What follows belongs to an exercise in optimizing a design on an open flow for small area; a production flow would make more cautious choices.
At most, simulation tests tie the RTL to the original design; equivalence was not proved.
Not every run is shown, and edits may drop behaviour that the tests do not exercise.
Function not checked in run 6: the RTL went through the layout flow alone.
Power is estimated from default activity; no workload was simulated.

<file path="design/flow/config.mk">
export PLATFORM = sky130hd
export DESIGN_NAME = CPU
export DESIGN_NICKNAME = CPU
export VERILOG_FILES = /design/flow/design.v
export SDC_FILE = /design/flow/constraint.sdc
export NUM_CORES = 4
export LEC_CHECK = 0
export CAP_MARGIN = 20
export CORE_MARGIN = 2
export CORE_UTILIZATION = 40
export SLEW_MARGIN = 20
</file>
<file path="design/flow/constraint.sdc">
create_clock -name core_clock -period 10.0 [get_ports {clock}]
set_input_delay 2.0000 -clock core_clock [delete_from_list [all_inputs] [get_ports {clock}]]
set_output_delay 2.0000 -clock core_clock [all_outputs]
set_load 0.01 [all_outputs]
</file>
<file path="design/flow/design.v">
`timescale 1ns / 1ps
module CPU(
	input clock,						
	input[15:0] d_datain,			 
	input enable,						
	input[15:0] i_datain,			 
	input reset,						
	input start,						
	output [7:0] d_addr,			
	output [15:0] d_dataout,	 
	output d_we,					
	output [7:0] i_addr			
    );
	parameter idle = 1'b0;
	parameter exec = 1'b1;
	reg[1:0]	state, next_state;
	parameter NOP = 5'b00000;
	parameter HALT = 5'b00001;
	parameter LOAD = 5'b00010;
	parameter STORE = 5'b00011;
	parameter LDIH = 5'b10000;
	parameter ADD = 5'b01000;
	parameter ADDI = 5'b01001;
	parameter ADDC = 5'b10001;
	parameter SUB = 5'b10010;
	parameter SUBI = 5'b10011;
	parameter SUBC = 5'b10100;
	parameter CMP = 5'b01100;
	parameter AND = 5'b01101;
	parameter OR = 5'b01110;
	parameter NOT = 5'b10111;
	parameter XOR = 5'b01111;
	parameter SLL = 5'b00100;
	parameter SRL = 5'b00110;
	parameter SLA = 5'b00101;
	parameter SRA = 5'b00111;
	parameter SLR = 5'b01010;
	parameter SRR = 5'b01011;
	parameter JUMP = 5'b11000;
	parameter JMPR = 5'b11001;
	parameter BZ = 5'b11010;
	parameter BNZ = 5'b11011;
	parameter BN = 5'b11100;
	parameter BNN = 5'b11101;
	parameter BC = 5'b11110;
	parameter BNC = 5'b11111;
	parameter INC = 5'b10101;
	parameter DEC = 5'b10110;
	reg[15:0] id_ir;
	reg[15:0] ex_ir;
	reg[15:0] mem_ir;
	reg[15:0] wb_ir;
	reg[15:0] reg_A;
	reg[15:0] reg_B;
	reg[15:0] reg_C;
	reg[15:0] reg_C1;
	reg[15:0] smdr;
	reg[15:0] smdr1;
	reg[2:0] flag;						 
	reg dw;
	reg[15:0] gr[0:7];
	reg[7:0] pc;
	assign i_addr = pc;
	assign d_we = dw;
	assign d_dataout = smdr1;
	assign d_addr = ((mem_ir[15:11] == LOAD)||(mem_ir[15:11] == STORE)) ? reg_C[7:0] : 8'b0000_0000;
	wire[15:0] mem_fwd = (mem_ir[15:11] == LOAD) ? d_datain : reg_C;
	wire[15:0] result;
	wire carry;
	reg[4:0] operation;
	always@(*)
	begin
		case(ex_ir[15:11])
			LOAD:operation <= 5'b00100;	 
			STORE:operation <= 5'b00000;	 
			LDIH:operation <= 5'b00000;	 
			ADD:operation <= 5'b00000;		 
			ADDI:operation <= 5'b00000;	 
			ADDC:operation <= 5'b00001;	 
			SUB:operation <= 5'b00010;		 
			SUBI:operation <= 5'b00010;	 
			SUBC:operation <= 5'b00011;	 
			INC:operation <= 5'b10000;		 
			DEC:operation <= 5'b10001;		 
			JUMP:operation <= 5'b00000;	 
			JMPR:operation <= 5'b00000;	 
			BZ:operation <= 5'b00000;		 
			BNZ:operation <= 5'b00000;		 
			BN:operation <= 5'b00000;		 
			BNN:operation <= 5'b00000;		 
			BC:operation <= 5'b00001;		 
			BNC:operation <= 5'b00001;		 
			CMP:operation <= 5'b00101;		 
			AND:operation <= 5'b00110;		 
			OR:operation <= 5'b00111;		 
			XOR:operation <= 5'b01000;		 
			NOT:operation <= 5'b01001;		 
			SLL:operation <= 5'b01010;		 
			SRL:operation <= 5'b01100;		 
			SLA:operation <= 5'b01011;		 
			SRA:operation <= 5'b01101;		 
			SLR:operation <= 5'b01110;		 
			SRR:operation <= 5'b01111;		 
			default: operation <= 5'b11111;
		endcase
	end
	ALU op(operation,reg_A,reg_B,flag[0],result,carry);
	always@(posedge clock or negedge reset)
	begin
		if(!reset)	state <= idle;
		else	state <= next_state;
	end
	always@(*)
	case(state)
		idle:
			if((enable == 1'b1)&&(start == 1'b1))	next_state <= exec;
			else	next_state <= idle;
		exec:
			if((enable == 1'b0)||(wb_ir[15:11] == HALT))	next_state <= idle;
			else	next_state <= exec;
		default:	next_state <= idle;
	endcase
	always@(posedge clock or negedge reset)
	begin
		if(!reset)
		begin
			id_ir <= 16'b0000_0000_0000_0000;
			pc <= 8'b0000_0000;
		end
		else if(state == exec)
		begin
			if((id_ir[15:11] == LOAD && i_datain[15:11] == ADD &&  (id_ir[10:8] == i_datain[2:0] || id_ir[10:8] == i_datain[6:4]))||
				(id_ir[15:11] == LOAD && i_datain[15:11] == ADDC && (id_ir[10:8] == i_datain[2:0] || id_ir[10:8] == i_datain[6:4]))||
				(id_ir[15:11] == LOAD && i_datain[15:11] == SUB && (id_ir[10:8] == i_datain[2:0] || id_ir[10:8] == i_datain[6:4]))||
				(id_ir[15:11] == LOAD && i_datain[15:11] == SUBC && (id_ir[10:8] == i_datain[2:0] || id_ir[10:8] == i_datain[6:4]))||
				(id_ir[15:11] == LOAD && i_datain[15:11] == OR && (id_ir[10:8] == i_datain[2:0] || id_ir[10:8] == i_datain[6:4]))||
				(id_ir[15:11] == LOAD && i_datain[15:11] == XOR && (id_ir[10:8] == i_datain[2:0] || id_ir[10:8] == i_datain[6:4]))||
				(id_ir[15:11] == LOAD && i_datain[15:11] == AND && (id_ir[10:8] == i_datain[2:0] || id_ir[10:8] == i_datain[6:4])))
			begin
				id_ir <= 16'b0000_0000_0000_0000;
				pc <= pc;
			end
			else if((id_ir[15:11] == LOAD && i_datain[15:11] == 	LOAD && id_ir[10:8] == i_datain[6:4])||
				(id_ir[15:11] == LOAD && i_datain[15:11] == STORE && id_ir[10:8] == i_datain[6:4])||
				(id_ir[15:11] == LOAD && i_datain[15:11] == INC && id_ir[10:8] == i_datain[6:4])||
				(id_ir[15:11] == LOAD && i_datain[15:11] == DEC && id_ir[10:8] == i_datain[6:4])||
				(id_ir[15:11] == LOAD && i_datain[15:11] == NOT && id_ir[10:8] == i_datain[6:4])||
				(id_ir[15:11] == LOAD && i_datain[15:11] == SLL && id_ir[10:8] == i_datain[6:4])||
				(id_ir[15:11] == LOAD && i_datain[15:11] == SRL && id_ir[10:8] == i_datain[6:4])||
				(id_ir[15:11] == LOAD && i_datain[15:11] == SLA && id_ir[10:8] == i_datain[6:4])||
				(id_ir[15:11] == LOAD && i_datain[15:11] == SRA && id_ir[10:8] == i_datain[6:4])||
				(id_ir[15:11] == LOAD && i_datain[15:11] == SLR && id_ir[10:8] == i_datain[6:4])||
				(id_ir[15:11] == LOAD && i_datain[15:11] == SRR && id_ir[10:8] == i_datain[6:4]))
				begin
				id_ir <= 16'b0000_0000_0000_0000;
				pc <= pc;
				end
			else if((id_ir[15:11] == LOAD && i_datain[15:11] == LDIH && id_ir[10:8] == i_datain[10:8])||
				(id_ir[15:11] == LOAD && i_datain[15:11] == ADDI && id_ir[10:8] == i_datain[10:8])||
				(id_ir[15:11] == LOAD && i_datain[15:11] == SUBI && id_ir[10:8] == i_datain[10:8]))
				begin
				id_ir <= 16'b0000_0000_0000_0000;
				pc <= pc;
				end
			else if(((mem_ir[15:11] == BZ) && (flag[1] == 1'b1))||
				((mem_ir[15:11] == BNZ) && (flag[1] == 1'b0))||
				((mem_ir[15:11] == BN) && (flag[2] == 1'b1))||
				((mem_ir[15:11] == BNN) && (flag[2] == 1'b0))||
				((mem_ir[15:11] == BC) && (flag[0] == 1'b1))||
				((mem_ir[15:11] == BNC) && (flag[0] == 1'b0))||
				(mem_ir[15:11] == JMPR)||(mem_ir[15:11] == JUMP))
				begin
				pc <= reg_C[7:0];
				id_ir <= i_datain;
				end
			else
				begin
				pc <= pc+1;
				id_ir <= i_datain;
				end
		end
	end
	always@(posedge clock or negedge reset)
	begin
		if(!reset)
		begin
			ex_ir <= 16'b0000_0000_0000_0000;
			reg_B <= 16'b0000_0000_0000_0000;
			reg_A <= 16'b0000_0000_0000_0000;
			smdr <= 16'b0000_0000_0000_0000;
		end
		else if(state == exec)
		begin
			ex_ir <= id_ir;
			if((id_ir[15:11] == BZ)||
				(id_ir[15:11] == BNZ)||
				(id_ir[15:11] == BC)||
				(id_ir[15:11] == BNC)||
				(id_ir[15:11] == BN)||
				(id_ir[15:11] == BNN)||
				(id_ir[15:11] == JMPR)||
				(id_ir[15:11] == LDIH)||
				(id_ir[15:11] == ADDI)||
				(id_ir[15:11] == SUBI))
				reg_A <= gr[id_ir[10:8]];
			else if(id_ir[15:11] == JUMP)
				reg_A <= 16'b0000_0000_0000_0000;
			else
				reg_A <= gr[id_ir[6:4]];
			if((id_ir[15:11] == LOAD)||
				(id_ir[15:11] == STORE)||
				(id_ir[15:11] == SLL)||
				(id_ir[15:11] == SRL)||
				(id_ir[15:11] == SLA)||
				(id_ir[15:11] == SRA)||
				(id_ir[15:11] == SLR)||
				(id_ir[15:11] == SRR))
				reg_B <= {12'b0000_0000_0000, id_ir[3:0]};
			else if((id_ir[15:11] == ADDI)||
				(id_ir[15:11] == SUBI)||
				(id_ir[15:11] == JUMP)||
				(id_ir[15:11] == JMPR)||
				(id_ir[15:11] == BZ)||
				(id_ir[15:11] == BNZ)||
				(id_ir[15:11] == BN)||
				(id_ir[15:11] == BNN)||
				(id_ir[15:11] == BC)||
				(id_ir[15:11] == BNC))
				reg_B <= {8'b0000_0000, id_ir[7:0]};
			else if(id_ir[15:11] == LDIH)
				reg_B <= {id_ir[7:0],8'b0000_0000};
			else if((id_ir[15:11] == ADD)||
				(id_ir[15:11] == ADDC)||
				(id_ir[15:11] == SUB)||
				(id_ir[15:11] == SUBC)||
				(id_ir[15:11] == CMP)||
				(id_ir[15:11] == AND)||
				(id_ir[15:11] == OR)||
				(id_ir[15:11] == XOR))
				reg_B <= gr[id_ir[2:0]];
			else
				reg_B <= 16'b0000_0000_0000_0000;
			if((id_ir[15:11] == ADD)||
				(id_ir[15:11] == ADDC)||
				(id_ir[15:11] == SUB)||
				(id_ir[15:11] == SUBC)||
				(id_ir[15:11] == CMP)||
				(id_ir[15:11] == AND)||
				(id_ir[15:11] == OR)||
				(id_ir[15:11] == NOT)||
				(id_ir[15:11] == XOR)||
				(id_ir[15:11] == INC)||
				(id_ir[15:11] == DEC)||
				(id_ir[15:11] == SLL)||
				(id_ir[15:11] == SRL)||
				(id_ir[15:11] == SLA)||
				(id_ir[15:11] == SRA)||
				(id_ir[15:11] == SLR)||
				(id_ir[15:11] == SRR))
				begin
					if(id_ir[6:4] == ex_ir[10:8])
						reg_A <= result;
					if(id_ir[6:4] == mem_ir[10:8])
						reg_A <= mem_fwd;
					if(id_ir[6:4] == wb_ir[10:8])
						reg_A <= reg_C1;
				end
			if((id_ir[15:11] == LDIH)||
				(id_ir[15:11] == SUBI)||
				(id_ir[15:11] == ADDI))
				begin
					if(id_ir[10:8] == ex_ir[10:8])
						reg_A <= result;
				end
			if((id_ir[15:11] == ADD)||
				(id_ir[15:11] == ADDC)||
				(id_ir[15:11] == SUB)||
				(id_ir[15:11] == SUBC)||
				(id_ir[15:11] == CMP)||
				(id_ir[15:11] == AND)||
				(id_ir[15:11] == OR)||
				(id_ir[15:11] == XOR))
				begin
					if(id_ir[3:0] == ex_ir[10:8])
						reg_B <= result;
					if(id_ir[3:0] == mem_ir[10:8])
						reg_B <= mem_fwd;
					if(id_ir[3:0] == wb_ir[10:8])
						reg_B <= reg_C1;
				end
			if(id_ir[15:11] == STORE)
				smdr <= gr[id_ir[10:8]];
			else
				smdr <= 16'b0000_0000_0000_0000;
		end
	end
	always@(posedge clock or negedge reset)
	begin
		if(!reset)
		begin
			mem_ir <= 16'b0000_0000_0000_0000;
			flag  <= 3'b000;
			reg_C <= 16'b0000_0000_0000_0000;
			dw <= 1'b0;
			smdr1 <= 16'b0000_0000_0000_0000;
		end
		else if(state == exec)
		begin
			mem_ir <= ex_ir;
			reg_C <= result;
			if(result == 16'b0000_0000_0000_0000)
				flag[1] <= 1'b1;
			else
				flag[1] <= 1'b0;
			if(result[15] == 1'b1)
				flag[2] <= 1'b1;
			else
				flag[2] <= 1'b0;
			if(ex_ir[15:11] == STORE)
				dw <= 1'b1;
			else
				dw <= 1'b0;
			if(ex_ir[15:11] == STORE)
				smdr1 <= smdr;
			else
				smdr1 <= 16'b0000_0000_0000_0000;
			if((ex_ir[15:11] == ADDC)||
				(ex_ir[15:11] == SUBC)||
				(ex_ir[15:11] == BC)||
				(ex_ir[15:11] == BNC)||
				(ex_ir[15:11] == CMP))
				flag[0] <= carry;
			else
				flag[0] <= 1'b0;
		end
	end
	always@(posedge clock or negedge reset)
	begin
		if(!reset)
		begin
			wb_ir <= 16'b0000_0000_0000_0000;
			reg_C1 <= 16'b0000_0000_0000_0000;
		end
		else if(state == exec)
		begin
			wb_ir <= mem_ir;
			if(mem_ir[15:11] == LOAD)
				reg_C1 <= d_datain;
			else
				reg_C1 <= reg_C;	
		end
	end
	always@(posedge clock)
	begin
		if(state == exec)
		begin
			if((wb_ir[15:11] == LOAD)||
				(wb_ir[15:11] == LDIH)||
				(wb_ir[15:11] == ADD)||
				(wb_ir[15:11] == ADDI)||
				(wb_ir[15:11] == ADDC)||
				(wb_ir[15:11] == SUB)||
				(wb_ir[15:11] == SUBI)||
				(wb_ir[15:11] == SUBC)||
				(wb_ir[15:11] == INC)||
				(wb_ir[15:11] == DEC)||
				(wb_ir[15:11] == AND)||
				(wb_ir[15:11] == OR)||
				(wb_ir[15:11] == NOT)||
				(wb_ir[15:11] == XOR)||
				(wb_ir[15:11] == SLL)||
				(wb_ir[15:11] == SRL)||
				(wb_ir[15:11] == SLA)||
				(wb_ir[15:11] == SRA)||
				(wb_ir[15:11] == SLR)||
				(wb_ir[15:11] == SRR))
				gr[wb_ir[10:8]] <= reg_C1;
			else;
		end
		else;
	end
endmodule
module ALU(
	input[4:0] select,
	input[15:0] in1,
	input[15:0] in2,
	input flag,									 
	output reg[15:0] out,
	output reg carry							 
	);
	reg[16:0] test;
	always@(*)
	begin
		carry = 1'b0;
		test = 17'b0;
		case(select)
			5'b00000:out = in1 + in2;		 
			5'b00001:							 
			begin
				test = in1 + in2 + flag;
				out = in1 + in2 + flag;
				if(test[16] == 1'b1)
					carry = 1'b1;
				else
					carry = 1'b0;
			end
			5'b00010:out = in1 - in2;		 
			5'b00011:							 
			begin
				if(in1 >= in2)
				begin
					out = in1 - in2;
					carry = 1'b0;
				end
				else
				begin
					out = in1 - in2;
					carry = 1'b1;
				end
			end
			5'b00100:out = in1;				 
			5'b00101:							 
			begin
				out = in1 - in2;
				if(in1 >= in2) carry = 1'b0;
				else carry = 1'b1;
			end
			5'b00110:out = in1 & in2;		 
			5'b00111:out = in1 | in2;		 
			5'b01000:out = in1 ^ in2;		 
			5'b01001:out = ~in1;				 
			5'b01010:out = in1 << in2;		 
			5'b01011:out = in1 << in2;		 
			5'b01100:out = in1 >> in2;		 
			5'b01101:							 
			begin
				if(in1[15] == 1'b0)
					out = in1 >> in2;
				else
					out = ~(~in1>>in2);
			end
			5'b01110:out = (in1 << in2) + (in1 >> (16 - in2)); 
			5'b01111:out = (in1 >> in2) + (in1 << (16 - in2)); 
			5'b10000:out = in1 + 1;		 
			5'b10001:out = in1 - 1;		 
			default:out = 0;
		endcase
	end
endmodule
</file>
<file path="design/flow/run.sh">
#!/bin/bash
# synth_recipe.tcl (not shown) runs the flow's synth.tcl, then flattens the netlist and writes it again
# the make line also repeats each setting of config.mk as NAME=value (left out here)
make -C /OpenROAD-flow-scripts/flow DESIGN_CONFIG=/design/flow/config.mk WORK_HOME=/design/flow/orfs CLKGATE_MAP_FILE= SYNTH_SCRIPT=/design/flow/synth_recipe.tcl finish
</file>
### Clock tree branches, run 1

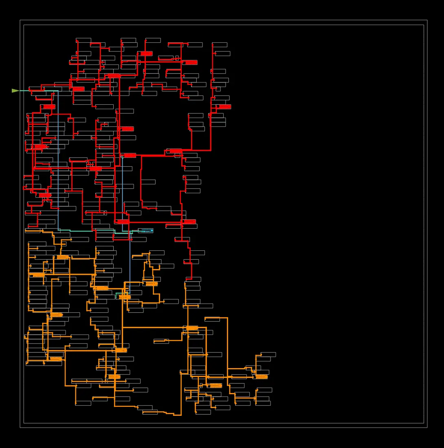
CTS Root Cell: clkbuf_16
FFs & Latches: 276
number of CTS-inserted buffers: 27
H-tree Lvls: 1

### Placed cells, one colour a class, run 1

Fill, decap, tap and diode cells in grey.
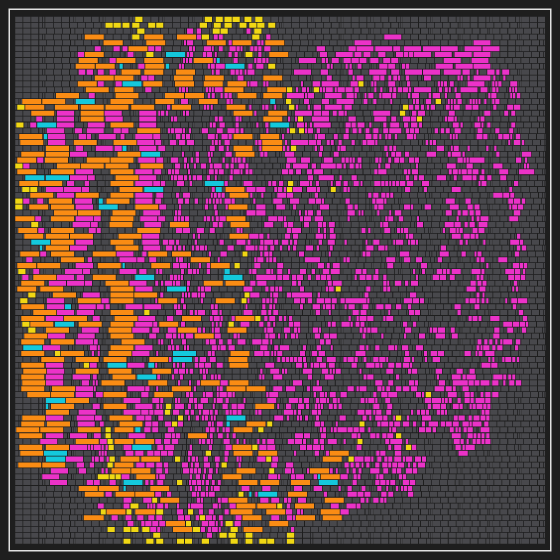
legend:
  cyan:
    class: clock drivers and dummy loads
    cells: 49
  magenta:
    class: all other logic
    cells: 2088
  yellow:
    class: other buffers and delay cells
    cells: 131
  orange:
    class: flops
    cells: 276
Final Cell Area: 26600 sq um
Post-Route Utilization: 0.442
FP Rows: 90
Core Area: 60200 sq um

### Wiring by layer, run 1

Scale bar: 100 microns. Two of the layers only.
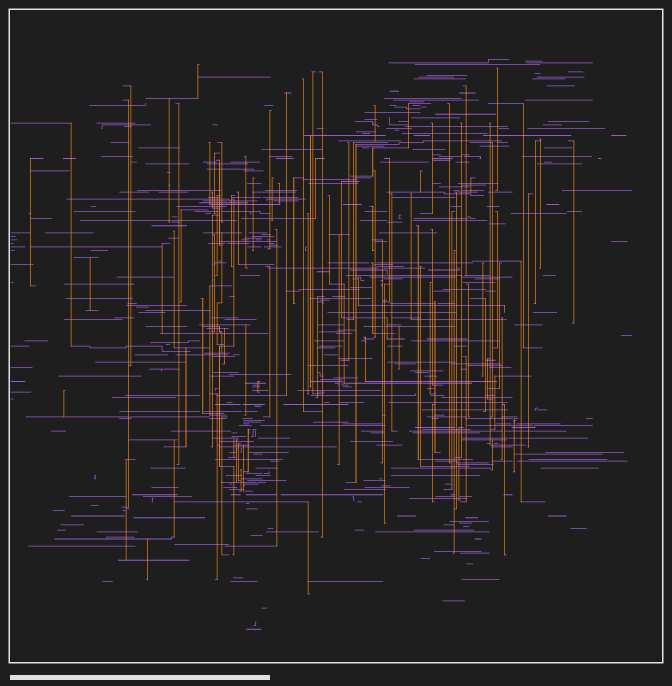
legend:
  purple:
    layer: met3
    wire_length: 6690 microns
  orange:
    layer: met4
    wire_length: 6340 microns
Overall Global Routing Usage: 0.306
WL per Instance: 29.6 microns
DR vias: 22252

==> run notes, run 1 <==
Top cell category: multi-input combinational cells
Area of placed instances: 25800 sq um
Setup slack after layout: 2.71 ns
Critical Path End: reg_B[12]$_DFFE_PN0P_
Reg-to-reg endpoint: reg_B[12]$_DFFE_PN0P_
Setup tns final: 0 ns
Max incr delay on CP: 1.03 ns
Top cells by area, synth: edfxtp_1 (16%), dfrtp_1 (15%), mux4_2 (13%), ha_1 (5.1%), mux2i_1 (4.4%)
Max-cap viol count: 0
Most used routing layer: met2
Dpl cells: 3277
Hpwl dp: 74.3 mm
Resized cells post-CTS: 0
DRC Markers: 0
Die height: 251 microns
Worst Tran Pin Value: 1.30 ns
Drt pass-1 iters: 7
Multi-input combinational area share: 0.592
Run status: timing/DRC/antenna clean
Seq pwr share: 0.221
Largest delay share family, worst path: compound AO/OA/AOI/OAI gates
Slowest-stage cell, CP: a221oi_1
Post-Synth Simple-Gate Area: 0.156
Worst r2r src: reg_B[0]$_DFFE_PN0P_
Die Wd: 251 microns
Sequential element share of the synthesized area: 0.310
Pre-CTS setup slack: 3.05 ns
Sequential power: 2.00 mW
Synth Area in Compound Gates: 0.213
Port Buffer Count: 68
Final Max Tran Viols: 0
Top_reg_cell synth: dfrtp_1
Die footprint: 62800 sq um
Syn Nets: 2705
Count of cell types in the netlist: 94
Boundary pin count: 69
Clock net power: 1.03 mW
CP required: 10.40 ns
Met3 Routed Length: 6.69 mm
#FFs+latches synth: 276
Seq area share: 0.284
### Met1 routing, run 1

Scale bar: 100 microns. Supply wires on this layer in grey.
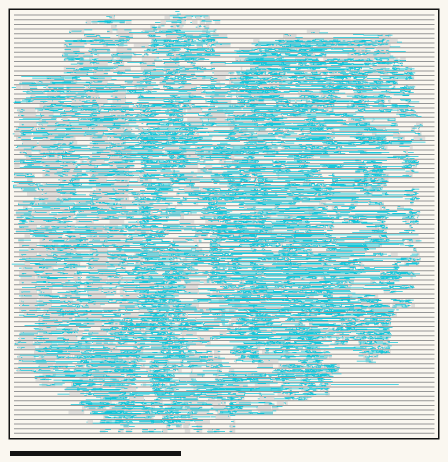

==> run 2: a larger rewrite; changed files in full <==
==> design/flow/design.v <==
`timescale 1ns / 1ps
module CPU(
	input clock,
	input [15:0] d_datain,
	input enable,
	input [15:0] i_datain,
	input reset,
	input start,
	output [7:0] d_addr,
	output [15:0] d_dataout,
	output d_we,
	output [7:0] i_addr
	);
	localparam [4:0] NOP = 5'b00000, HALT = 5'b00001, LOAD = 5'b00010, STORE = 5'b00011,
		LDIH = 5'b10000, ADD = 5'b01000, ADDI = 5'b01001, ADDC = 5'b10001, SUB = 5'b10010,
		SUBI = 5'b10011, SUBC = 5'b10100, CMP = 5'b01100, AND = 5'b01101, OR = 5'b01110,
		NOT = 5'b10111, XOR = 5'b01111, SLL = 5'b00100, SRL = 5'b00110, SLA = 5'b00101,
		SRA = 5'b00111, SLR = 5'b01010, SRR = 5'b01011, JUMP = 5'b11000, JMPR = 5'b11001,
		BZ = 5'b11010, BNZ = 5'b11011, BN = 5'b11100, BNN = 5'b11101, BC = 5'b11110,
		BNC = 5'b11111, INC = 5'b10101, DEC = 5'b10110;
	reg run;
	reg [7:0] pc;
	reg [7:0] id_hi, id_lo;
	reg [7:0] ex_hi, ex_lo;
	wire [15:0] id_ir = {id_hi, id_lo};
	wire [15:0] ex_ir = {ex_hi, ex_lo};
	reg [4:0] mem_op;
	reg [2:0] mem_r1;
	reg [15:0] reg_C;
	reg cf;
	reg [15:0] smdr1;
	reg wb_wr, wb_halt;
	reg [2:0] wb_r1;
	reg [15:0] reg_C1;
	reg p_wr;
	reg [2:0] p_r1;
	reg [15:0] reg_C2;
	reg [15:0] gr [0:7];
	wire mem_load  = (mem_op == LOAD);
	wire mem_store = (mem_op == STORE);
	wire zf = (reg_C == 16'd0);
	wire nf = reg_C[15];
	wire taken = (mem_op == JUMP) || (mem_op == JMPR) ||
		((mem_op == BZ) && zf) || ((mem_op == BNZ) && !zf) ||
		((mem_op == BN) && nf) || ((mem_op == BNN) && !nf) ||
		((mem_op == BC) && cf) || ((mem_op == BNC) && !cf);
	assign i_addr = pc;
	assign d_we = mem_store;
	assign d_addr = (mem_load || mem_store) ? reg_C[7:0] : 8'd0;
	assign d_dataout = mem_store ? smdr1 : 16'd0;
	wire mem_wr = (mem_op == LOAD) || (mem_op == LDIH) || (mem_op == ADD) ||
		(mem_op == ADDI) || (mem_op == ADDC) || (mem_op == SUB) || (mem_op == SUBI) ||
		(mem_op == SUBC) || (mem_op == INC) || (mem_op == DEC) || (mem_op == AND) ||
		(mem_op == OR) || (mem_op == NOT) || (mem_op == XOR) || (mem_op == SLL) ||
		(mem_op == SRL) || (mem_op == SLA) || (mem_op == SRA) || (mem_op == SLR) ||
		(mem_op == SRR);
	wire [4:0] iop = i_datain[15:11];
	wire [2:0] ld_r = id_ir[10:8];
	wire stall = (id_ir[15:11] == LOAD) && (
		(((iop == ADD) || (iop == ADDC) || (iop == SUB) || (iop == SUBC) ||
		  (iop == OR) || (iop == XOR) || (iop == AND)) &&
		 ((ld_r == i_datain[2:0]) || (ld_r == i_datain[6:4]))) ||
		(((iop == LOAD) || (iop == STORE) || (iop == INC) || (iop == DEC) ||
		  (iop == NOT) || (iop == SLL) || (iop == SRL) || (iop == SLA) ||
		  (iop == SRA) || (iop == SLR) || (iop == SRR)) &&
		 (ld_r == i_datain[6:4])) ||
		(((iop == LDIH) || (iop == ADDI) || (iop == SUBI)) &&
		 (ld_r == i_datain[10:8])));
	wire [4:0] op = ex_ir[15:11];
	wire [2:0] r1 = ex_ir[10:8];
	wire [2:0] r2 = ex_ir[6:4];
	wire [2:0] r3 = ex_ir[2:0];
	wire [3:0] f4 = ex_ir[3:0];
	wire [7:0] imm8 = ex_ir[7:0];
	wire op_br = (op == BZ) || (op == BNZ) || (op == BN) || (op == BNN) ||
		(op == BC) || (op == BNC) || (op == JMPR);
	wire op_imm = (op == LDIH) || (op == ADDI) || (op == SUBI);
	wire op_fwdA = (op == ADD) || (op == ADDC) || (op == SUB) || (op == SUBC) ||
		(op == CMP) || (op == AND) || (op == OR) || (op == NOT) || (op == XOR) ||
		(op == INC) || (op == DEC) || (op == SLL) || (op == SRL) || (op == SLA) ||
		(op == SRA) || (op == SLR) || (op == SRR);
	wire op_fwdB = (op == ADD) || (op == ADDC) || (op == SUB) || (op == SUBC) ||
		(op == CMP) || (op == AND) || (op == OR) || (op == XOR);
	wire [2:0] ra = (op_br || op_imm) ? r1 : r2;
	wire [2:0] rb = (op == STORE) ? r1 : r3;
	wire [15:0] gA = gr[ra];
	wire [15:0] gB = gr[rb];
	wire a_p = op_fwdA && (r2 == p_r1);
	wire a_w = op_fwdA && (r2 == wb_r1);
	wire a_m = (op_fwdA && (r2 == mem_r1)) || (op_imm && (r1 == mem_r1));
	wire [15:0] in1 = (op == JUMP) ? 16'd0 : a_p ? reg_C2 : a_w ? reg_C1 : a_m ? reg_C : gA;
	wire b_p = (f4 == {1'b0, p_r1});
	wire b_w = (f4 == {1'b0, wb_r1});
	wire b_m = (f4 == {1'b0, mem_r1});
	wire [15:0] fB = b_p ? reg_C2 : b_w ? reg_C1 : b_m ? reg_C : gB;
	reg [15:0] in2;
	always @(*) begin
		case (op)
			ADD, ADDC, SUB, SUBC, CMP, AND, OR, XOR: in2 = fB;
			STORE: in2 = {12'd0, f4};
			ADDI, SUBI, JUMP, JMPR, BZ, BNZ, BN, BNN, BC, BNC: in2 = {8'd0, imm8};
			LDIH: in2 = {imm8, 8'd0};
			INC, DEC: in2 = 16'd1;
			NOT: in2 = 16'hffff;
			default: in2 = 16'd0;
		endcase
	end
	wire op_sub = (op == SUB) || (op == SUBI) || (op == SUBC) || (op == CMP) || (op == DEC);
	wire op_addc = (op == ADDC) || (op == BC) || (op == BNC);
	wire [15:0] bx = op_sub ? ~in2 : in2;
	wire cin = op_sub | (op_addc & cf);
	wire [16:0] sum = {1'b0, in1} + {1'b0, bx} + {16'd0, cin};
	wire cf_next = op_addc ? sum[16] : ((op == SUBC) || (op == CMP)) ? !sum[16] : 1'b0;
	wire [3:0] k = f4;
	wire left = (op == SLL) || (op == SLA) || (op == SLR);
	wire [3:0] amt = left ? (4'd0 - k) : k;
	wire [31:0] rr = {in1, in1} >> amt;
	wire [15:0] rot = rr[15:0];
	reg [15:0] ge;
	integer i;
	always @(*)
		for (i = 0; i < 16; i = i + 1)
			ge[i] = (i >= k);
	wire [15:0] ger;
	genvar gi;
	generate
		for (gi = 0; gi < 16; gi = gi + 1) begin : g_rev
			assign ger[gi] = ge[15 - gi];
		end
	endgenerate
	reg [15:0] result;
	always @(*) begin
		case (op)
			LOAD, STORE, LDIH, ADD, ADDI, ADDC, SUB, SUBI, SUBC, CMP, INC, DEC,
			JUMP, JMPR, BZ, BNZ, BN, BNN, BC, BNC: result = sum[15:0];
			AND: result = in1 & in2;
			OR: result = in1 | in2;
			XOR, NOT: result = in1 ^ in2;
			SLL, SLA: result = rot & ge;
			SLR, SRR: result = rot;
			SRL: result = rot & ger;
			SRA: result = (rot & ger) | (~ger & {16{in1[15]}});
			default: result = 16'd0;
		endcase
	end
	always @(posedge clock or negedge reset) begin
		if (!reset)
			run <= 1'b0;
		else if (run)
			run <= enable && !wb_halt;
		else
			run <= enable && start;
	end
	always @(posedge clock or negedge reset) begin
		if (!reset) begin
			pc <= 8'd0;
			id_hi <= 8'd0;
			ex_hi <= 8'd0;
			mem_op <= 5'd0;
			mem_r1 <= 3'd0;
			reg_C <= 16'd0;
			wb_wr <= 1'b0;
			wb_halt <= 1'b0;
			wb_r1 <= 3'd0;
		end else if (run) begin
			if (stall)
				id_hi <= 8'd0;
			else begin
				id_hi <= i_datain[15:8];
				pc <= taken ? reg_C[7:0] : pc + 8'd1;
			end
			ex_hi <= id_hi;
			mem_op <= op;
			mem_r1 <= r1;
			reg_C <= result;
			wb_wr <= mem_wr;
			wb_halt <= (mem_op == HALT);
			wb_r1 <= mem_r1;
		end
	end
	always @(posedge clock) begin
		if (run) begin
			id_lo <= i_datain[7:0];
			ex_lo <= id_lo;
			cf <= cf_next;
			smdr1 <= gB;
			reg_C1 <= mem_load ? d_datain : reg_C;
			p_wr <= wb_wr;
			p_r1 <= wb_r1;
			reg_C2 <= reg_C1;
			if (p_wr)
				gr[p_r1] <= reg_C2;
		end
	end
endmodule
==> design/flow/config.mk <==
export PLATFORM = sky130hd
export DESIGN_NAME = CPU
export DESIGN_NICKNAME = CPU
export VERILOG_FILES = /design/flow/design.v
export SDC_FILE = /design/flow/constraint.sdc
export NUM_CORES = 4
export LEC_CHECK = 0
export CAP_MARGIN = 20
export CORE_MARGIN = 2
export CORE_UTILIZATION = 40
export CTS_BUF_LIST = sky130_fd_sc_hd__clkbuf_4
export CTS_CLUSTER_SIZE = 30
export SLEW_MARGIN = 20
### Met1 routing, run 2

Scale bar: 50 microns. Supply wires on this layer in grey.
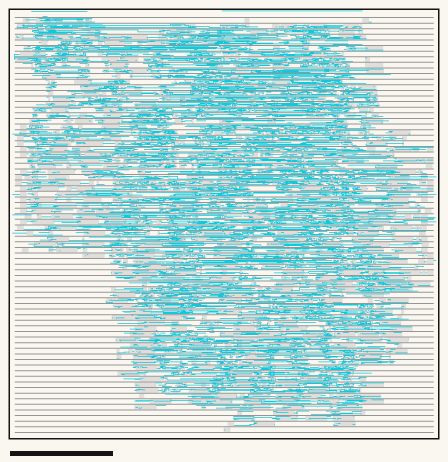
share of all routed wire: 41%
wire length on this layer: 24.5 mm
nets with wire on the layer: 1688
main direction: horizontal
routed wire length: 59.5 mm
met1 Usage GRT: 0.379

### Nets reached from selected ports, run 2

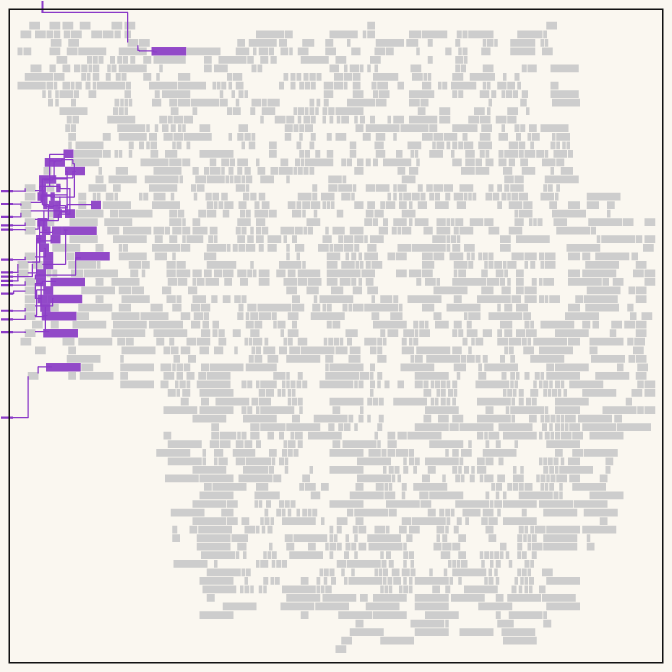
legend:
  purple:
    port: `i_datain`
    bits: 16
    direction: input
    edge: 15 left, 1 top
    end_cells: 38
    wire: 497 microns
Port Buffer Count: 68
boundary pin count: 69

==> run notes, run 2 <==
Clock net power: 996 uW
Final Cell Area: 18800 sq um
Multi-input combinational area share: 0.460
Slowest-stage cell, CP: dfrtp_1
Seq area share: 0.387
Post-Route Utilization: 0.460
Die Wd: 208 microns
Top cells by area, synth: edfxtp_1 (36%), dfrtp_1 (8.1%), nand2_1 (6.2%), nand3_1 (3.9%), ha_1 (3.8%)
Top_reg_cell synth: edfxtp_1
Critical Path End: cf$_DFFE_PP_
#FFs+latches synth: 251
Sequential element share of the synthesized area: 0.438
Dpl cells: 2237
Most used routing layer: met2
Core Area: 40900 sq um
Area of placed instances: 17900 sq um
Setup tns final: 0 ns
Max incr delay on CP: 0.99 ns
Count of cell types in the netlist: 95
Seq pwr share: 0.257
Overall Global Routing Usage: 0.272
Worst Tran Pin Value: 1.23 ns
Final Max Tran Viols: 0
Run status: timing/DRC/antenna clean
Die footprint: 43100 sq um
Max-cap viol count: 0
CP required: 10.53 ns
### Clock tree branches, run 2

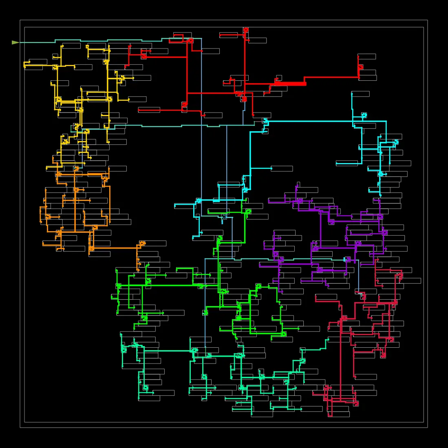
CTS Root Cell: clkbuf_4
FFs & Latches: 251

==> run 3, diff against run 2 <==
--- a/design/flow/config.mk
+++ b/design/flow/config.mk
@@ -9,5 +9,3 @@
 export CORE_MARGIN = 2
 export CORE_UTILIZATION = 40
-export CTS_BUF_LIST = sky130_fd_sc_hd__clkbuf_4
-export CTS_CLUSTER_SIZE = 30
 export SLEW_MARGIN = 20
==> run notes, run 3 <==
Run status: timing/DRC/antenna clean
Setup slack after layout: 2.45 ns
FFs & Latches: 251
Final Setup Violations: 0
Syn Nets: 1799
Sequential element share of the synthesized area: 0.438
Port Buffer Count: 68
DRC Markers: 0
Synthesis Warnings: 1
Leading cell types in the layout, fill and taps excluded: nand2_1 (273), edfxtp_1 (197), nand3_1 (129)
Cts hold-fix bufs: 0
Most used routing layer: met2
Initial antenna violation count: 2
Area of placed instances: 17900 sq um
Post-Synth Simple-Gate Area: 0.170
Seq pwr share: 0.252
Pre-CTS setup slack: 2.58 ns
Boundary pin count: 69
#FFs+latches synth: 251
Hpwl dp: 41.5 mm
Worst r2r src: ex_hi[5]$_DFFE_PN0P_
Top cells by area, synth: edfxtp_1 (36%), dfrtp_1 (8.1%), nand2_1 (6.2%), nand3_1 (3.9%), ha_1 (3.8%)
Count of cell types in the netlist: 95
Max-cap viol count: 0
Die footprint: 43100 sq um
Worst Tran Pin Value: 1.31 ns
Drt pass-1 iters: 7
Critical Path End: cf$_DFFE_PP_
Multi-input combinational area share: 0.458
Reg-to-reg endpoint: cf$_DFFE_PP_
Met1 Usage GRT: 0.383
FP Rows: 74
Top cell category: multi-input combinational cells
Sequential power: 1.52 mW
Final Cell Area: 18900 sq um
Largest delay share family, worst path: compound AO/OA/AOI/OAI gates
Clock net power: 1.13 mW
Total power: 6.04 mW
Resized cells post-CTS: 0
Final Skew: 0.0467 ns
Top_reg_cell synth: edfxtp_1
Dpl cells: 2237
Setup tns final: 0 ns
### Clock tree branches, run 3

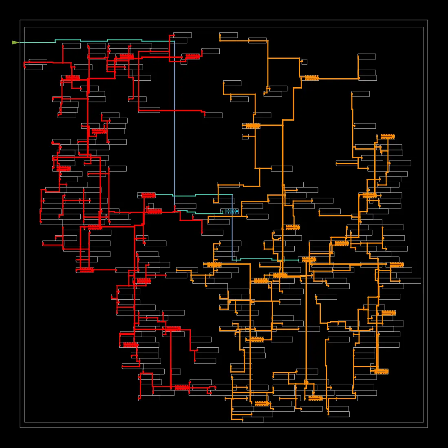
Sink Count: 251
number of CTS-inserted buffers: 30
CTS Root Cell: clkbuf_16

### Placed cells, one colour a class, run 3

Fill, decap, tap and diode cells in grey.
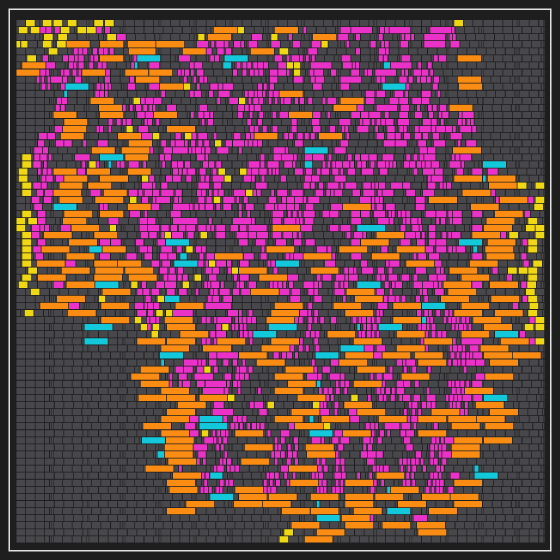
Core Area: 40900 sq um
Seq area share: 0.385
Post-Route Utilization: 0.461

### Wiring by layer, run 3

Scale bar: 50 microns. Two of the layers only.
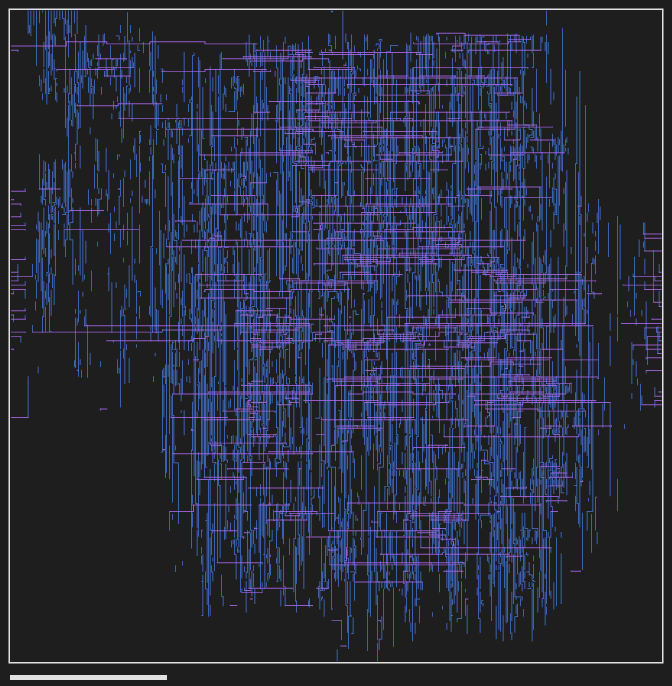
legend:
  purple:
    layer: met3
    wire_length: 5960 microns
  blue:
    layer: met2
    wire_length: 25.7 mm
WL per Instance: 25.9 microns
DR vias: 14549
routed wire length: 59.3 mm
Overall Global Routing Usage: 0.269

### Met1 routing, run 3

Scale bar: 50 microns. Supply wires on this layer in grey.
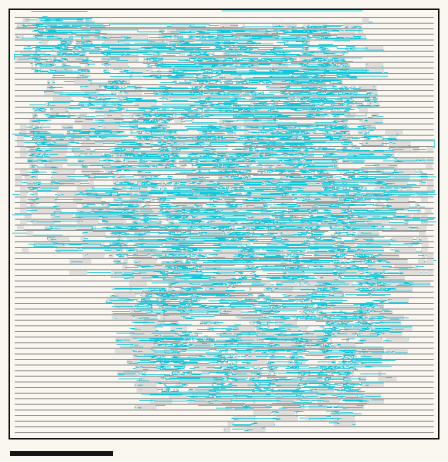

==> run 4, diff against run 3 <==
--- a/design/flow/config.mk
+++ b/design/flow/config.mk
@@ -9,3 +9,6 @@
 export CORE_MARGIN = 2
 export CORE_UTILIZATION = 40
+export CTS_BUF_LIST = sky130_fd_sc_hd__clkbuf_16
+export CTS_CLUSTER_DIAMETER = 60
+export CTS_CLUSTER_SIZE = 30
 export SLEW_MARGIN = 20
### Met1 routing, run 4

Scale bar: 50 microns. Supply wires on this layer in grey.
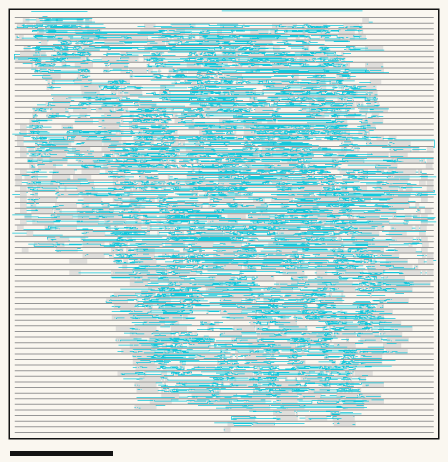
main direction: horizontal
wire length on this layer: 24.6 mm
routed wire length: 58.8 mm
DR vias: 14348

### Clock tree branches, run 4

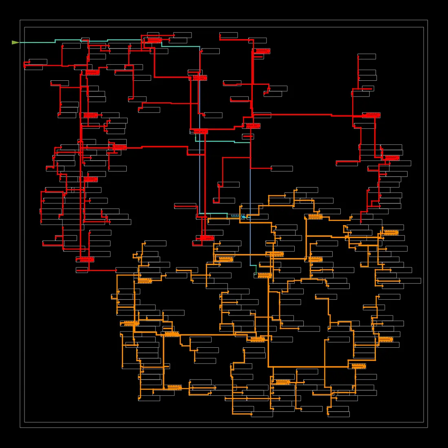
number of CTS-inserted buffers: 28

==> run notes, run 4 <==
Sequential power: 1.52 mW
Sequential element share of the synthesized area: 0.438
Largest delay share family, worst path: compound AO/OA/AOI/OAI gates
Top_reg_cell synth: edfxtp_1
Most used routing layer: met2
Cts hold-fix bufs: 0
Post-Route Utilization: 0.463
Max incr delay on CP: 0.99 ns
Synth Area in Compound Gates: 0.177
DRC Markers: 0
Drt pass-1 iters: 7
#FFs+latches synth: 251
Boundary pin count: 69
Top cell category: multi-input combinational cells
Leading cell types in the layout, fill and taps excluded: nand2_1 (273), edfxtp_1 (197), nand3_1 (129)
Die height: 208 microns
Setup tns final: 0 ns
Met1 Usage GRT: 0.378
Critical Path End: cf$_DFFE_PP_
Sink Count: 251
Dpl cells: 2237
Slowest-stage cell, CP: dfrtp_1
Top cells by area, synth: edfxtp_1 (36%), dfrtp_1 (8.1%), nand2_1 (6.2%), nand3_1 (3.9%), ha_1 (3.8%)
Clock net power: 1.16 mW
Core Area: 40900 sq um
FFs & Latches: 251
Die Wd: 208 microns
Reg-to-reg endpoint: cf$_DFFE_PP_
Max-cap viol count: 0
Seq area share: 0.384
H-tree Lvls: 1
Count of cell types in the netlist: 95
CTS Root Cell: clkbuf_16
Run status: timing/DRC/antenna clean
Multi-input combinational area share: 0.457
Hpwl dp: 41.5 mm
Met3 Routed Length: 6.09 mm
Final Setup Violations: 0
Die footprint: 43100 sq um
Resized cells post-CTS: 0
Initial antenna violation count: 1
Setup slack after layout: 2.40 ns
Synthesis Warnings: 1
### Wiring by layer, run 4

Scale bar: 50 microns. Two of the layers only.
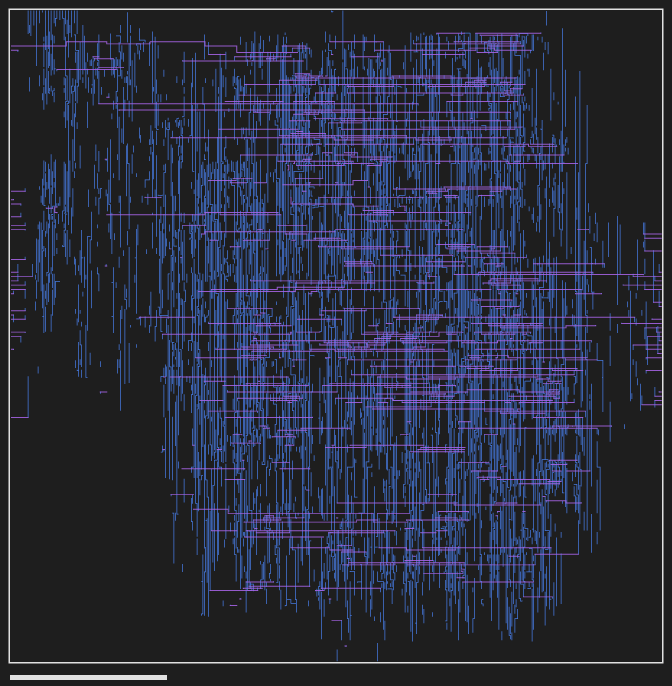
legend:
  purple:
    layer: met3
    wire_length: 6090 microns
  blue:
    layer: met2
    wire_length: 25.2 mm
Overall Global Routing Usage: 0.267
WL per Instance: 25.7 microns

==> run 5, diff against run 4 <==
--- a/design/flow/config.mk
+++ b/design/flow/config.mk
@@ -9,6 +9,6 @@
 export CORE_MARGIN = 2
 export CORE_UTILIZATION = 40
-export CTS_BUF_LIST = sky130_fd_sc_hd__clkbuf_16
-export CTS_CLUSTER_DIAMETER = 60
-export CTS_CLUSTER_SIZE = 30
+export CTS_BUF_LIST = sky130_fd_sc_hd__clkbuf_8
+export CTS_CLUSTER_DIAMETER = 50
+export CTS_CLUSTER_SIZE = 20
 export SLEW_MARGIN = 20
==> run notes, run 5 <==
Pre-CTS setup slack: 2.58 ns
Leading cell types in the layout, fill and taps excluded: nand2_1 (273), edfxtp_1 (197), nand3_1 (129)
Sequential element share of the synthesized area: 0.438
Tcrit/Tclk final: 0.759
EDFF count, synth: 197
Sw frac: 0.486
Clock net power: 956 uW
DR vias: 14536
Top_reg_cell synth: edfxtp_1
Sequential power: 1.52 mW
Area of placed instances: 17900 sq um
Die height: 208 microns
Seq pwr share: 0.259
Top cells by area, synth: edfxtp_1 (36%), dfrtp_1 (8.1%), nand2_1 (6.2%), nand3_1 (3.9%), ha_1 (3.8%)
DRC Markers: 0
Final Max Tran Viols: 0
Most common cell after layout, fill and taps aside: nand2_1
Post-Synth Simple-Gate Area: 0.170
Core Area: 40900 sq um
Sink Count: 251
Port Buffer Count: 68
Max-cap viol count: 0
Slowest-stage cell, CP: dfrtp_1
Reg-to-reg endpoint: cf$_DFFE_PP_
Syn Nets: 1799
Multi-input combinational area share: 0.463
#FFs+latches synth: 251
Drt pass-1 iters: 6
Boundary pin count: 69
Reg2Reg Setup Slack: 2.41 ns
Initial antenna violation count: 2
Dpl cells: 2237
Overall Global Routing Usage: 0.271
Resized cells post-CTS: 0
Total power: 5.88 mW
Worst r2r src: ex_hi[5]$_DFFE_PN0P_
Synthesis Warnings: 1
CP required: 10.39 ns
Setup slack after layout: 2.41 ns
Top cell category: multi-input combinational cells
Largest delay share family, worst path: compound AO/OA/AOI/OAI gates
FFs & Latches: 251
Hpwl dp: 41.5 mm
Max incr delay on CP: 0.99 ns
Final Setup Violations: 0
Die Wd: 208 microns
Synth Area in Compound Gates: 0.177
Critical Path End: cf$_DFFE_PP_
Met3 Routed Length: 5.91 mm
Die footprint: 43100 sq um
Met1 Usage GRT: 0.382
Most used routing layer: met2
Count of cell types in the netlist: 95
Vias per cell: 6.32
Final Skew: 0.0649 ns
Run status: timing/DRC/antenna clean
### Wiring by layer, run 5

Scale bar: 50 microns. Two of the layers only.
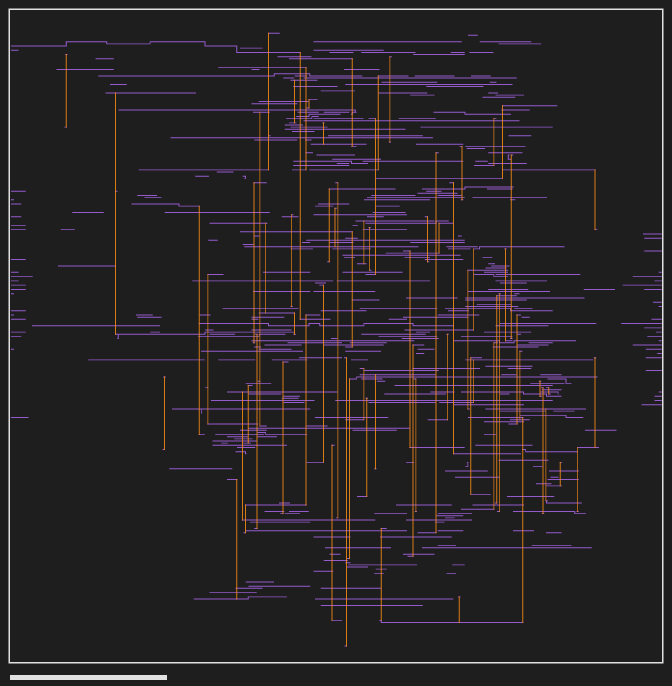
routed wire length: 59.5 mm
WL per Instance: 25.9 microns

### Clock tree branches, run 5

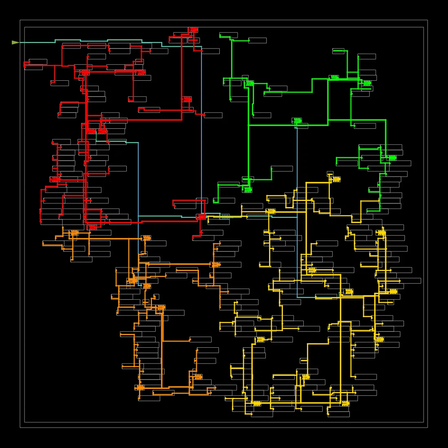
number of CTS-inserted buffers: 35
CTS Root Cell: clkbuf_8
H-tree Lvls: 2

### Placed cells, one colour a class, run 5

Fill, decap, tap and diode cells in grey.
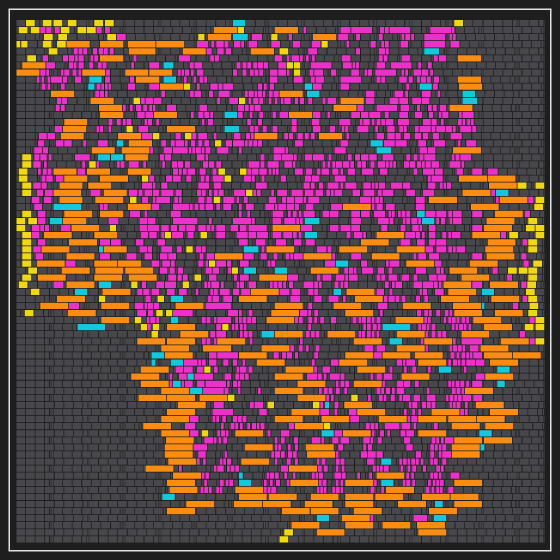
Final Cell Area: 18700 sq um
Post-Route Utilization: 0.457
FP Rows: 74
Seq area share: 0.389

==> run 6, diff against run 5 <==
--- a/design/flow/design.v
+++ b/design/flow/design.v
@@ -82,16 +82,24 @@
 	wire op_fwdB = (op == ADD) || (op == ADDC) || (op == SUB) || (op == SUBC) ||
 		(op == CMP) || (op == AND) || (op == OR) || (op == XOR);
+	wire a_p = op_fwdA && (r2 == p_r1);
+	wire a_w = op_fwdA && (r2 == wb_r1) && !a_p;
+	wire a_m = ((op_fwdA && (r2 == mem_r1)) || (op_imm && (r1 == mem_r1))) && !a_p && !a_w;
+	wire a_g = (op != JUMP) && !a_p && !a_w && !a_m;
 	wire [2:0] ra = (op_br || op_imm) ? r1 : r2;
+	wire b_p = op_fwdB && (f4 == {1'b0, p_r1});
+	wire b_w = op_fwdB && (f4 == {1'b0, wb_r1}) && !b_p;
+	wire b_m = op_fwdB && (f4 == {1'b0, mem_r1}) && !b_p && !b_w;
+	wire b_g = !b_p && !b_w && !b_m;
 	wire [2:0] rb = (op == STORE) ? r1 : r3;
-	wire [15:0] gA = gr[ra];
-	wire [15:0] gB = gr[rb];
-	wire a_p = op_fwdA && (r2 == p_r1);
-	wire a_w = op_fwdA && (r2 == wb_r1);
-	wire a_m = (op_fwdA && (r2 == mem_r1)) || (op_imm && (r1 == mem_r1));
-	wire [15:0] in1 = (op == JUMP) ? 16'd0 : a_p ? reg_C2 : a_w ? reg_C1 : a_m ? reg_C : gA;
-	wire b_p = (f4 == {1'b0, p_r1});
-	wire b_w = (f4 == {1'b0, wb_r1});
-	wire b_m = (f4 == {1'b0, mem_r1});
-	wire [15:0] fB = b_p ? reg_C2 : b_w ? reg_C1 : b_m ? reg_C : gB;
+	reg [15:0] in1, fB;
+	integer j;
+	always @(*) begin
+		in1 = ({16{a_p}} & reg_C2) | ({16{a_w}} & reg_C1) | ({16{a_m}} & reg_C);
+		fB = ({16{b_p}} & reg_C2) | ({16{b_w}} & reg_C1) | ({16{b_m}} & reg_C);
+		for (j = 0; j < 8; j = j + 1) begin
+			in1 = in1 | ({16{a_g && (ra == j)}} & gr[j]);
+			fB = fB | ({16{b_g && (rb == j)}} & gr[j]);
+		end
+	end
 	reg [15:0] in2;
 	always @(*) begin
@@ -110,5 +118,15 @@
 	wire [15:0] bx = op_sub ? ~in2 : in2;
 	wire cin = op_sub | (op_addc & cf);
-	wire [16:0] sum = {1'b0, in1} + {1'b0, bx} + {16'd0, cin};
+	wire [15:0] pp = in1 ^ bx;
+	wire [15:0] gg = in1 & bx;
+	wire [16:0] cc;
+	assign cc[0] = cin;
+	genvar ci;
+	generate
+		for (ci = 0; ci < 16; ci = ci + 1) begin : g_rc
+			assign cc[ci + 1] = gg[ci] | (pp[ci] & cc[ci]);
+		end
+	endgenerate
+	wire [16:0] sum = {cc[16], pp ^ cc[15:0]};
 	wire cf_next = op_addc ? sum[16] : ((op == SUBC) || (op == CMP)) ? !sum[16] : 1'b0;
 	wire [3:0] k = f4;
@@ -129,4 +147,9 @@
 		end
 	endgenerate
+	wire shl = (op == SLL) || (op == SLA);
+	wire shr = (op == SRL) || (op == SRA);
+	wire [15:0] shm = shl ? ge : shr ? ger : 16'hffff;
+	wire [15:0] shf = ((op == SRA) && in1[15]) ? ~ger : 16'd0;
+	wire [15:0] shv = (rot & shm) | shf;
 	reg [15:0] result;
 	always @(*) begin
@@ -137,8 +160,5 @@
 			OR: result = in1 | in2;
 			XOR, NOT: result = in1 ^ in2;
-			SLL, SLA: result = rot & ge;
-			SLR, SRR: result = rot;
-			SRL: result = rot & ger;
-			SRA: result = (rot & ger) | (~ger & {16{in1[15]}});
+			SLL, SLA, SLR, SRR, SRL, SRA: result = shv;
 			default: result = 16'd0;
 		endcase
@@ -184,5 +204,5 @@
 			ex_lo <= id_lo;
 			cf <= cf_next;
-			smdr1 <= gB;
+			smdr1 <= fB;
 			reg_C1 <= mem_load ? d_datain : reg_C;
 			p_wr <= wb_wr;
==> design/flow/flow/run.sh (new file) <==
#!/bin/bash
# Own layout flow: the standard flow with three changes.
#  1. Synthesis is synth_recipe.tcl unchanged except that Yosys's abc pass runs
#     flow/abc_area.script (an area-oriented mapping). abc maps only the
#     combinational logic, after the flip-flops are mapped and named, so the
#     registers are those of the standard synthesis.
#  2. Port buffers are sky130_fd_sc_hd__buf_1 instead of the default buffer.
#  3. Clock tree: clkbuf_8 buffers, sinks clustered by 20, no dummy loads.
# Each tool's output goes to a log file in the work folder.
set -euo pipefail
W=$PWD
F=$W/flow

{
	head -n 1 "$W/synth_recipe.tcl"
	cat <<EOF
proc abc {args} {
	set i [lsearch \$args -script]
	if { \$i >= 0 } { set args [lreplace \$args \$i [expr {\$i + 1}] -script $F/abc_area.script] }
	yosys abc {*}\$args
}
EOF
	tail -n +2 "$W/synth_recipe.tcl"
} > "$W/own_synth.tcl"

make -C "$FLOW_HOME" DESIGN_CONFIG="$W/config.mk" WORK_HOME="$W/orfs" CLKGATE_MAP_FILE= \
	SYNTH_SCRIPT="$W/own_synth.tcl" synth > "$W/own_synth.log" 2>&1

bash "$W/standard.sh" \
	"BUFFER_PORTS_ARGS=-buffer_cell sky130_fd_sc_hd__buf_1" \
	"CTS_ARGS=-sink_clustering_enable -repair_clock_nets -buf_list sky130_fd_sc_hd__clkbuf_8 -sink_clustering_size 20 -sink_clustering_max_diameter 50 -dont_use_dummy_load" \
	finish > "$W/own_layout.log" 2>&1
==> design/flow/flow/abc_area.script (new file) <==
&get -n
&st
&dch -f
&nf -a -R 1000
&put
mfs2
strash
&get -n
&st
&dch -f
&nf -a -R 1000
&put
topo
stime -c
==> design/flow/standard.sh (new file) <==
#!/bin/bash
# synth_recipe.tcl (not shown) runs the flow's synth.tcl, then flattens the netlist and writes it again
# the make line also repeats each setting of config.mk as NAME=value (left out here)
make -C /OpenROAD-flow-scripts/flow DESIGN_CONFIG=/design/flow/config.mk WORK_HOME=/design/flow/orfs CLKGATE_MAP_FILE= SYNTH_SCRIPT=/design/flow/synth_recipe.tcl "${@:-finish}"
--- a/design/flow/config.mk
+++ b/design/flow/config.mk
@@ -9,6 +9,3 @@
 export CORE_MARGIN = 2
 export CORE_UTILIZATION = 40
-export CTS_BUF_LIST = sky130_fd_sc_hd__clkbuf_8
-export CTS_CLUSTER_DIAMETER = 50
-export CTS_CLUSTER_SIZE = 20
 export SLEW_MARGIN = 20
removed: design/flow/run.sh
### Clock tree branches, run 6

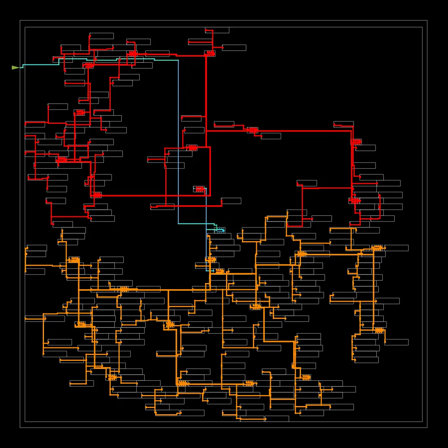
number of CTS-inserted buffers: 26
H-tree Lvls: 1

### Wiring by layer, run 6

Scale bar: 50 microns. Two of the layers only.
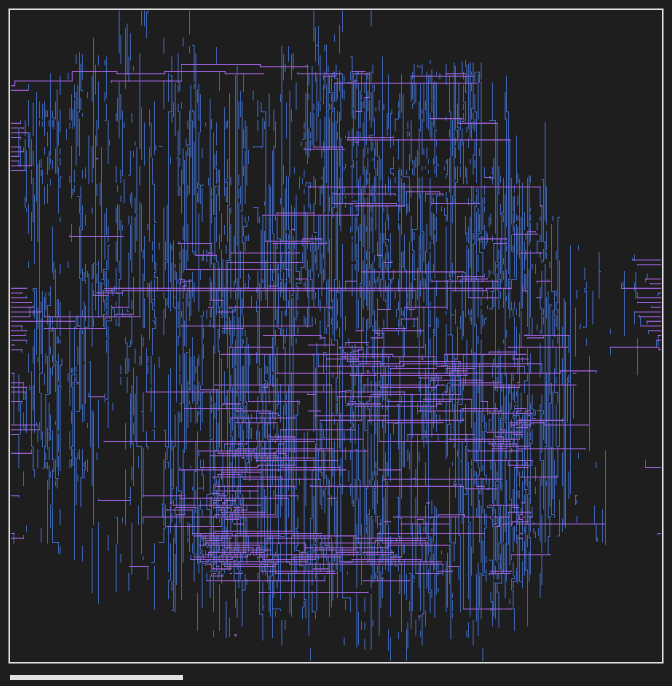
legend:
  blue:
    layer: met2
    wire_length: 20.4 mm
  purple:
    layer: met3
    wire_length: 4480 microns
Overall Global Routing Usage: 0.254
DR vias: 11310
WL per Instance: 25.4 microns

### Placed cells, one colour a class, run 6

Fill, decap, tap and diode cells in grey.
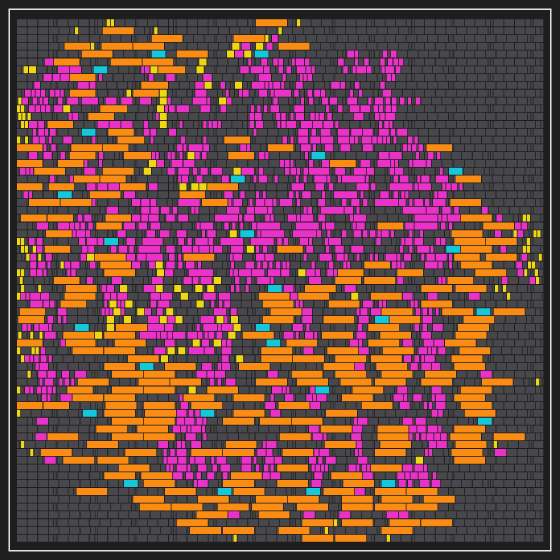
legend:
  magenta:
    class: all other logic
    cells: 931
  cyan:
    class: cells driving clock nets
    cells: 26
  orange:
    class: flops
    cells: 251
  yellow:
    class: other buffers and delay cells
    cells: 131
Seq area share: 0.468
Final Cell Area: 15500 sq um
Core Area: 33400 sq um

==> run notes, run 6 <==
Met1 Usage GRT: 0.354
Boundary pin count: 69
Post-Synth Simple-Gate Area: 0.124
Max incr delay on CP: 0.47 ns
Sequential power: 1.54 mW
Vias per cell: 6.33
Leading cell types in the layout, fill and taps excluded: edfxtp_1 (197), nand2_1 (136), a222oi_1 (82)
Final Setup Violations: 0
Slowest-stage cell, CP: dfrtp_2
Post-Route Utilization: 0.465
Most used routing layer: met2
Met3 Routed Length: 4.48 mm
Sequential element share of the synthesized area: 0.536
Run status: timing/DRC/antenna clean
Final Skew: 0.111 ns
CP required: 10.40 ns
Drt pass-1 iters: 14
Top cells by area, synth: edfxtp_1 (44%), dfrtp_1 (10%), a222oi_1 (6.1%), nand2_1 (3.8%), ha_1 (3.3%)
Final Max Tran Viols: 0
Setup tns final: 0 ns
Top cell category: sequential cells
Reg-to-reg endpoint: reg_C[15]$_DFFE_PN0P_
Most common cell after layout, fill and taps aside: edfxtp_1
Synthesis Warnings: 1
Seq pwr share: 0.383
Top_reg_cell synth: edfxtp_1
Die footprint: 35400 sq um
Dpl cells: 1753
Worst r2r src: ex_hi[5]$_DFFE_PN0P_
Sink Count: 251
Multi-input combinational area share: 0.412
Cts hold-fix bufs: 0
Worst Tran Pin Value: 1.04 ns
Critical Path End: reg_C[15]$_DFFE_PN0P_
FP Rows: 67
CTS Root Cell: clkbuf_8
Total power: 4.02 mW
Pre-CTS setup slack: 0.238 ns
Port Buffer Count: 68
==> run 7, diff against run 6 <==
--- a/design/flow/design.v
+++ b/design/flow/design.v
@@ -109,6 +109,4 @@
 			ADDI, SUBI, JUMP, JMPR, BZ, BNZ, BN, BNN, BC, BNC: in2 = {8'd0, imm8};
 			LDIH: in2 = {imm8, 8'd0};
-			INC, DEC: in2 = 16'd1;
-			NOT: in2 = 16'hffff;
 			default: in2 = 16'd0;
 		endcase
@@ -117,5 +115,5 @@
 	wire op_addc = (op == ADDC) || (op == BC) || (op == BNC);
 	wire [15:0] bx = op_sub ? ~in2 : in2;
-	wire cin = op_sub | (op_addc & cf);
+	wire cin = (op_sub && (op != DEC)) || (op == INC) || (op_addc && cf);
 	wire [15:0] pp = in1 ^ bx;
 	wire [15:0] gg = in1 & bx;
@@ -152,4 +150,18 @@
 	wire [15:0] shf = ((op == SRA) && in1[15]) ? ~ger : 16'd0;
 	wire [15:0] shv = (rot & shm) | shf;
+	reg [3:0] tt;
+	always @(*) begin
+		case (op)
+			AND: tt = 4'b1000;
+			OR: tt = 4'b1110;
+			XOR: tt = 4'b0110;
+			default: tt = 4'b0011;	 
+		endcase
+	end
+	reg [15:0] lu;
+	integer li;
+	always @(*)
+		for (li = 0; li < 16; li = li + 1)
+			lu[li] = tt[{in1[li], in2[li]}];
 	reg [15:0] result;
 	always @(*) begin
@@ -157,7 +169,5 @@
 			LOAD, STORE, LDIH, ADD, ADDI, ADDC, SUB, SUBI, SUBC, CMP, INC, DEC,
 			JUMP, JMPR, BZ, BNZ, BN, BNN, BC, BNC: result = sum[15:0];
-			AND: result = in1 & in2;
-			OR: result = in1 | in2;
-			XOR, NOT: result = in1 ^ in2;
+			AND, OR, XOR, NOT: result = lu;
 			SLL, SLA, SLR, SRR, SRL, SRA: result = shv;
 			default: result = 16'd0;
--- a/design/flow/config.mk
+++ b/design/flow/config.mk
@@ -9,3 +9,4 @@
 export CORE_MARGIN = 2
 export CORE_UTILIZATION = 40
+export GPL_TIMING_DRIVEN = 0
 export SLEW_MARGIN = 20
==> run notes, run 7 <==
Worst Tran Pin Value: 1.10 ns
Post-Synth Simple-Gate Area: 0.124
Vias per cell: 6.45
Most used routing layer: met2
Final Setup Violations: 1
Postcts setup bufs: 49
Synth Area in Compound Gates: 0.199
Sequential element share of the synthesized area: 0.549
VDD IR max: 0.112 mV
Run status: finished with violations
Max-cap viol count: 0
Max incr delay on CP: 0.52 ns
Sequential power: 1.54 mW
Area of placed instances: 14800 sq um
Post-Route Utilization: 0.485
Worst Reg-to-Reg Cells: 38
Largest delay share family, worst path: adder cells
Boundary pin count: 69
FP Rows: 66
Total power: 4.16 mW
Met3 Routed Length: 4.86 mm
Most common cell after layout, fill and taps aside: edfxtp_1
Top cells by area, synth: edfxtp_1 (45%), dfrtp_1 (10%), a222oi_1 (5.9%), mux2i_1 (3.6%), nor2_1 (3.3%)
Number of CTS-inserted buffers: 29
Leading cell types in the layout, fill and taps excluded: edfxtp_1 (197), nor2_1 (94), nand2_1 (78), a222oi_1 (78), buf_1 (67)
Syn Nets: 1194
Setup slack after layout: -0.190 ns
Cts hold-fix bufs: 0
H-tree Lvls: 1
Tcrit/Tclk final: 1.02
Top cell category: sequential cells
Final Skew: 0.0925 ns
Hpwl dp: 29.6 mm
Setup tns final: -0.190 ns
FFs & Latches: 251
Critical Path End: reg_C[15]$_DFFE_PN0P_
Violated Checks: setup timing
#FFs+latches synth: 251
EDFF count, synth: 197
Sink Count: 251
Slowest-stage cell, CP: or4_4
Die Wd: 186 microns
Synthesis Warnings: 1
Resized cells post-CTS: 18
Reg2Reg Setup Slack: -0.19 ns
Dpl cells: 1678
Multi-input combinational area share: 0.401
CP required: 10.39 ns
Seq pwr share: 0.370
Drt pass-1 iters: 8
Max Freq: 98.1 MHz
Count of cell types in the netlist: 50
Final Max Tran Viols: 0
DRC Markers: 0
### Met1 routing, run 7

Scale bar: 50 microns. Supply wires on this layer in grey.
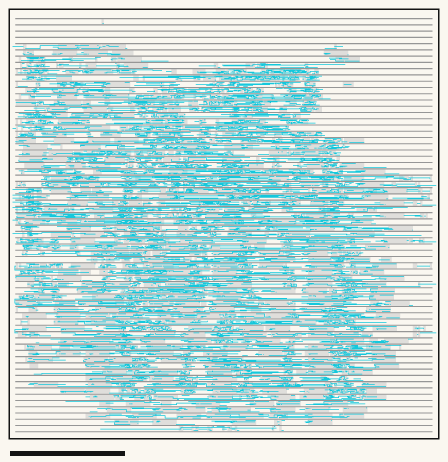
main direction: horizontal
nets with wire on the layer: 1263
share of all routed wire: 40%
longest straight run: 98.9 microns
DR vias: 11415
met1 Usage GRT: 0.366
routed wire length: 45.5 mm

### Placed cells, one colour a class, run 7

Fill, decap, tap and diode cells in grey.
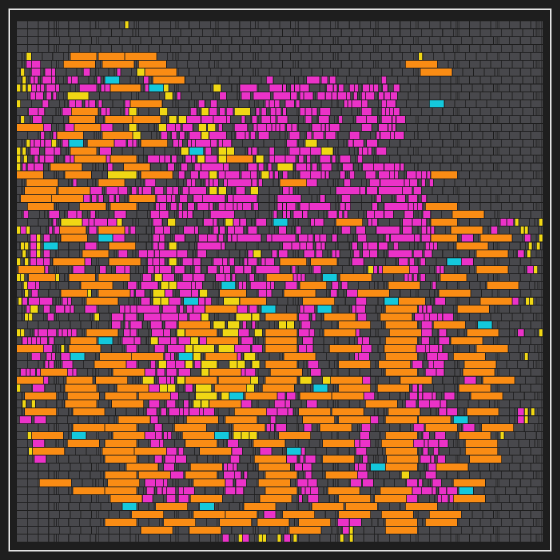
legend:
  cyan:
    class: cells driving clock nets
    cells: 29
  orange:
    class: flops
    cells: 251
  yellow:
    class: other buffers and delay cells
    cells: 160
  magenta:
    class: all other logic
    cells: 888
Core Area: 32500 sq um
Seq area share: 0.461
Final Cell Area: 15800 sq um

### Wiring by layer, run 7

Scale bar: 50 microns. Two of the layers only.
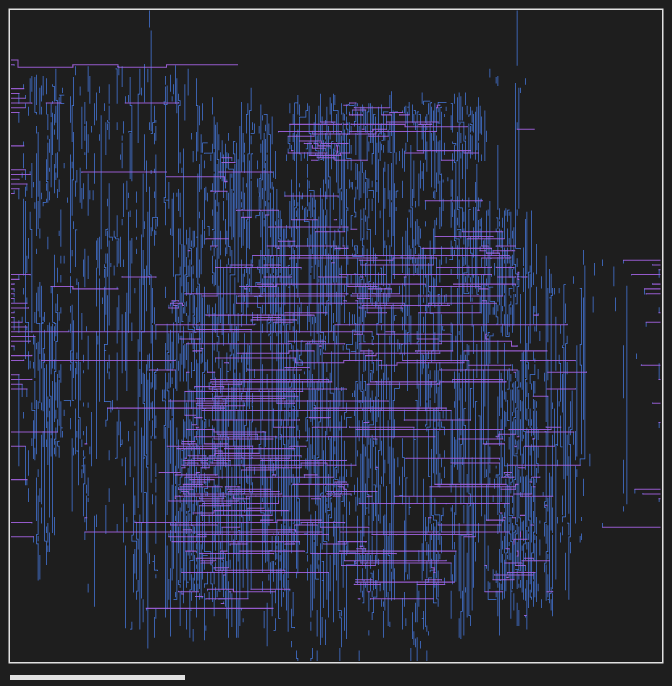
legend:
  blue:
    layer: met2
    wire_length: 20.1 mm
  purple:
    layer: met3
    wire_length: 4860 microns
WL per Instance: 25.7 microns
Overall Global Routing Usage: 0.261

==> run 8, diff against run 7 <==
--- a/design/flow/flow/run.sh
+++ b/design/flow/flow/run.sh
@@ -30,3 +30,3 @@
 	"BUFFER_PORTS_ARGS=-buffer_cell sky130_fd_sc_hd__buf_1" \
 	"CTS_ARGS=-sink_clustering_enable -repair_clock_nets -buf_list sky130_fd_sc_hd__clkbuf_8 -sink_clustering_size 20 -sink_clustering_max_diameter 50 -dont_use_dummy_load" \
-	finish > "$W/own_layout.log" 2>&1
+	"REMOVE_ABC_BUFFERS=1" finish > "$W/own_layout.log" 2>&1
### Nets reached from selected ports, run 8

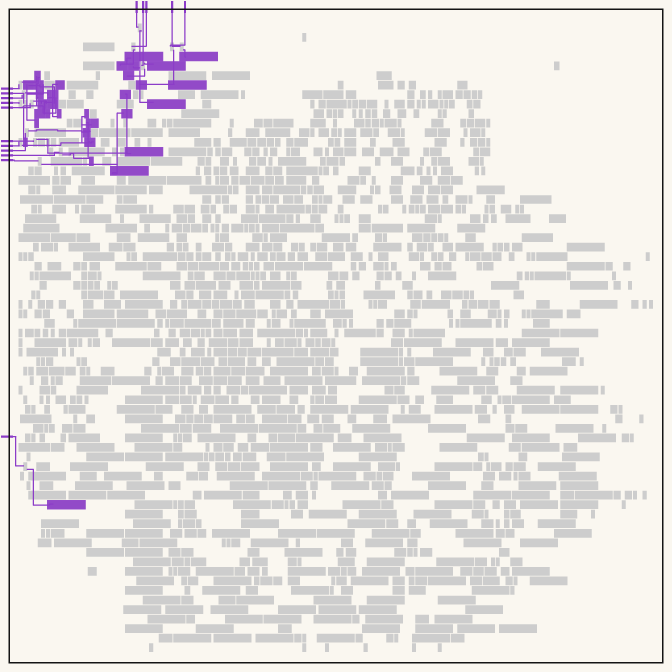
legend:
  purple:
    port: `i_datain`
    bits: 16
    direction: input
    edge: 11 left, 5 top
    end_cells: 36
    wire: 496 microns

### Met1 routing, run 8

Scale bar: 50 microns. Supply wires on this layer in grey.
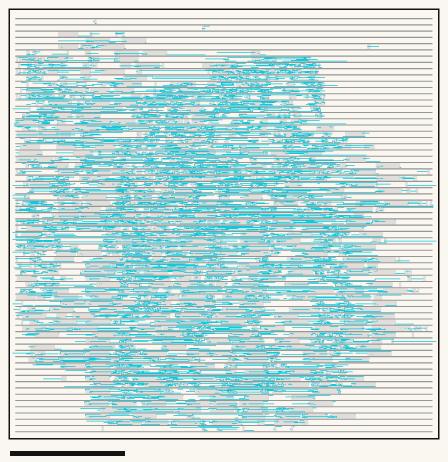
share of all routed wire: 39%
wire length on this layer: 18000 microns
longest straight run: 82.3 microns
main direction: horizontal
nets with wire on the layer: 1304
routed wire length: 46.5 mm
met1 Usage GRT: 0.373

==> run notes, run 8 <==
Synth Area in Compound Gates: 0.199
Die height: 186 microns
Post-Synth Simple-Gate Area: 0.124
CTS Root Cell: clkbuf_8
Overall Global Routing Usage: 0.272
EDFF count, synth: 197
WL per Instance: 26.1 microns
H-tree Lvls: 1
DR vias: 11625
Boundary pin count: 69
Max-cap viol count: 0
Leading cell types in the layout, fill and taps excluded: edfxtp_1 (197), nor2_1 (94), a222oi_1 (78)
Initial antenna violation count: 0
Final Skew: 0.113 ns
Worst r2r src: ex_hi[6]$_DFFE_PN0P_
FP Rows: 66
Postcts setup bufs: 49
Total power: 4.23 mW
Die Wd: 186 microns
Top cell category: sequential cells
Max Freq: 95.6 MHz
Sequential power: 1.55 mW
Setup tns final: -0.994 ns
Top cells by area, synth: edfxtp_1 (45%), dfrtp_1 (10%), a222oi_1 (5.9%), mux2i_1 (3.6%), nor2_1 (3.3%)
Met3 Routed Length: 5.48 mm
Resized cells post-CTS: 82
#FFs+latches synth: 251
Most used routing layer: met2
Tcrit/Tclk final: 1.05
Critical Path End: reg_C[15]$_DFFE_PN0P_
Vias per cell: 6.52
Multi-input combinational area share: 0.397
DRC Markers: 0
Dpl cells: 1698
Clock net power: 588 uW
VDD IR max: 0.122 mV
Die footprint: 34600 sq um
Core Area: 32500 sq um
Worst Reg-to-Reg Cells: 41
Max incr delay on CP: 0.55 ns
Sequential element share of the synthesized area: 0.549
Final Max Tran Viols: 0
Seq area share: 0.455
Reg2Reg Setup Slack: -0.46 ns
Count of cell types in the netlist: 50
Violated Checks: setup timing
Cts hold-fix bufs: 0
Final Setup Violations: 3
Sw frac: 0.436
Run status: finished with violations
Synthesis Warnings: 1
Area of placed instances: 14800 sq um
Most common cell after layout, fill and taps aside: edfxtp_1
Post-Route Utilization: 0.492
Port Buffer Count: 68
Worst Tran Pin Value: 1.15 ns
Slowest-stage cell, CP: or4_4
Setup slack after layout: -0.457 ns
Top_reg_cell synth: edfxtp_1
Largest delay share family, worst path: adder cells
### Clock tree branches, run 8

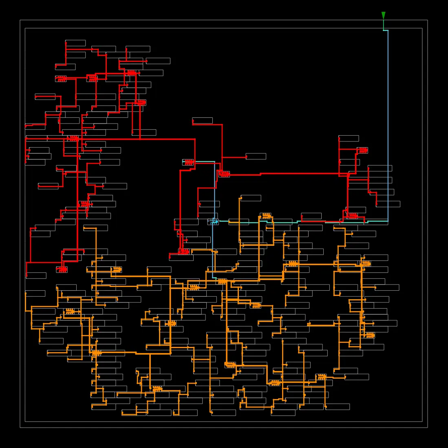
number of CTS-inserted buffers: 28

==> run 9, diff against run 8 <==
--- a/design/flow/flow/run.sh
+++ b/design/flow/flow/run.sh
@@ -30,3 +30,3 @@
 	"BUFFER_PORTS_ARGS=-buffer_cell sky130_fd_sc_hd__buf_1" \
 	"CTS_ARGS=-sink_clustering_enable -repair_clock_nets -buf_list sky130_fd_sc_hd__clkbuf_8 -sink_clustering_size 20 -sink_clustering_max_diameter 50 -dont_use_dummy_load" \
-	"REMOVE_ABC_BUFFERS=1" finish > "$W/own_layout.log" 2>&1
+	"RECOVER_POWER=100" finish > "$W/own_layout.log" 2>&1
--- a/design/flow/config.mk
+++ b/design/flow/config.mk
@@ -9,4 +9,3 @@
 export CORE_MARGIN = 2
 export CORE_UTILIZATION = 40
-export GPL_TIMING_DRIVEN = 0
 export SLEW_MARGIN = 20
==> run notes, run 9 <==
FP Rows: 66
Seq pwr share: 0.369
Slowest-stage cell, CP: or4_4
Postcts setup bufs: 5
Run status: finished with violations
Synthesis Warnings: 1
Top cell category: sequential cells
Resized cells post-CTS: 1
FFs & Latches: 251
DRC Markers: 0
Die Wd: 186 microns
Vias per cell: 6.46
Violated Checks: capacitance limit, slew limit
Number of CTS-inserted buffers: 29
Final Max Tran Viols: 71
Worst Tran Pin Value: 3.28 ns
Die height: 186 microns
Top cells by area, synth: edfxtp_1 (45%), dfrtp_1 (10%), a222oi_1 (5.9%), mux2i_1 (3.6%), nor2_1 (3.3%)
Top_reg_cell synth: edfxtp_1
Sw frac: 0.436
Tcrit/Tclk final: 0.974
Max incr delay on CP: 0.55 ns
Max-cap viol count: 3
Boundary pin count: 69
Sink Count: 251
Most common cell after layout, fill and taps aside: edfxtp_1
#FFs+latches synth: 251
Dpl cells: 1716
Die footprint: 34600 sq um
Pre-CTS setup slack: -0.0470 ns
VDD IR max: 0.111 mV
WL per Instance: 25.9 microns
Post-Synth Simple-Gate Area: 0.124
CTS Root Cell: clkbuf_8
H-tree Lvls: 1
Synth Area in Compound Gates: 0.199
### Placed cells, one colour a class, run 9

Fill, decap, tap and diode cells in grey.
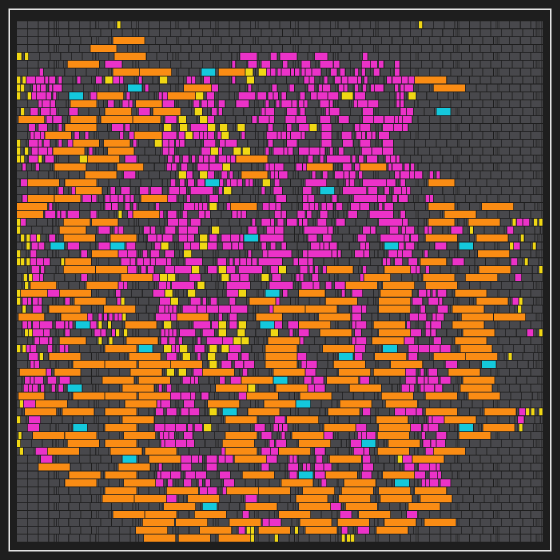
legend:
  orange:
    class: flops
    cells: 251
  magenta:
    class: all other logic
    cells: 887
  cyan:
    class: cells driving clock nets
    cells: 29
  yellow:
    class: other buffers and delay cells
    cells: 146
Post-Route Utilization: 0.471
Seq area share: 0.475

### Wiring by layer, run 9

Scale bar: 50 microns. Two of the layers only.
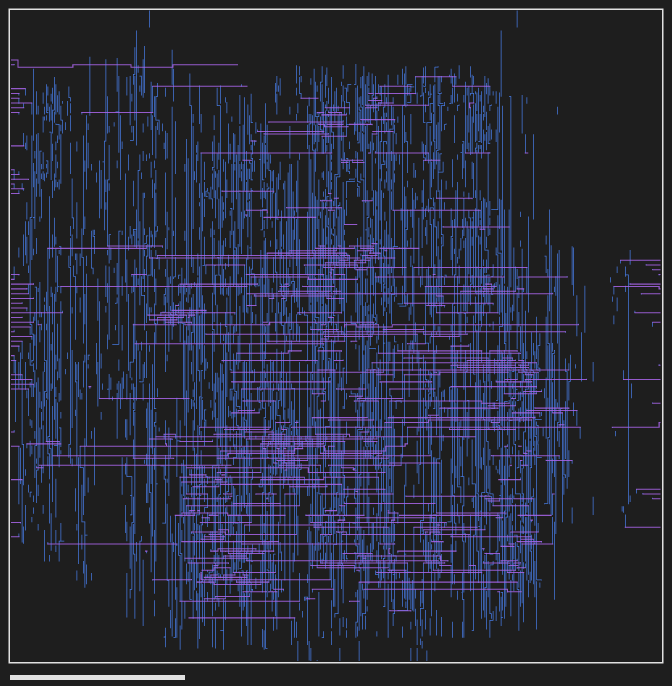
Overall Global Routing Usage: 0.264
DR vias: 11342

### Met1 routing, run 9

Scale bar: 50 microns. Supply wires on this layer in grey.
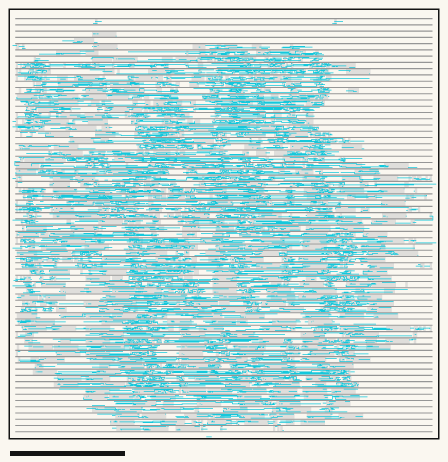
longest straight run: 47.6 microns
main direction: horizontal
share of all routed wire: 40%
routed wire length: 45.5 mm
met1 Usage GRT: 0.364

==> run 10, diff against run 9 <==
--- a/design/flow/flow/run.sh
+++ b/design/flow/flow/run.sh
@@ -30,3 +30,3 @@
 	"BUFFER_PORTS_ARGS=-buffer_cell sky130_fd_sc_hd__buf_1" \
 	"CTS_ARGS=-sink_clustering_enable -repair_clock_nets -buf_list sky130_fd_sc_hd__clkbuf_8 -sink_clustering_size 20 -sink_clustering_max_diameter 50 -dont_use_dummy_load" \
-	"RECOVER_POWER=100" finish > "$W/own_layout.log" 2>&1
+	finish > "$W/own_layout.log" 2>&1
### Placed cells, one colour a class, run 10

Fill, decap, tap and diode cells in grey.
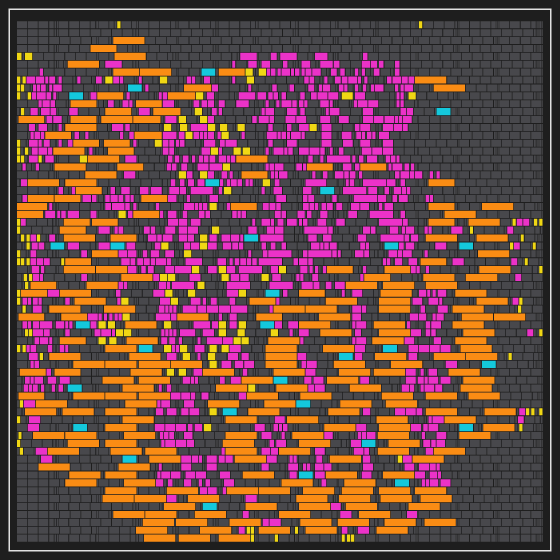
legend:
  cyan:
    class: cells driving clock nets
    cells: 29
  orange:
    class: flops
    cells: 251
  yellow:
    class: other buffers and delay cells
    cells: 146
  magenta:
    class: all other logic
    cells: 887
FP Rows: 66
Final Cell Area: 15400 sq um
Post-Route Utilization: 0.472
Seq area share: 0.474

### Nets reached from selected ports, run 10

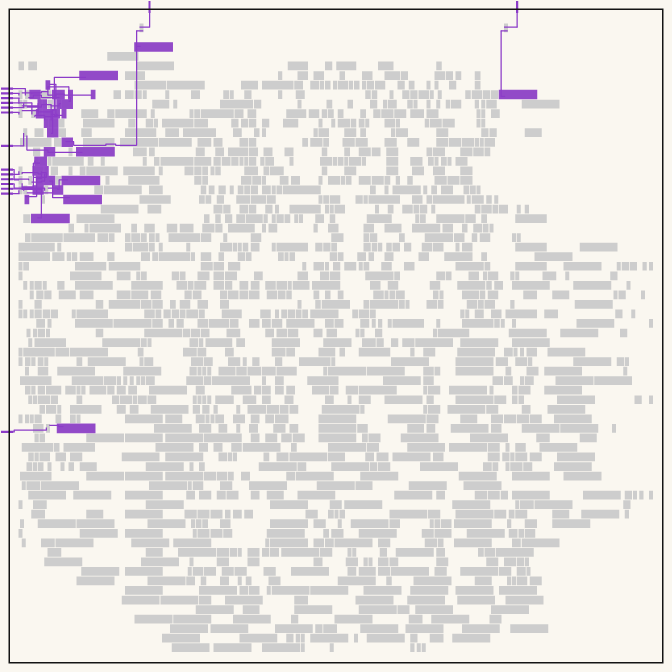
legend:
  purple:
    port: `i_datain`
    bits: 16
    direction: input
    edge: 14 left, 2 top
    end_cells: 36
    wire: 408 microns

### Clock tree branches, run 10

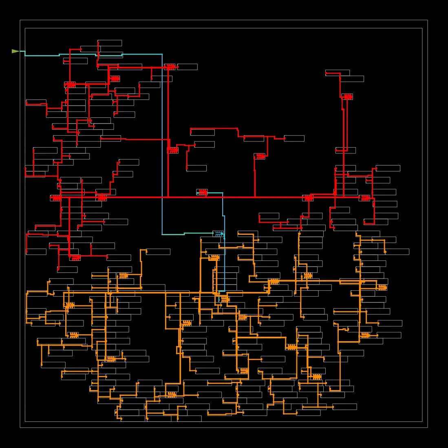
number of CTS-inserted buffers: 29

==> run notes, run 10 <==
Reg2Reg Setup Slack: 0.24 ns
Worst Tran Pin Value: 1.04 ns
Synth Area in Compound Gates: 0.199
Sink Count: 251
VDD IR max: 0.111 mV
Initial antenna violation count: 3
Post-Synth Simple-Gate Area: 0.124
Count of cell types in the netlist: 50
Overall Global Routing Usage: 0.264
Cts hold-fix bufs: 0
DRC Markers: 0
Reg-to-reg endpoint: reg_C[15]$_DFFE_PN0P_
Most common cell after layout, fill and taps aside: edfxtp_1
Max incr delay on CP: 0.55 ns
Dpl cells: 1716
Final Skew: 0.120 ns
Largest delay share family, worst path: adder cells
Top cells by area, synth: edfxtp_1 (45%), dfrtp_1 (10%), a222oi_1 (5.9%), mux2i_1 (3.6%), nor2_1 (3.3%)
Sequential power: 1.52 mW
Top_reg_cell synth: edfxtp_1
Die Wd: 186 microns
Final Max Tran Viols: 0
Die footprint: 34600 sq um
Max Freq: 102 MHz
Final Setup Violations: 0
Run status: timing/DRC/antenna clean
Leading cell types in the layout, fill and taps excluded: edfxtp_1 (197), nor2_1 (108), nand2_1 (79)
H-tree Lvls: 1
Area of placed instances: 14800 sq um
Critical Path End: reg_C[15]$_DFFE_PN0P_
Max-cap viol count: 0
Core Area: 32500 sq um
Sw frac: 0.436
Hpwl dp: 30.2 mm
Total power: 4.12 mW
Resized cells post-CTS: 1
Slowest-stage cell, CP: or4_4
Worst Reg-to-Reg Cells: 36
Synthesis Warnings: 1
Most used routing layer: met2
EDFF count, synth: 197
Setup tns final: 0 ns
#FFs+latches synth: 251
==> run 11, diff against run 10 <==
--- a/design/flow/config.mk
+++ b/design/flow/config.mk
@@ -6,6 +6,6 @@
 export NUM_CORES = 4
 export LEC_CHECK = 0
-export CAP_MARGIN = 20
+export CAP_MARGIN = 0
 export CORE_MARGIN = 2
 export CORE_UTILIZATION = 40
-export SLEW_MARGIN = 20
+export SLEW_MARGIN = 0
### Wiring by layer, run 11

Scale bar: 50 microns. Two of the layers only.
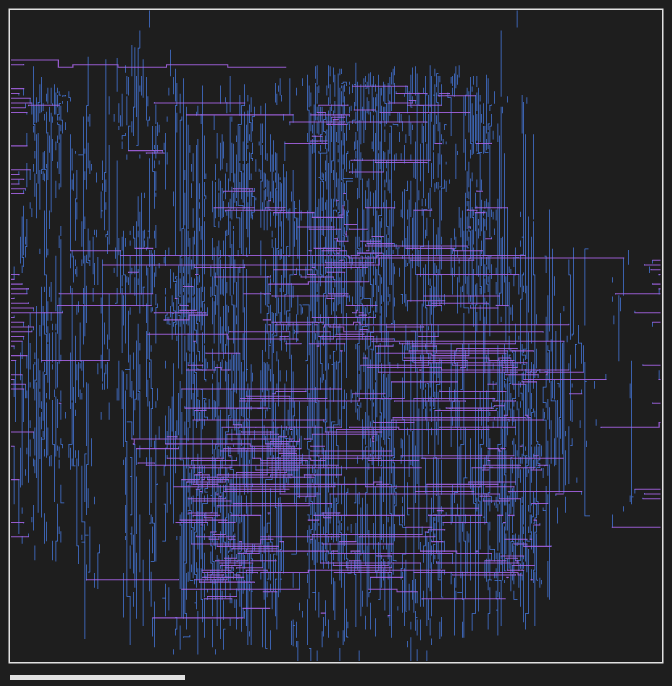
DR vias: 11302
Overall Global Routing Usage: 0.262
WL per Instance: 25.9 microns

### Placed cells, one colour a class, run 11

Fill, decap, tap and diode cells in grey.
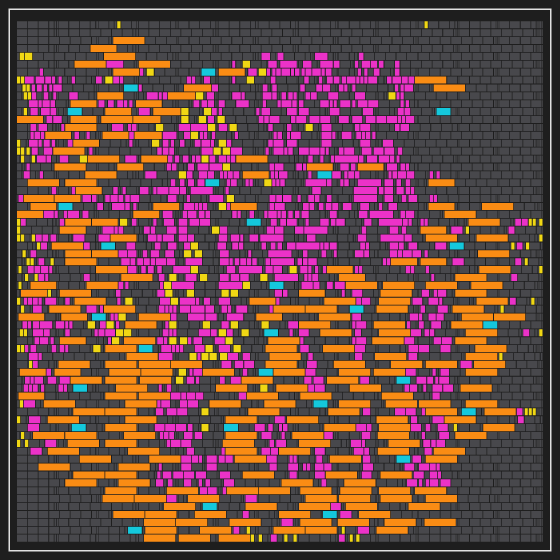
legend:
  cyan:
    class: cells driving clock nets
    cells: 27
  orange:
    class: flops
    cells: 251
  magenta:
    class: all other logic
    cells: 887
  yellow:
    class: other buffers and delay cells
    cells: 142
Post-Route Utilization: 0.470
Final Cell Area: 15300 sq um

### Nets reached from selected ports, run 11

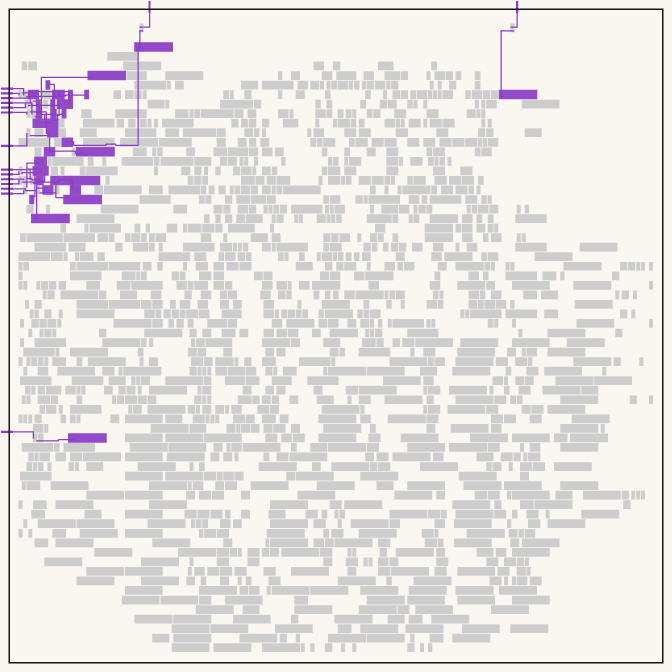
legend:
  purple:
    port: `i_datain`
    bits: 16
    direction: input
    edge: 14 left, 2 top
    end_cells: 36
    wire: 409 microns

==> run notes, run 11 <==
#FFs+latches synth: 251
Resized cells post-CTS: 1
Sequential element share of the synthesized area: 0.549
Sw frac: 0.436
H-tree Lvls: 1
Seq area share: 0.476
EDFF count, synth: 197
Worst Setup SP: ex_hi[6]$_DFFE_PN0P_
Worst Hold End: ex_lo[1]$_DFFE_PP_
Routed wire length: 45.3 mm
Cts hold-fix bufs: 0
Reg-to-reg endpoint: reg_C[15]$_DFFE_PN0P_
Most used routing layer: met2
Area of placed instances: 14800 sq um
Multi-input combinational area share: 0.402
Core Area: 32500 sq um
Count of cell types in the netlist: 50
Syn Nets: 1194
Worst r2r src: ex_hi[6]$_DFFE_PN0P_
Worst Tran Pin Value: 1.32 ns
Synth Area in Compound Gates: 0.199
Total power: 4.08 mW
Adder-Cell Fraction of Synth Area: 0.0280
Final Setup Violations: 0
Top cell category: sequential cells
Sink Count: 251
CP required: 10.36 ns
Die footprint: 34600 sq um
Clock Latency Late Sink: 0.63 ns
Top_reg_cell synth: edfxtp_1
Post-Synth Simple-Gate Area: 0.124
Max-cap viol count: 0
FFs & Latches: 251
Worst Reg-to-Reg Cells: 37
Met1 Usage GRT: 0.360
Comb_multi_in: 854
Number of CTS-inserted buffers: 27
Final Max Tran Viols: 0
Postcts setup bufs: 5
Dpl cells: 1715
Run status: timing/DRC/antenna clean
Largest delay share family, worst path: adder cells
Reg2Reg Setup Slack: 0.25 ns
Tcrit/Tclk final: 0.975
Hpwl dp: 30.2 mm
Max incr delay on CP: 0.46 ns
Setup slack after layout: 0.250 ns
Setup tns final: 0 ns
VDD IR max: 0.155 mV
Slowest-stage cell, CP: dfrtp_2
Boundary pin count: 69
Port Buffer Count: 68
Critical Path End: reg_C[15]$_DFFE_PN0P_
Initial antenna violation count: 1
Pre-CTS setup slack: -0.0586 ns
CTS Root Cell: clkbuf_8
FP Rows: 66
Die Wd: 186 microns
==> run 12, diff against run 11 <==
--- a/design/flow/flow/run.sh
+++ b/design/flow/flow/run.sh
@@ -29,4 +29,4 @@
 bash "$W/standard.sh" \
 	"BUFFER_PORTS_ARGS=-buffer_cell sky130_fd_sc_hd__buf_1" \
-	"CTS_ARGS=-sink_clustering_enable -repair_clock_nets -buf_list sky130_fd_sc_hd__clkbuf_8 -sink_clustering_size 20 -sink_clustering_max_diameter 50 -dont_use_dummy_load" \
+	"CTS_ARGS=-sink_clustering_enable -repair_clock_nets -buf_list sky130_fd_sc_hd__clkbuf_8 -sink_clustering_size 20 -sink_clustering_max_diameter 70 -dont_use_dummy_load" \
 	finish > "$W/own_layout.log" 2>&1
--- a/design/flow/config.mk
+++ b/design/flow/config.mk
@@ -6,6 +6,6 @@
 export NUM_CORES = 4
 export LEC_CHECK = 0
-export CAP_MARGIN = 0
+export CAP_MARGIN = 20
 export CORE_MARGIN = 2
 export CORE_UTILIZATION = 40
-export SLEW_MARGIN = 0
+export SLEW_MARGIN = 20
==> run notes, run 12 <==
Port Buffer Count: 68
Resized cells post-CTS: 1
Area of placed instances: 14800 sq um
EDFF count, synth: 197
Sequential element share of the synthesized area: 0.549
Max-cap viol count: 0
CTS Root Cell: clkbuf_8
Most common cell after layout, fill and taps aside: edfxtp_1
FFs & Latches: 251
Worst r2r src: ex_hi[5]$_DFFE_PN0P_
Dpl cells: 1716
Die footprint: 34600 sq um
Final Setup Violations: 0
Cts hold-fix bufs: 0
Syn Nets: 1194
Synthesis Warnings: 1
Die Wd: 186 microns
Run status: timing/DRC/antenna clean
Clock Latency Late Sink: 0.58 ns
FP Rows: 66
Multi-input combinational area share: 0.404
Critical Path End: reg_C[15]$_DFFE_PN0P_
Most used routing layer: met2
Worst Reg-to-Reg Cells: 36
Post-Synth Simple-Gate Area: 0.124
Worst Tran Pin Value: 1.05 ns
#FFs+latches synth: 251
Slowest-stage cell, CP: or4_4
Worst Hold End: ex_lo[7]$_DFFE_PP_
Setup slack after layout: 0.238 ns
Reg2Reg Setup Slack: 0.24 ns
Largest delay share family, worst path: adder cells
Max incr delay on CP: 0.55 ns
H-tree Lvls: 1
Sw frac: 0.442
Sequential power: 1.52 mW
Final Max Tran Viols: 0
DRC Markers: 0
Leading cell types in the layout, fill and taps excluded: edfxtp_1 (197), nor2_1 (108), nand2_1 (79)
Top cell category: sequential cells
Drt pass-1 iters: 14
Reg-to-reg endpoint: reg_C[15]$_DFFE_PN0P_
Worst Setup SP: ex_hi[5]$_DFFE_PN0P_
Sink Count: 251
Clock net power: 508 uW
### Wiring by layer, run 12

Scale bar: 50 microns. Two of the layers only.
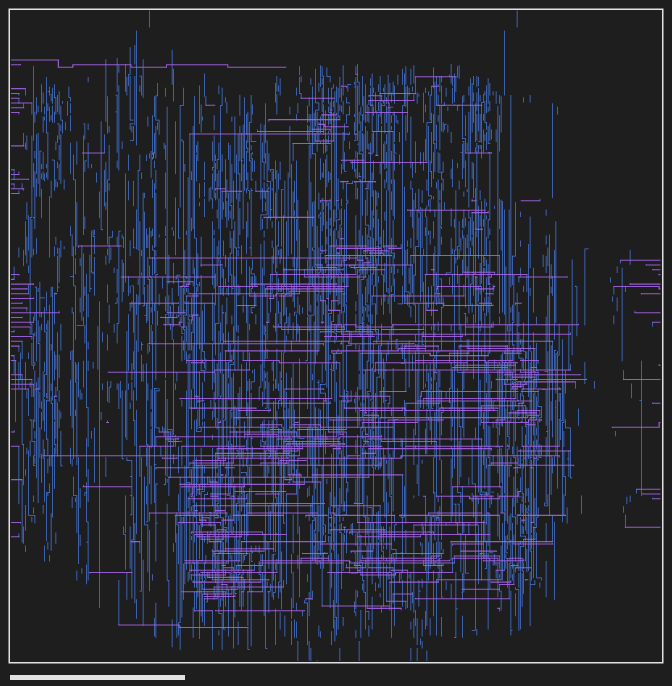
legend:
  purple:
    layer: met3
    wire_length: 5100 microns
  blue:
    layer: met2
    wire_length: 19700 microns
Overall Global Routing Usage: 0.264
DR vias: 11286
routed wire length: 45.3 mm
WL per Instance: 26.0 microns

### Clock tree branches, run 12

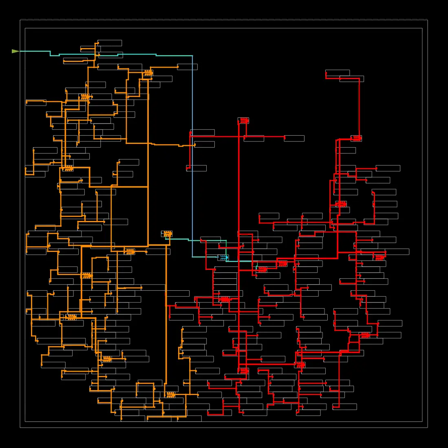
number of CTS-inserted buffers: 20

### Placed cells, one colour a class, run 12

Fill, decap, tap and diode cells in grey.
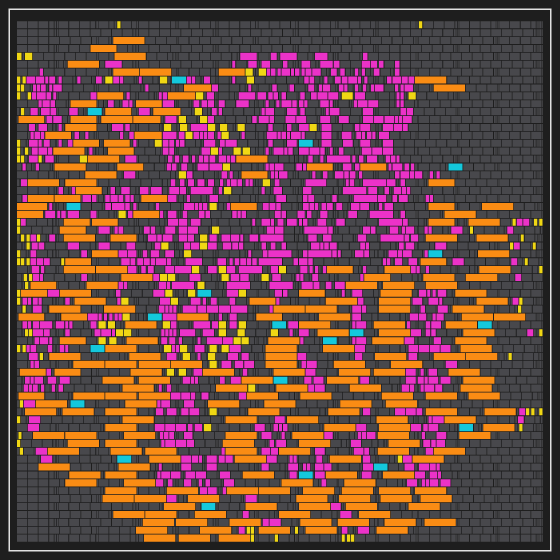
legend:
  orange:
    class: flops
    cells: 251
  yellow:
    class: other buffers and delay cells
    cells: 145
  magenta:
    class: all other logic
    cells: 887
  cyan:
    class: cells driving clock nets
    cells: 20
Final Cell Area: 15200 sq um
Seq area share: 0.478
Post-Route Utilization: 0.468

==> run 13, diff against run 12 <==
--- a/design/flow/design.v
+++ b/design/flow/design.v
@@ -118,13 +118,8 @@
 	wire [15:0] pp = in1 ^ bx;
 	wire [15:0] gg = in1 & bx;
-	wire [16:0] cc;
-	assign cc[0] = cin;
-	genvar ci;
-	generate
-		for (ci = 0; ci < 16; ci = ci + 1) begin : g_rc
-			assign cc[ci + 1] = gg[ci] | (pp[ci] & cc[ci]);
-		end
-	endgenerate
-	wire [16:0] sum = {cc[16], pp ^ cc[15:0]};
+	wire [8:0] sum_lo = {1'b0, in1[7:0]} + {1'b0, bx[7:0]} + {8'd0, cin};
+	wire [8:0] sum_h0 = {1'b0, in1[15:8]} + {1'b0, bx[15:8]};
+	wire [8:0] sum_h1 = {1'b0, in1[15:8]} + {1'b0, bx[15:8]} + 9'd1;
+	wire [16:0] sum = {sum_lo[8] ? sum_h1 : sum_h0, sum_lo[7:0]};
 	wire cf_next = op_addc ? sum[16] : ((op == SUBC) || (op == CMP)) ? !sum[16] : 1'b0;
 	wire [3:0] k = f4;
### Nets reached from selected ports, run 13

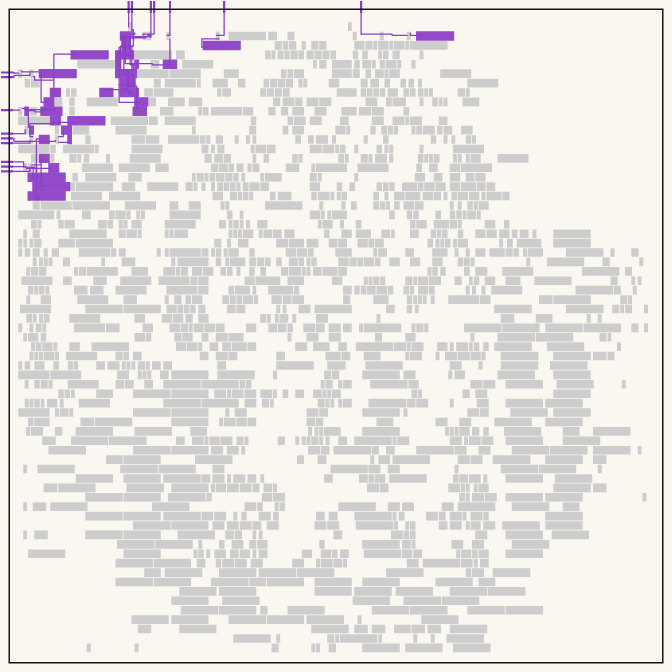
legend:
  purple:
    port: `i_datain`
    bits: 16
    direction: input
    edge: 9 left, 7 top
    end_cells: 41
    wire: 430 microns

### Placed cells, one colour a class, run 13

Fill, decap, tap and diode cells in grey.
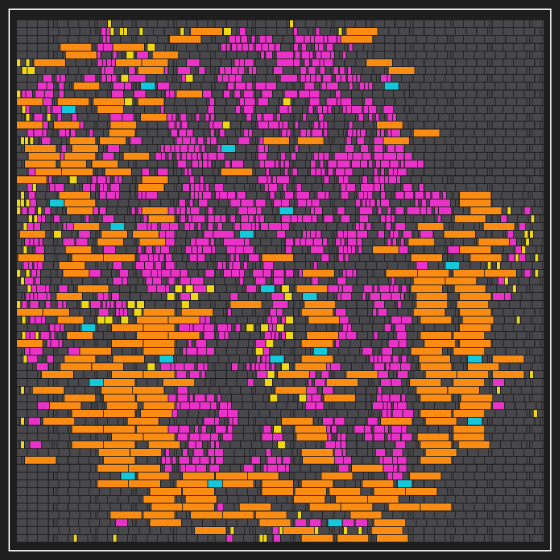
legend:
  cyan:
    class: cells driving clock nets
    cells: 22
  magenta:
    class: all other logic
    cells: 976
  orange:
    class: flops
    cells: 251
  yellow:
    class: other buffers and delay cells
    cells: 109
Final Cell Area: 15100 sq um
Post-Route Utilization: 0.451

### Met1 routing, run 13

Scale bar: 50 microns. Supply wires on this layer in grey.
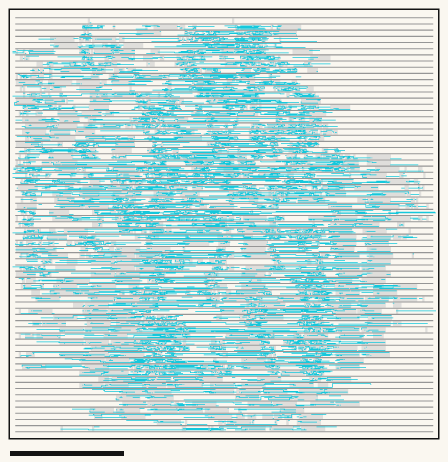
wire length on this layer: 19300 microns
share of all routed wire: 41%
longest straight run: 62.1 microns
nets with wire on the layer: 1320
met1 Usage GRT: 0.371
routed wire length: 46.8 mm
DR vias: 11688

==> run notes, run 13 <==
Die Wd: 188 microns
Clock net power: 520 uW
Post-Synth Simple-Gate Area: 0.135
Total power: 4.39 mW
Max-cap viol count: 0
Adder-Cell Fraction of Synth Area: 0.0228
Worst Tran Pin Value: 1.11 ns
Pre-CTS setup slack: 2.02 ns
CTS Root Cell: clkbuf_8
EDFF count, synth: 197
Max Freq: 122 MHz
Boundary pin count: 69
Top cell category: sequential cells
Core Area: 33500 sq um
Final Setup Violations: 0
Die height: 188 microns
Setup tns final: 0 ns
Top_reg_cell synth: edfxtp_1
Syn Nets: 1286
Count of cell types in the netlist: 51
Reg2Reg Setup Slack: 1.77 ns
Cts hold-fix bufs: 0
Die footprint: 35500 sq um
Overall Global Routing Usage: 0.259
CP required: 10.26 ns
Port Buffer Count: 68
Run status: timing/DRC/antenna clean
Number of CTS-inserted buffers: 22
#FFs+latches synth: 251
Synthesis Warnings: 1
Dpl cells: 1784
Worst Reg-to-Reg Cells: 27
Seq area share: 0.481
Postcts setup bufs: 0
Sequential power: 1.57 mW
Reg-to-reg endpoint: cf$_DFFE_PP_
Max incr delay on CP: 0.82 ns
DRC Markers: 0
Sw frac: 0.460
Leading cell types in the layout, fill and taps excluded: edfxtp_1 (197), nand2_1 (136), nor2_1 (112)
Sink Count: 251
Area of placed instances: 14800 sq um
Tcrit/Tclk final: 0.823
Synth Area in Compound Gates: 0.200
Final Max Tran Viols: 0
Most used routing layer: met2
Worst Hold End: ex_lo[3]$_DFFE_PP_
Hpwl dp: 31.9 mm
Drt pass-1 iters: 14
Vias per cell: 6.47
Setup slack after layout: 1.77 ns
Final Skew: 0.0805 ns
Sequential element share of the synthesized area: 0.534
FFs & Latches: 251
Slowest-stage cell, CP: nor2_1
==> run 14, diff against run 13 <==
==> design/flow/flow/abc_area.script (replaced) <==
&get -n
&st
&dch -f
&nf -a -R 1000
&put
mfs2
strash
&get -n
&st
&dch -f
&nf -a -R 1000
&put
mfs2
strash
&get -n
&st
&dch -f
&nf -a -R 1000
&put
topo
stime -c
--- a/design/flow/config.mk
+++ b/design/flow/config.mk
@@ -6,6 +6,6 @@
 export NUM_CORES = 4
 export LEC_CHECK = 0
-export CAP_MARGIN = 20
+export CAP_MARGIN = 0
 export CORE_MARGIN = 2
 export CORE_UTILIZATION = 40
-export SLEW_MARGIN = 20
+export SLEW_MARGIN = 0
### Met1 routing, run 14

Scale bar: 50 microns. Supply wires on this layer in grey.
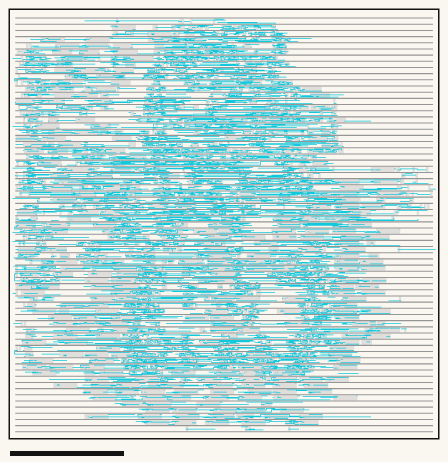
main direction: horizontal
nets with wire on the layer: 1321
longest straight run: 49.2 microns
share of all routed wire: 40%
wire length on this layer: 19000 microns
met1 Usage GRT: 0.358
routed wire length: 47.2 mm
DR vias: 11852

### Placed cells, one colour a class, run 14

Fill, decap, tap and diode cells in grey.
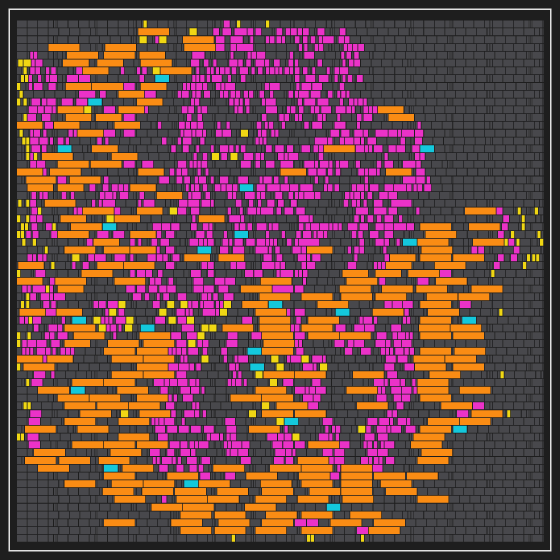
legend:
  magenta:
    class: all other logic
    cells: 984
  cyan:
    class: cells driving clock nets
    cells: 22
  orange:
    class: flops
    cells: 251
  yellow:
    class: other buffers and delay cells
    cells: 110
Seq area share: 0.480
Final Cell Area: 15100 sq um
FP Rows: 67
Core Area: 33500 sq um
Post-Route Utilization: 0.452

### Nets reached from selected ports, run 14

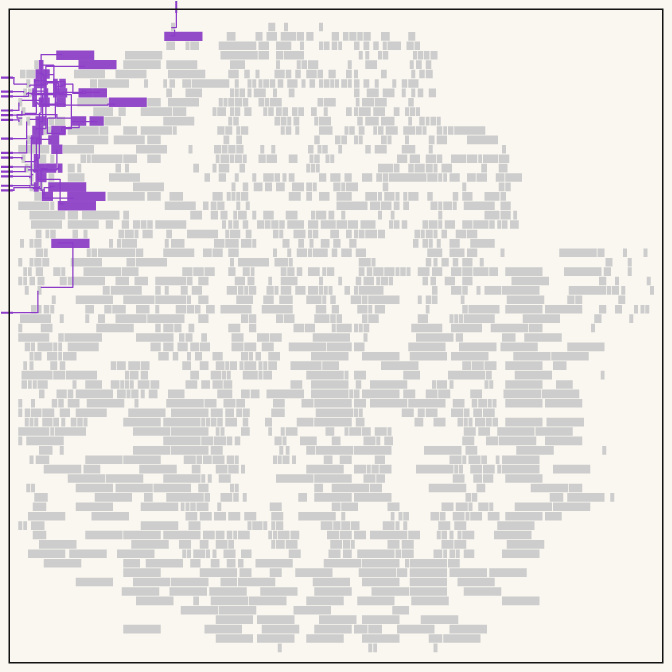
legend:
  purple:
    port: `i_datain`
    bits: 16
    direction: input
    edge: 15 left, 1 top
    end_cells: 40
    wire: 512 microns

==> run notes, run 14 <==
Leading cell types in the layout, fill and taps excluded: edfxtp_1 (197), nand2_1 (139), nor2_1 (119)
Pre-CTS setup slack: 1.42 ns
Synth Area in Compound Gates: 0.202
Vias per cell: 6.53
Setup slack after layout: 1.08 ns
Top_reg_cell synth: edfxtp_1
Boundary pin count: 69
Hpwl dp: 32.3 mm
Sequential element share of the synthesized area: 0.534
Post-Synth Simple-Gate Area: 0.133
Cts hold-fix bufs: 0
DRC Markers: 0
Reg-to-reg endpoint: cf$_DFFE_PP_
H-tree Lvls: 1
Met3 Routed Length: 5.38 mm
EDFF count, synth: 197
Reg2Reg Setup Slack: 1.08 ns
Die footprint: 35500 sq um
Max-cap viol count: 0
Top cell category: sequential cells
Run status: timing/DRC/antenna clean
Max incr delay on CP: 0.80 ns
Seq pwr share: 0.350
Clock net power: 525 uW
Final Max Tran Viols: 0
Count of cell types in the netlist: 55
Dpl cells: 1793
Tcrit/Tclk final: 0.892
Multi-input combinational area share: 0.417
Port Buffer Count: 68
Number of CTS-inserted buffers: 22
Worst Setup SP: ex_hi[4]$_DFFE_PN0P_
Max Freq: 112 MHz
Initial antenna violation count: 0
Comb_multi_in: 953
Synthesis Warnings: 1
Final Skew: 0.114 ns
==> run 15, diff against run 14 <==
==> design/flow/flow/abc_area.script (replaced) <==
&get -n
&st
&dch -f
&nf -a -R 1000
&put
mfs2
strash
&get -n
&st
&dch -f
&nf -a -R 1000
&put
topo
stime -c
--- a/design/flow/config.mk
+++ b/design/flow/config.mk
@@ -8,4 +8,4 @@
 export CAP_MARGIN = 0
 export CORE_MARGIN = 2
-export CORE_UTILIZATION = 40
+export CORE_UTILIZATION = 50
 export SLEW_MARGIN = 0
### Nets reached from selected ports, run 15

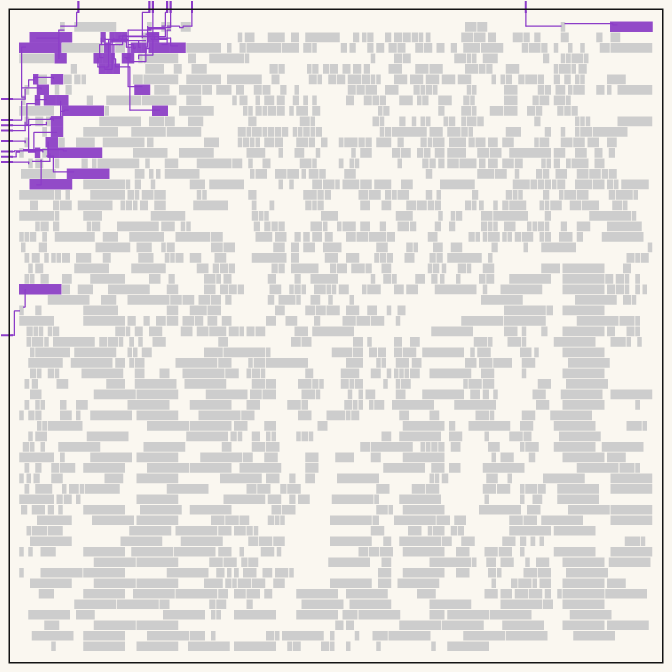

### Met1 routing, run 15

Scale bar: 50 microns. Supply wires on this layer in grey.
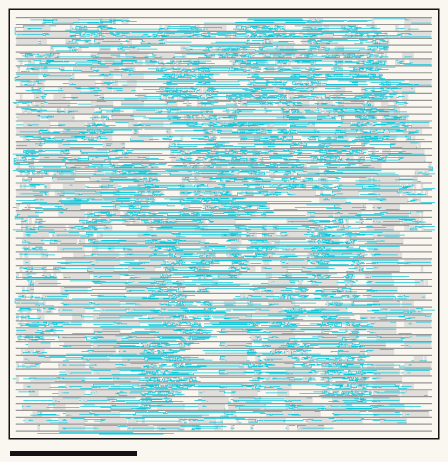
met1 Usage GRT: 0.489
DR vias: 11709
routed wire length: 47.5 mm

### Placed cells, one colour a class, run 15

Fill, decap, tap and diode cells in grey.
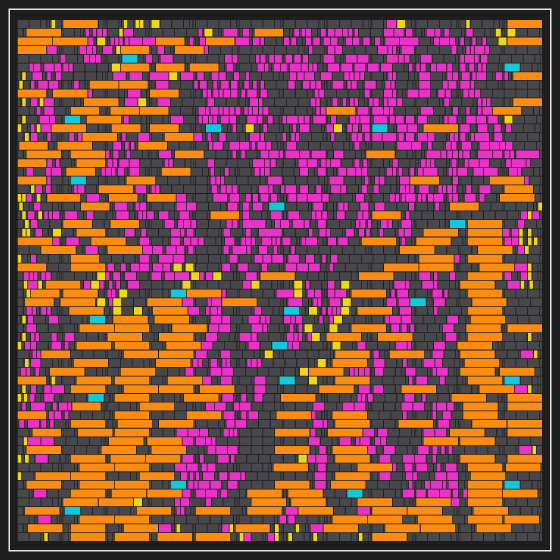
legend:
  magenta:
    class: all other logic
    cells: 976
  cyan:
    class: cells driving clock nets
    cells: 20
  orange:
    class: flops
    cells: 251
  yellow:
    class: other buffers and delay cells
    cells: 111
Final Cell Area: 15000 sq um
Seq area share: 0.486
FP Rows: 60
Core Area: 26800 sq um

==> run notes, run 15 <==
Max incr delay on CP: 0.85 ns
Top cells by area, synth: edfxtp_1 (43%), dfrtp_1 (9.9%), a222oi_1 (6.0%), nand2_1 (3.8%), nor2_1 (3.1%)
Comb_multi_in: 946
Run status: timing/DRC/antenna clean
Vias per cell: 6.89
Max-cap viol count: 0
Largest delay share family, worst path: simple AND/OR/NAND/NOR gates
#FFs+latches synth: 251
Post-Route Utilization: 0.558
Sink Count: 251
DRC Markers: 0
Worst Reg-to-Reg Cells: 28
Port Buffer Count: 68
Sw frac: 0.466
Postcts setup bufs: 0
Slowest-stage cell, CP: nor2_1
Number of CTS-inserted buffers: 20
Synthesis Warnings: 1
Most used routing layer: met1
Max Freq: 124 MHz
CTS Root Cell: clkbuf_8
Worst r2r src: ex_hi[4]$_DFFE_PN0P_
Setup slack after layout: 1.93 ns
WL per Instance: 27.9 microns
Sequential element share of the synthesized area: 0.534
Adder-Cell Fraction of Synth Area: 0.0228
Total power: 4.41 mW
Worst Hold End: ex_lo[0]$_DFFE_PP_
Boundary pin count: 69
H-tree Lvls: 1
==> run 16, diff against run 15 <==
==> design/flow/flow/abc_area.script (replaced) <==
&get -n
&st
&dch -f
&nf -a -R 1000
&put
mfs2
strash
&get -n
&st
&dch -f
&nf -a -R 1000
&put
buffer -c
topo
stime -c
upsize -c
dnsize -c
--- a/design/flow/config.mk
+++ b/design/flow/config.mk
@@ -8,4 +8,4 @@
 export CAP_MARGIN = 0
 export CORE_MARGIN = 2
-export CORE_UTILIZATION = 50
+export CORE_UTILIZATION = 40
 export SLEW_MARGIN = 0
### Wiring by layer, run 16

Scale bar: 50 microns. Two of the layers only.
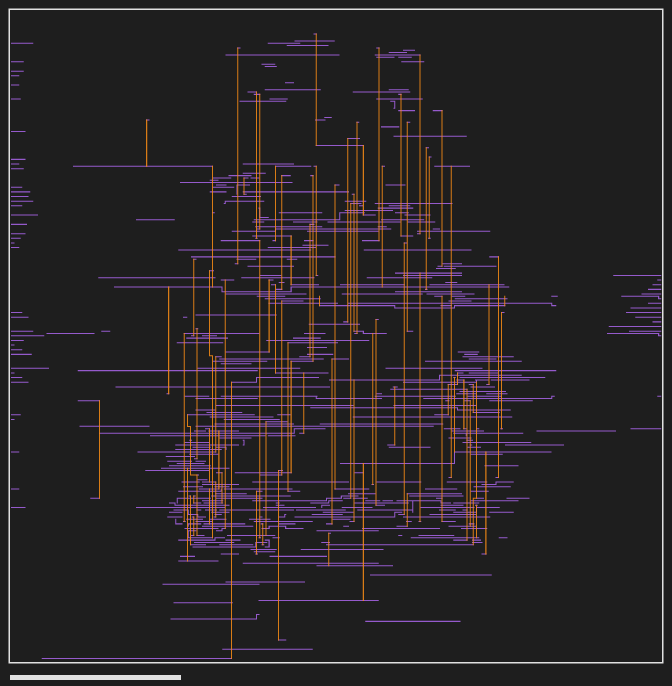
legend:
  orange:
    layer: met4
    wire_length: 3040 microns
  purple:
    layer: met3
    wire_length: 5200 microns
DR vias: 11892
WL per Instance: 26.4 microns
routed wire length: 47.9 mm
Overall Global Routing Usage: 0.262

### Clock tree branches, run 16

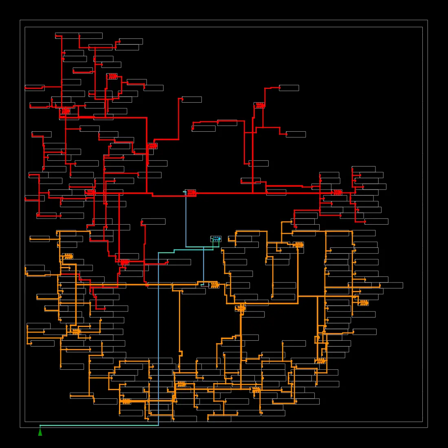
number of CTS-inserted buffers: 19

### Placed cells, one colour a class, run 16

Fill, decap, tap and diode cells in grey.
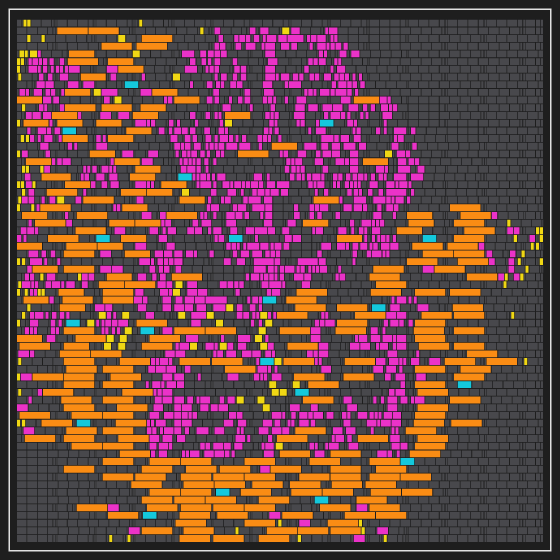
legend:
  magenta:
    class: all other logic
    cells: 976
  orange:
    class: flops
    cells: 251
  yellow:
    class: other buffers and delay cells
    cells: 109
  cyan:
    class: cells driving clock nets
    cells: 19
FP Rows: 68
Seq area share: 0.481
Core Area: 34500 sq um
Post-Route Utilization: 0.438
Final Cell Area: 15100 sq um

==> run notes, run 16 <==
Run status: timing/DRC/antenna clean
#FFs+latches synth: 251
Clock Latency Late Sink: 0.59 ns
Drt pass-1 iters: 14
Area of placed instances: 14800 sq um
Sequential element share of the synthesized area: 0.520
Max Freq: 118 MHz
Critical Path End: cf$_DFFE_PP_
Met3 Routed Length: 5.20 mm
Die height: 191 microns
Clock net power: 503 uW
Final Max Tran Viols: 0
Worst Setup SP: ex_hi[4]$_DFFE_PN0P_
Final Skew: 0.0791 ns
Setup tns final: 0 ns
Synth Area in Compound Gates: 0.196
Sw frac: 0.464
Reg-to-reg endpoint: cf$_DFFE_PP_
Most common cell after layout, fill and taps aside: edfxtp_1
Die footprint: 36500 sq um
Slowest-stage cell, CP: nor2_1
DRC Markers: 0
Count of cell types in the netlist: 64
Initial antenna violation count: 2
HP Class: register to register
Syn Nets: 1367
EDFF count, synth: 197
Top cells by area, synth: edfxtp_1 (42%), dfrtp_1 (9.7%), a222oi_1 (5.8%), nand2_1 (3.7%), nor2_1 (3.0%)
Setup slack after layout: 1.53 ns
FFs & Latches: 251
Post-Synth Simple-Gate Area: 0.134
Adder-Cell Fraction of Synth Area: 0.0222
Dpl cells: 1791
Sequential power: 1.56 mW
Sink Count: 251
Hold Path Stages: 0
Resized cells post-CTS: 0
CP required: 10.27 ns
Leading cell types in the layout, fill and taps excluded: edfxtp_1 (197), nand2_1 (136), nor2_1 (111)
Boundary pin count: 69
Cts hold-fix bufs: 0
Clock buf/inv share: 0.0173
Relative slew slack: 0.154
Port Buffer Count: 68
Die Wd: 191 microns
DR iter-0 viols: 2246
Met1 Usage GRT: 0.371
Final Setup Violations: 0
Seq pwr share: 0.352
Synthesis Warnings: 1
Worst r2r src: ex_hi[4]$_DFFE_PN0P_
Postcts setup bufs: 0
Tcrit/Tclk final: 0.847
Largest delay share family, worst path: simple AND/OR/NAND/NOR gates
Routed Antenna Nets: 0
Reg2Reg Setup Slack: 1.53 ns
H-tree Lvls: 1
Vias per cell: 6.57
CTS Root Cell: clkbuf_8
Total power: 4.43 mW
==> run 17, diff against run 16 <==
==> design/flow/flow/abc_area.script (replaced) <==
&get -n
&st
&dch -f
&nf -a -R 1000
&put
mfs2
strash
&get -n
&st
&dch -f
&nf -a -R 1000
&put
topo
stime -c
==> run notes, run 17 <==
Largest delay share family, worst path: simple AND/OR/NAND/NOR gates
Sequential power: 1.58 mW
Boundary pin count: 69
Top_reg_cell synth: edfxtp_1
FP Rows: 67
#FFs+latches synth: 251
H-tree Lvls: 1
Hpwl dp: 32.0 mm
Vias per cell: 6.54
Met3 Routed Length: 5.25 mm
CP required: 10.27 ns
Area of placed instances: 14800 sq um
Postcts setup bufs: 0
Final Setup Violations: 0
Adder-Cell Fraction of Synth Area: 0.0228
Setup slack after layout: 1.74 ns
Drt pass-1 iters: 11
Reg-to-reg endpoint: cf$_DFFE_PP_
Relative slew slack: 0.149
Run status: timing/DRC/antenna clean
Most used routing layer: met2
Pre-CTS setup slack: 2.01 ns
Post-Synth Simple-Gate Area: 0.135
Synth Area in Compound Gates: 0.200
Critical Path End: cf$_DFFE_PP_
Leading cell types in the layout, fill and taps excluded: edfxtp_1 (197), nand2_1 (136), nor2_1 (112)
Max Freq: 121 MHz
Port Buffer Count: 68
Slowest-stage cell, CP: nor2_1
Die footprint: 35500 sq um
Worst Hold End: ex_lo[3]$_DFFE_PP_
Routed Antenna Nets: 0
Top cell category: sequential cells
### Met1 routing, run 17

Scale bar: 50 microns. Supply wires on this layer in grey.
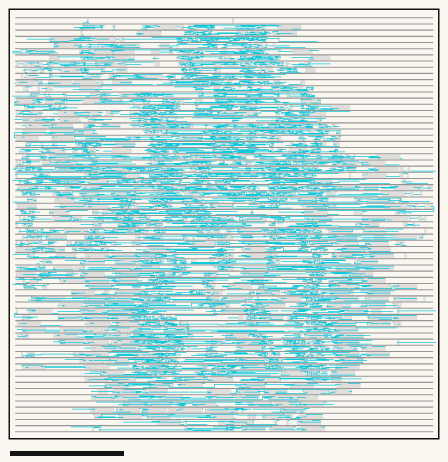
longest straight run: 62.1 microns
share of all routed wire: 41%
wire length on this layer: 19300 microns
met1 Usage GRT: 0.374
routed wire length: 47.0 mm
DR vias: 11813

### Clock tree branches, run 17

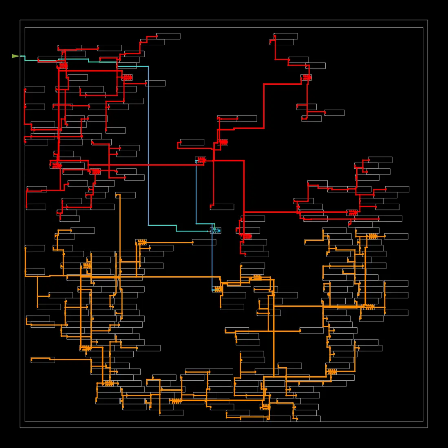
number of CTS-inserted buffers: 21

### Nets reached from selected ports, run 17

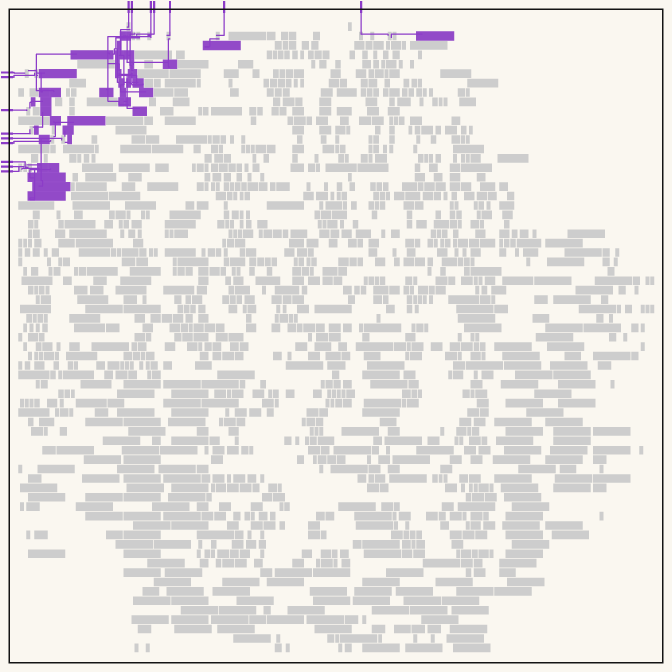

### Wiring by layer, run 17

Scale bar: 50 microns. Two of the layers only.
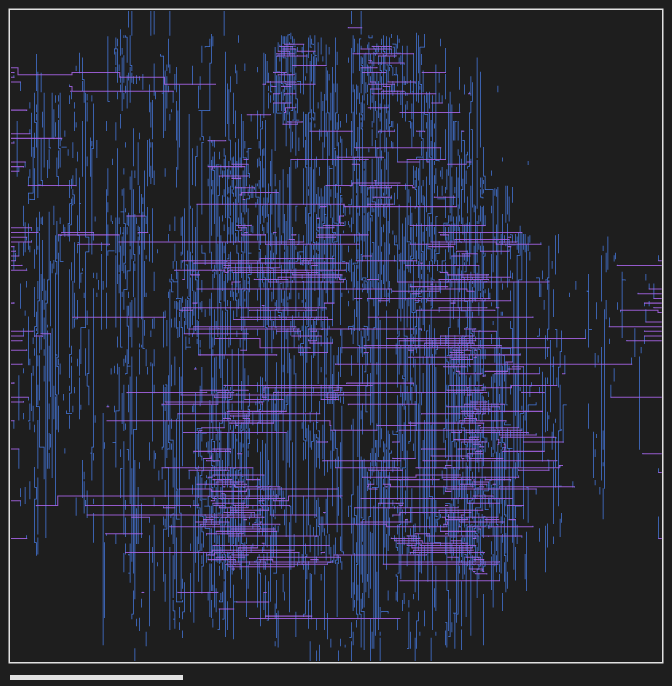

==> run 18, diff against run 17 <==
--- a/design/flow/flow/run.sh
+++ b/design/flow/flow/run.sh
@@ -29,4 +29,4 @@
 bash "$W/standard.sh" \
 	"BUFFER_PORTS_ARGS=-buffer_cell sky130_fd_sc_hd__buf_1" \
-	"CTS_ARGS=-sink_clustering_enable -repair_clock_nets -buf_list sky130_fd_sc_hd__clkbuf_8 -sink_clustering_size 20 -sink_clustering_max_diameter 70 -dont_use_dummy_load" \
+	"CTS_ARGS=-sink_clustering_enable -repair_clock_nets -buf_list sky130_fd_sc_hd__clkbuf_8 -sink_clustering_size 20 -sink_clustering_max_diameter 50 -dont_use_dummy_load" \
 	finish > "$W/own_layout.log" 2>&1
--- a/design/flow/config.mk
+++ b/design/flow/config.mk
@@ -6,6 +6,6 @@
 export NUM_CORES = 4
 export LEC_CHECK = 0
-export CAP_MARGIN = 0
+export CAP_MARGIN = 20
 export CORE_MARGIN = 2
 export CORE_UTILIZATION = 40
-export SLEW_MARGIN = 0
+export SLEW_MARGIN = 20
### Wiring by layer, run 18

Scale bar: 50 microns. Two of the layers only.
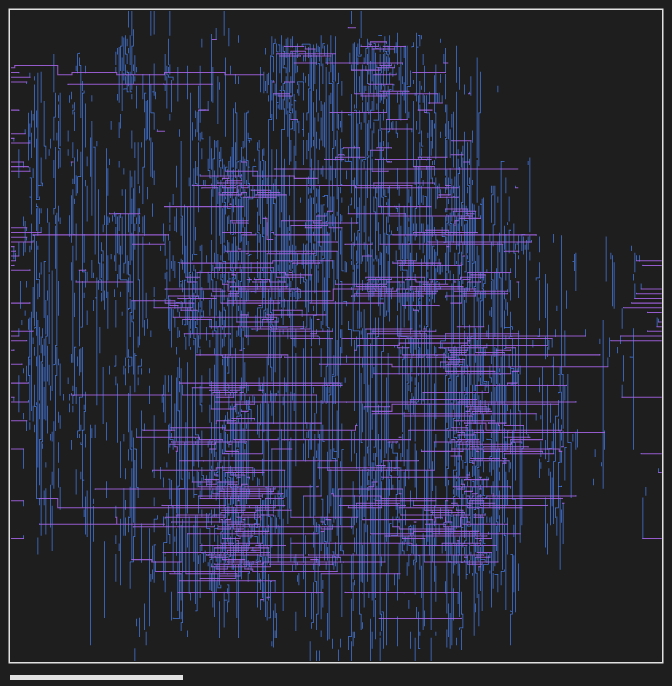
legend:
  blue:
    layer: met2
    wire_length: 19600 microns
  purple:
    layer: met3
    wire_length: 5890 microns
Overall Global Routing Usage: 0.259
DR vias: 11793

### Clock tree branches, run 18

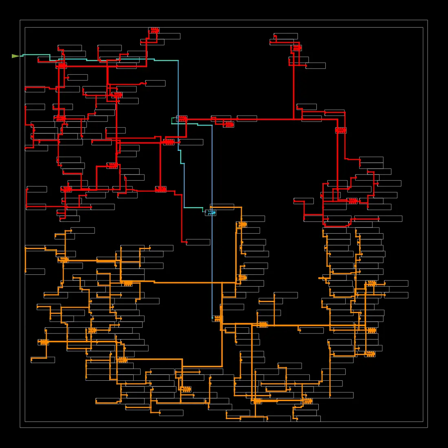
number of CTS-inserted buffers: 29

### Met1 routing, run 18

Scale bar: 50 microns. Supply wires on this layer in grey.
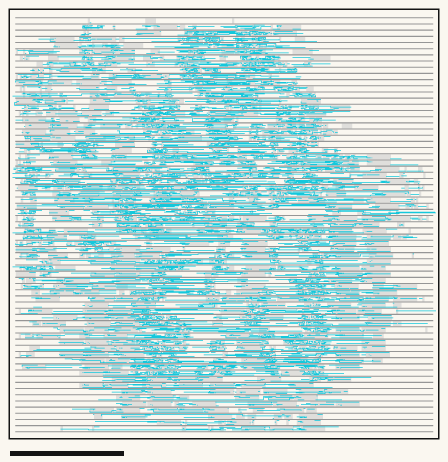
met1 Usage GRT: 0.372
routed wire length: 46.8 mm

==> run notes, run 18 <==
Post-Synth Simple-Gate Area: 0.135
Clock Latency Late Sink: 0.65 ns
Comb_multi_in: 946
Max-cap viol count: 0
Setup slack after layout: 1.79 ns
Largest delay share family, worst path: simple AND/OR/NAND/NOR gates
Reg2Reg Setup Slack: 1.79 ns
Hold Path Stages: 0
VDD IR max: 0.128 mV
Vias per cell: 6.50
Pre-CTS setup slack: 2.02 ns
Worst r2r src: ex_hi[7]$_DFFE_PN0P_
Area of placed instances: 14800 sq um
EDFF count, synth: 197
Drt pass-1 iters: 11
Dpl cells: 1784
Slowest-stage cell, CP: nor2_1
Resized cells post-CTS: 0
Top cells by area, synth: edfxtp_1 (43%), dfrtp_1 (9.9%), a222oi_1 (6.0%), nand2_1 (3.8%), nor2_1 (3.1%)
DRC Markers: 0
Synthesis Warnings: 1
Run status: timing/DRC/antenna clean
FP Rows: 67
Final Skew: 0.0989 ns
Final Cell Area: 15200 sq um
HP Class: register to register
Boundary pin count: 69
Postcts setup bufs: 0
Seq area share: 0.478
Sequential element share of the synthesized area: 0.534
Clock net power: 590 uW
Sink Count: 251
Worst Tran Pin Value: 1.13 ns
Hpwl dp: 31.9 mm
Worst Setup SP: ex_hi[7]$_DFFE_PN0P_
Syn Nets: 1286
H-tree Lvls: 1
Top_reg_cell synth: edfxtp_1
Sequential power: 1.58 mW
Leading cell types in the layout, fill and taps excluded: edfxtp_1 (197), nand2_1 (136), nor2_1 (112)
Multi-input combinational area share: 0.415
Met3 Routed Length: 5.89 mm
Tcrit/Tclk final: 0.821
Reg-to-reg endpoint: cf$_DFFE_PP_

## port drivers added, routing unchanged
In the flow no input, the clock included, has a driving cell. The finished layouts below were timed again as built, in two steps.
Step 1 assumes that a clkbuf_16 drives the clock port and a buf_2 every other input.
Step 2 adds t to the input delays and takes it off the output delays; t is the mean of the earliest and latest rising clock arrival at the registers after step 1. Input paths then give back, and output paths get back, about the clock's delay inside the block.
a / b / c = no drivers / after step 1 / after step 2; a / b = the first two.
run	t (ns)	slack for setup (ns)	latest minus earliest clock arrival (ns)	worst register clock-pin slew, ns	worst data-port slew with drivers (ns)
run 1	0.605	2.711 / 2.711 / 2.711	0.025 / 0.025	0.07 / 0.07	0.05
run 2	0.804	2.445 / 2.445 / 2.445	0.080 / 0.080	0.07 / 0.07	0.05
run 3	0.639	2.445 / 2.445 / 2.445	0.046 / 0.046	0.07 / 0.07	0.05
run 4	0.633	2.400 / 2.400 / 2.400	0.027 / 0.027	0.08 / 0.08	0.05
run 5	0.681	2.405 / 2.405 / 2.405	0.068 / 0.069	0.10 / 0.10	0.05
run 6	0.619	0.187 / 0.187 / 0.187	0.111 / 0.111	0.12 / 0.12	0.04
run 7	0.616	-0.190 / -0.190 / -0.190	0.092 / 0.092	0.09 / 0.09	0.04
run 8	0.631	-0.457 / -0.457 / -0.457	0.113 / 0.113	0.10 / 0.10	0.05
run 9	0.623	0.256 / 0.256 / 0.256	0.117 / 0.117	0.10 / 0.10	0.04
run 10	0.621	0.240 / 0.240 / 0.240	0.120 / 0.120	0.10 / 0.10	0.04
run 11	0.618	0.250 / 0.250 / 0.250	0.122 / 0.123	0.11 / 0.11	0.05
run 12	0.598	0.238 / 0.238 / 0.238	0.051 / 0.052	0.12 / 0.12	0.04
run 13	0.603	1.773 / 1.773 / 1.773	0.081 / 0.081	0.11 / 0.11	0.07
run 14	0.596	1.080 / 1.080 / 1.080	0.114 / 0.113	0.12 / 0.12	0.04
run 15	0.589	1.933 / 1.933 / 1.933	0.109 / 0.109	0.12 / 0.12	0.07
run 16	0.593	1.530 / 1.530 / 1.530	0.079 / 0.080	0.12 / 0.12	0.04
run 17	0.604	1.735 / 1.735 / 1.735	0.086 / 0.085	0.11 / 0.11	0.06
run 18	0.647	1.790 / 1.790 / 1.790	0.099 / 0.100	0.11 / 0.11	0.07
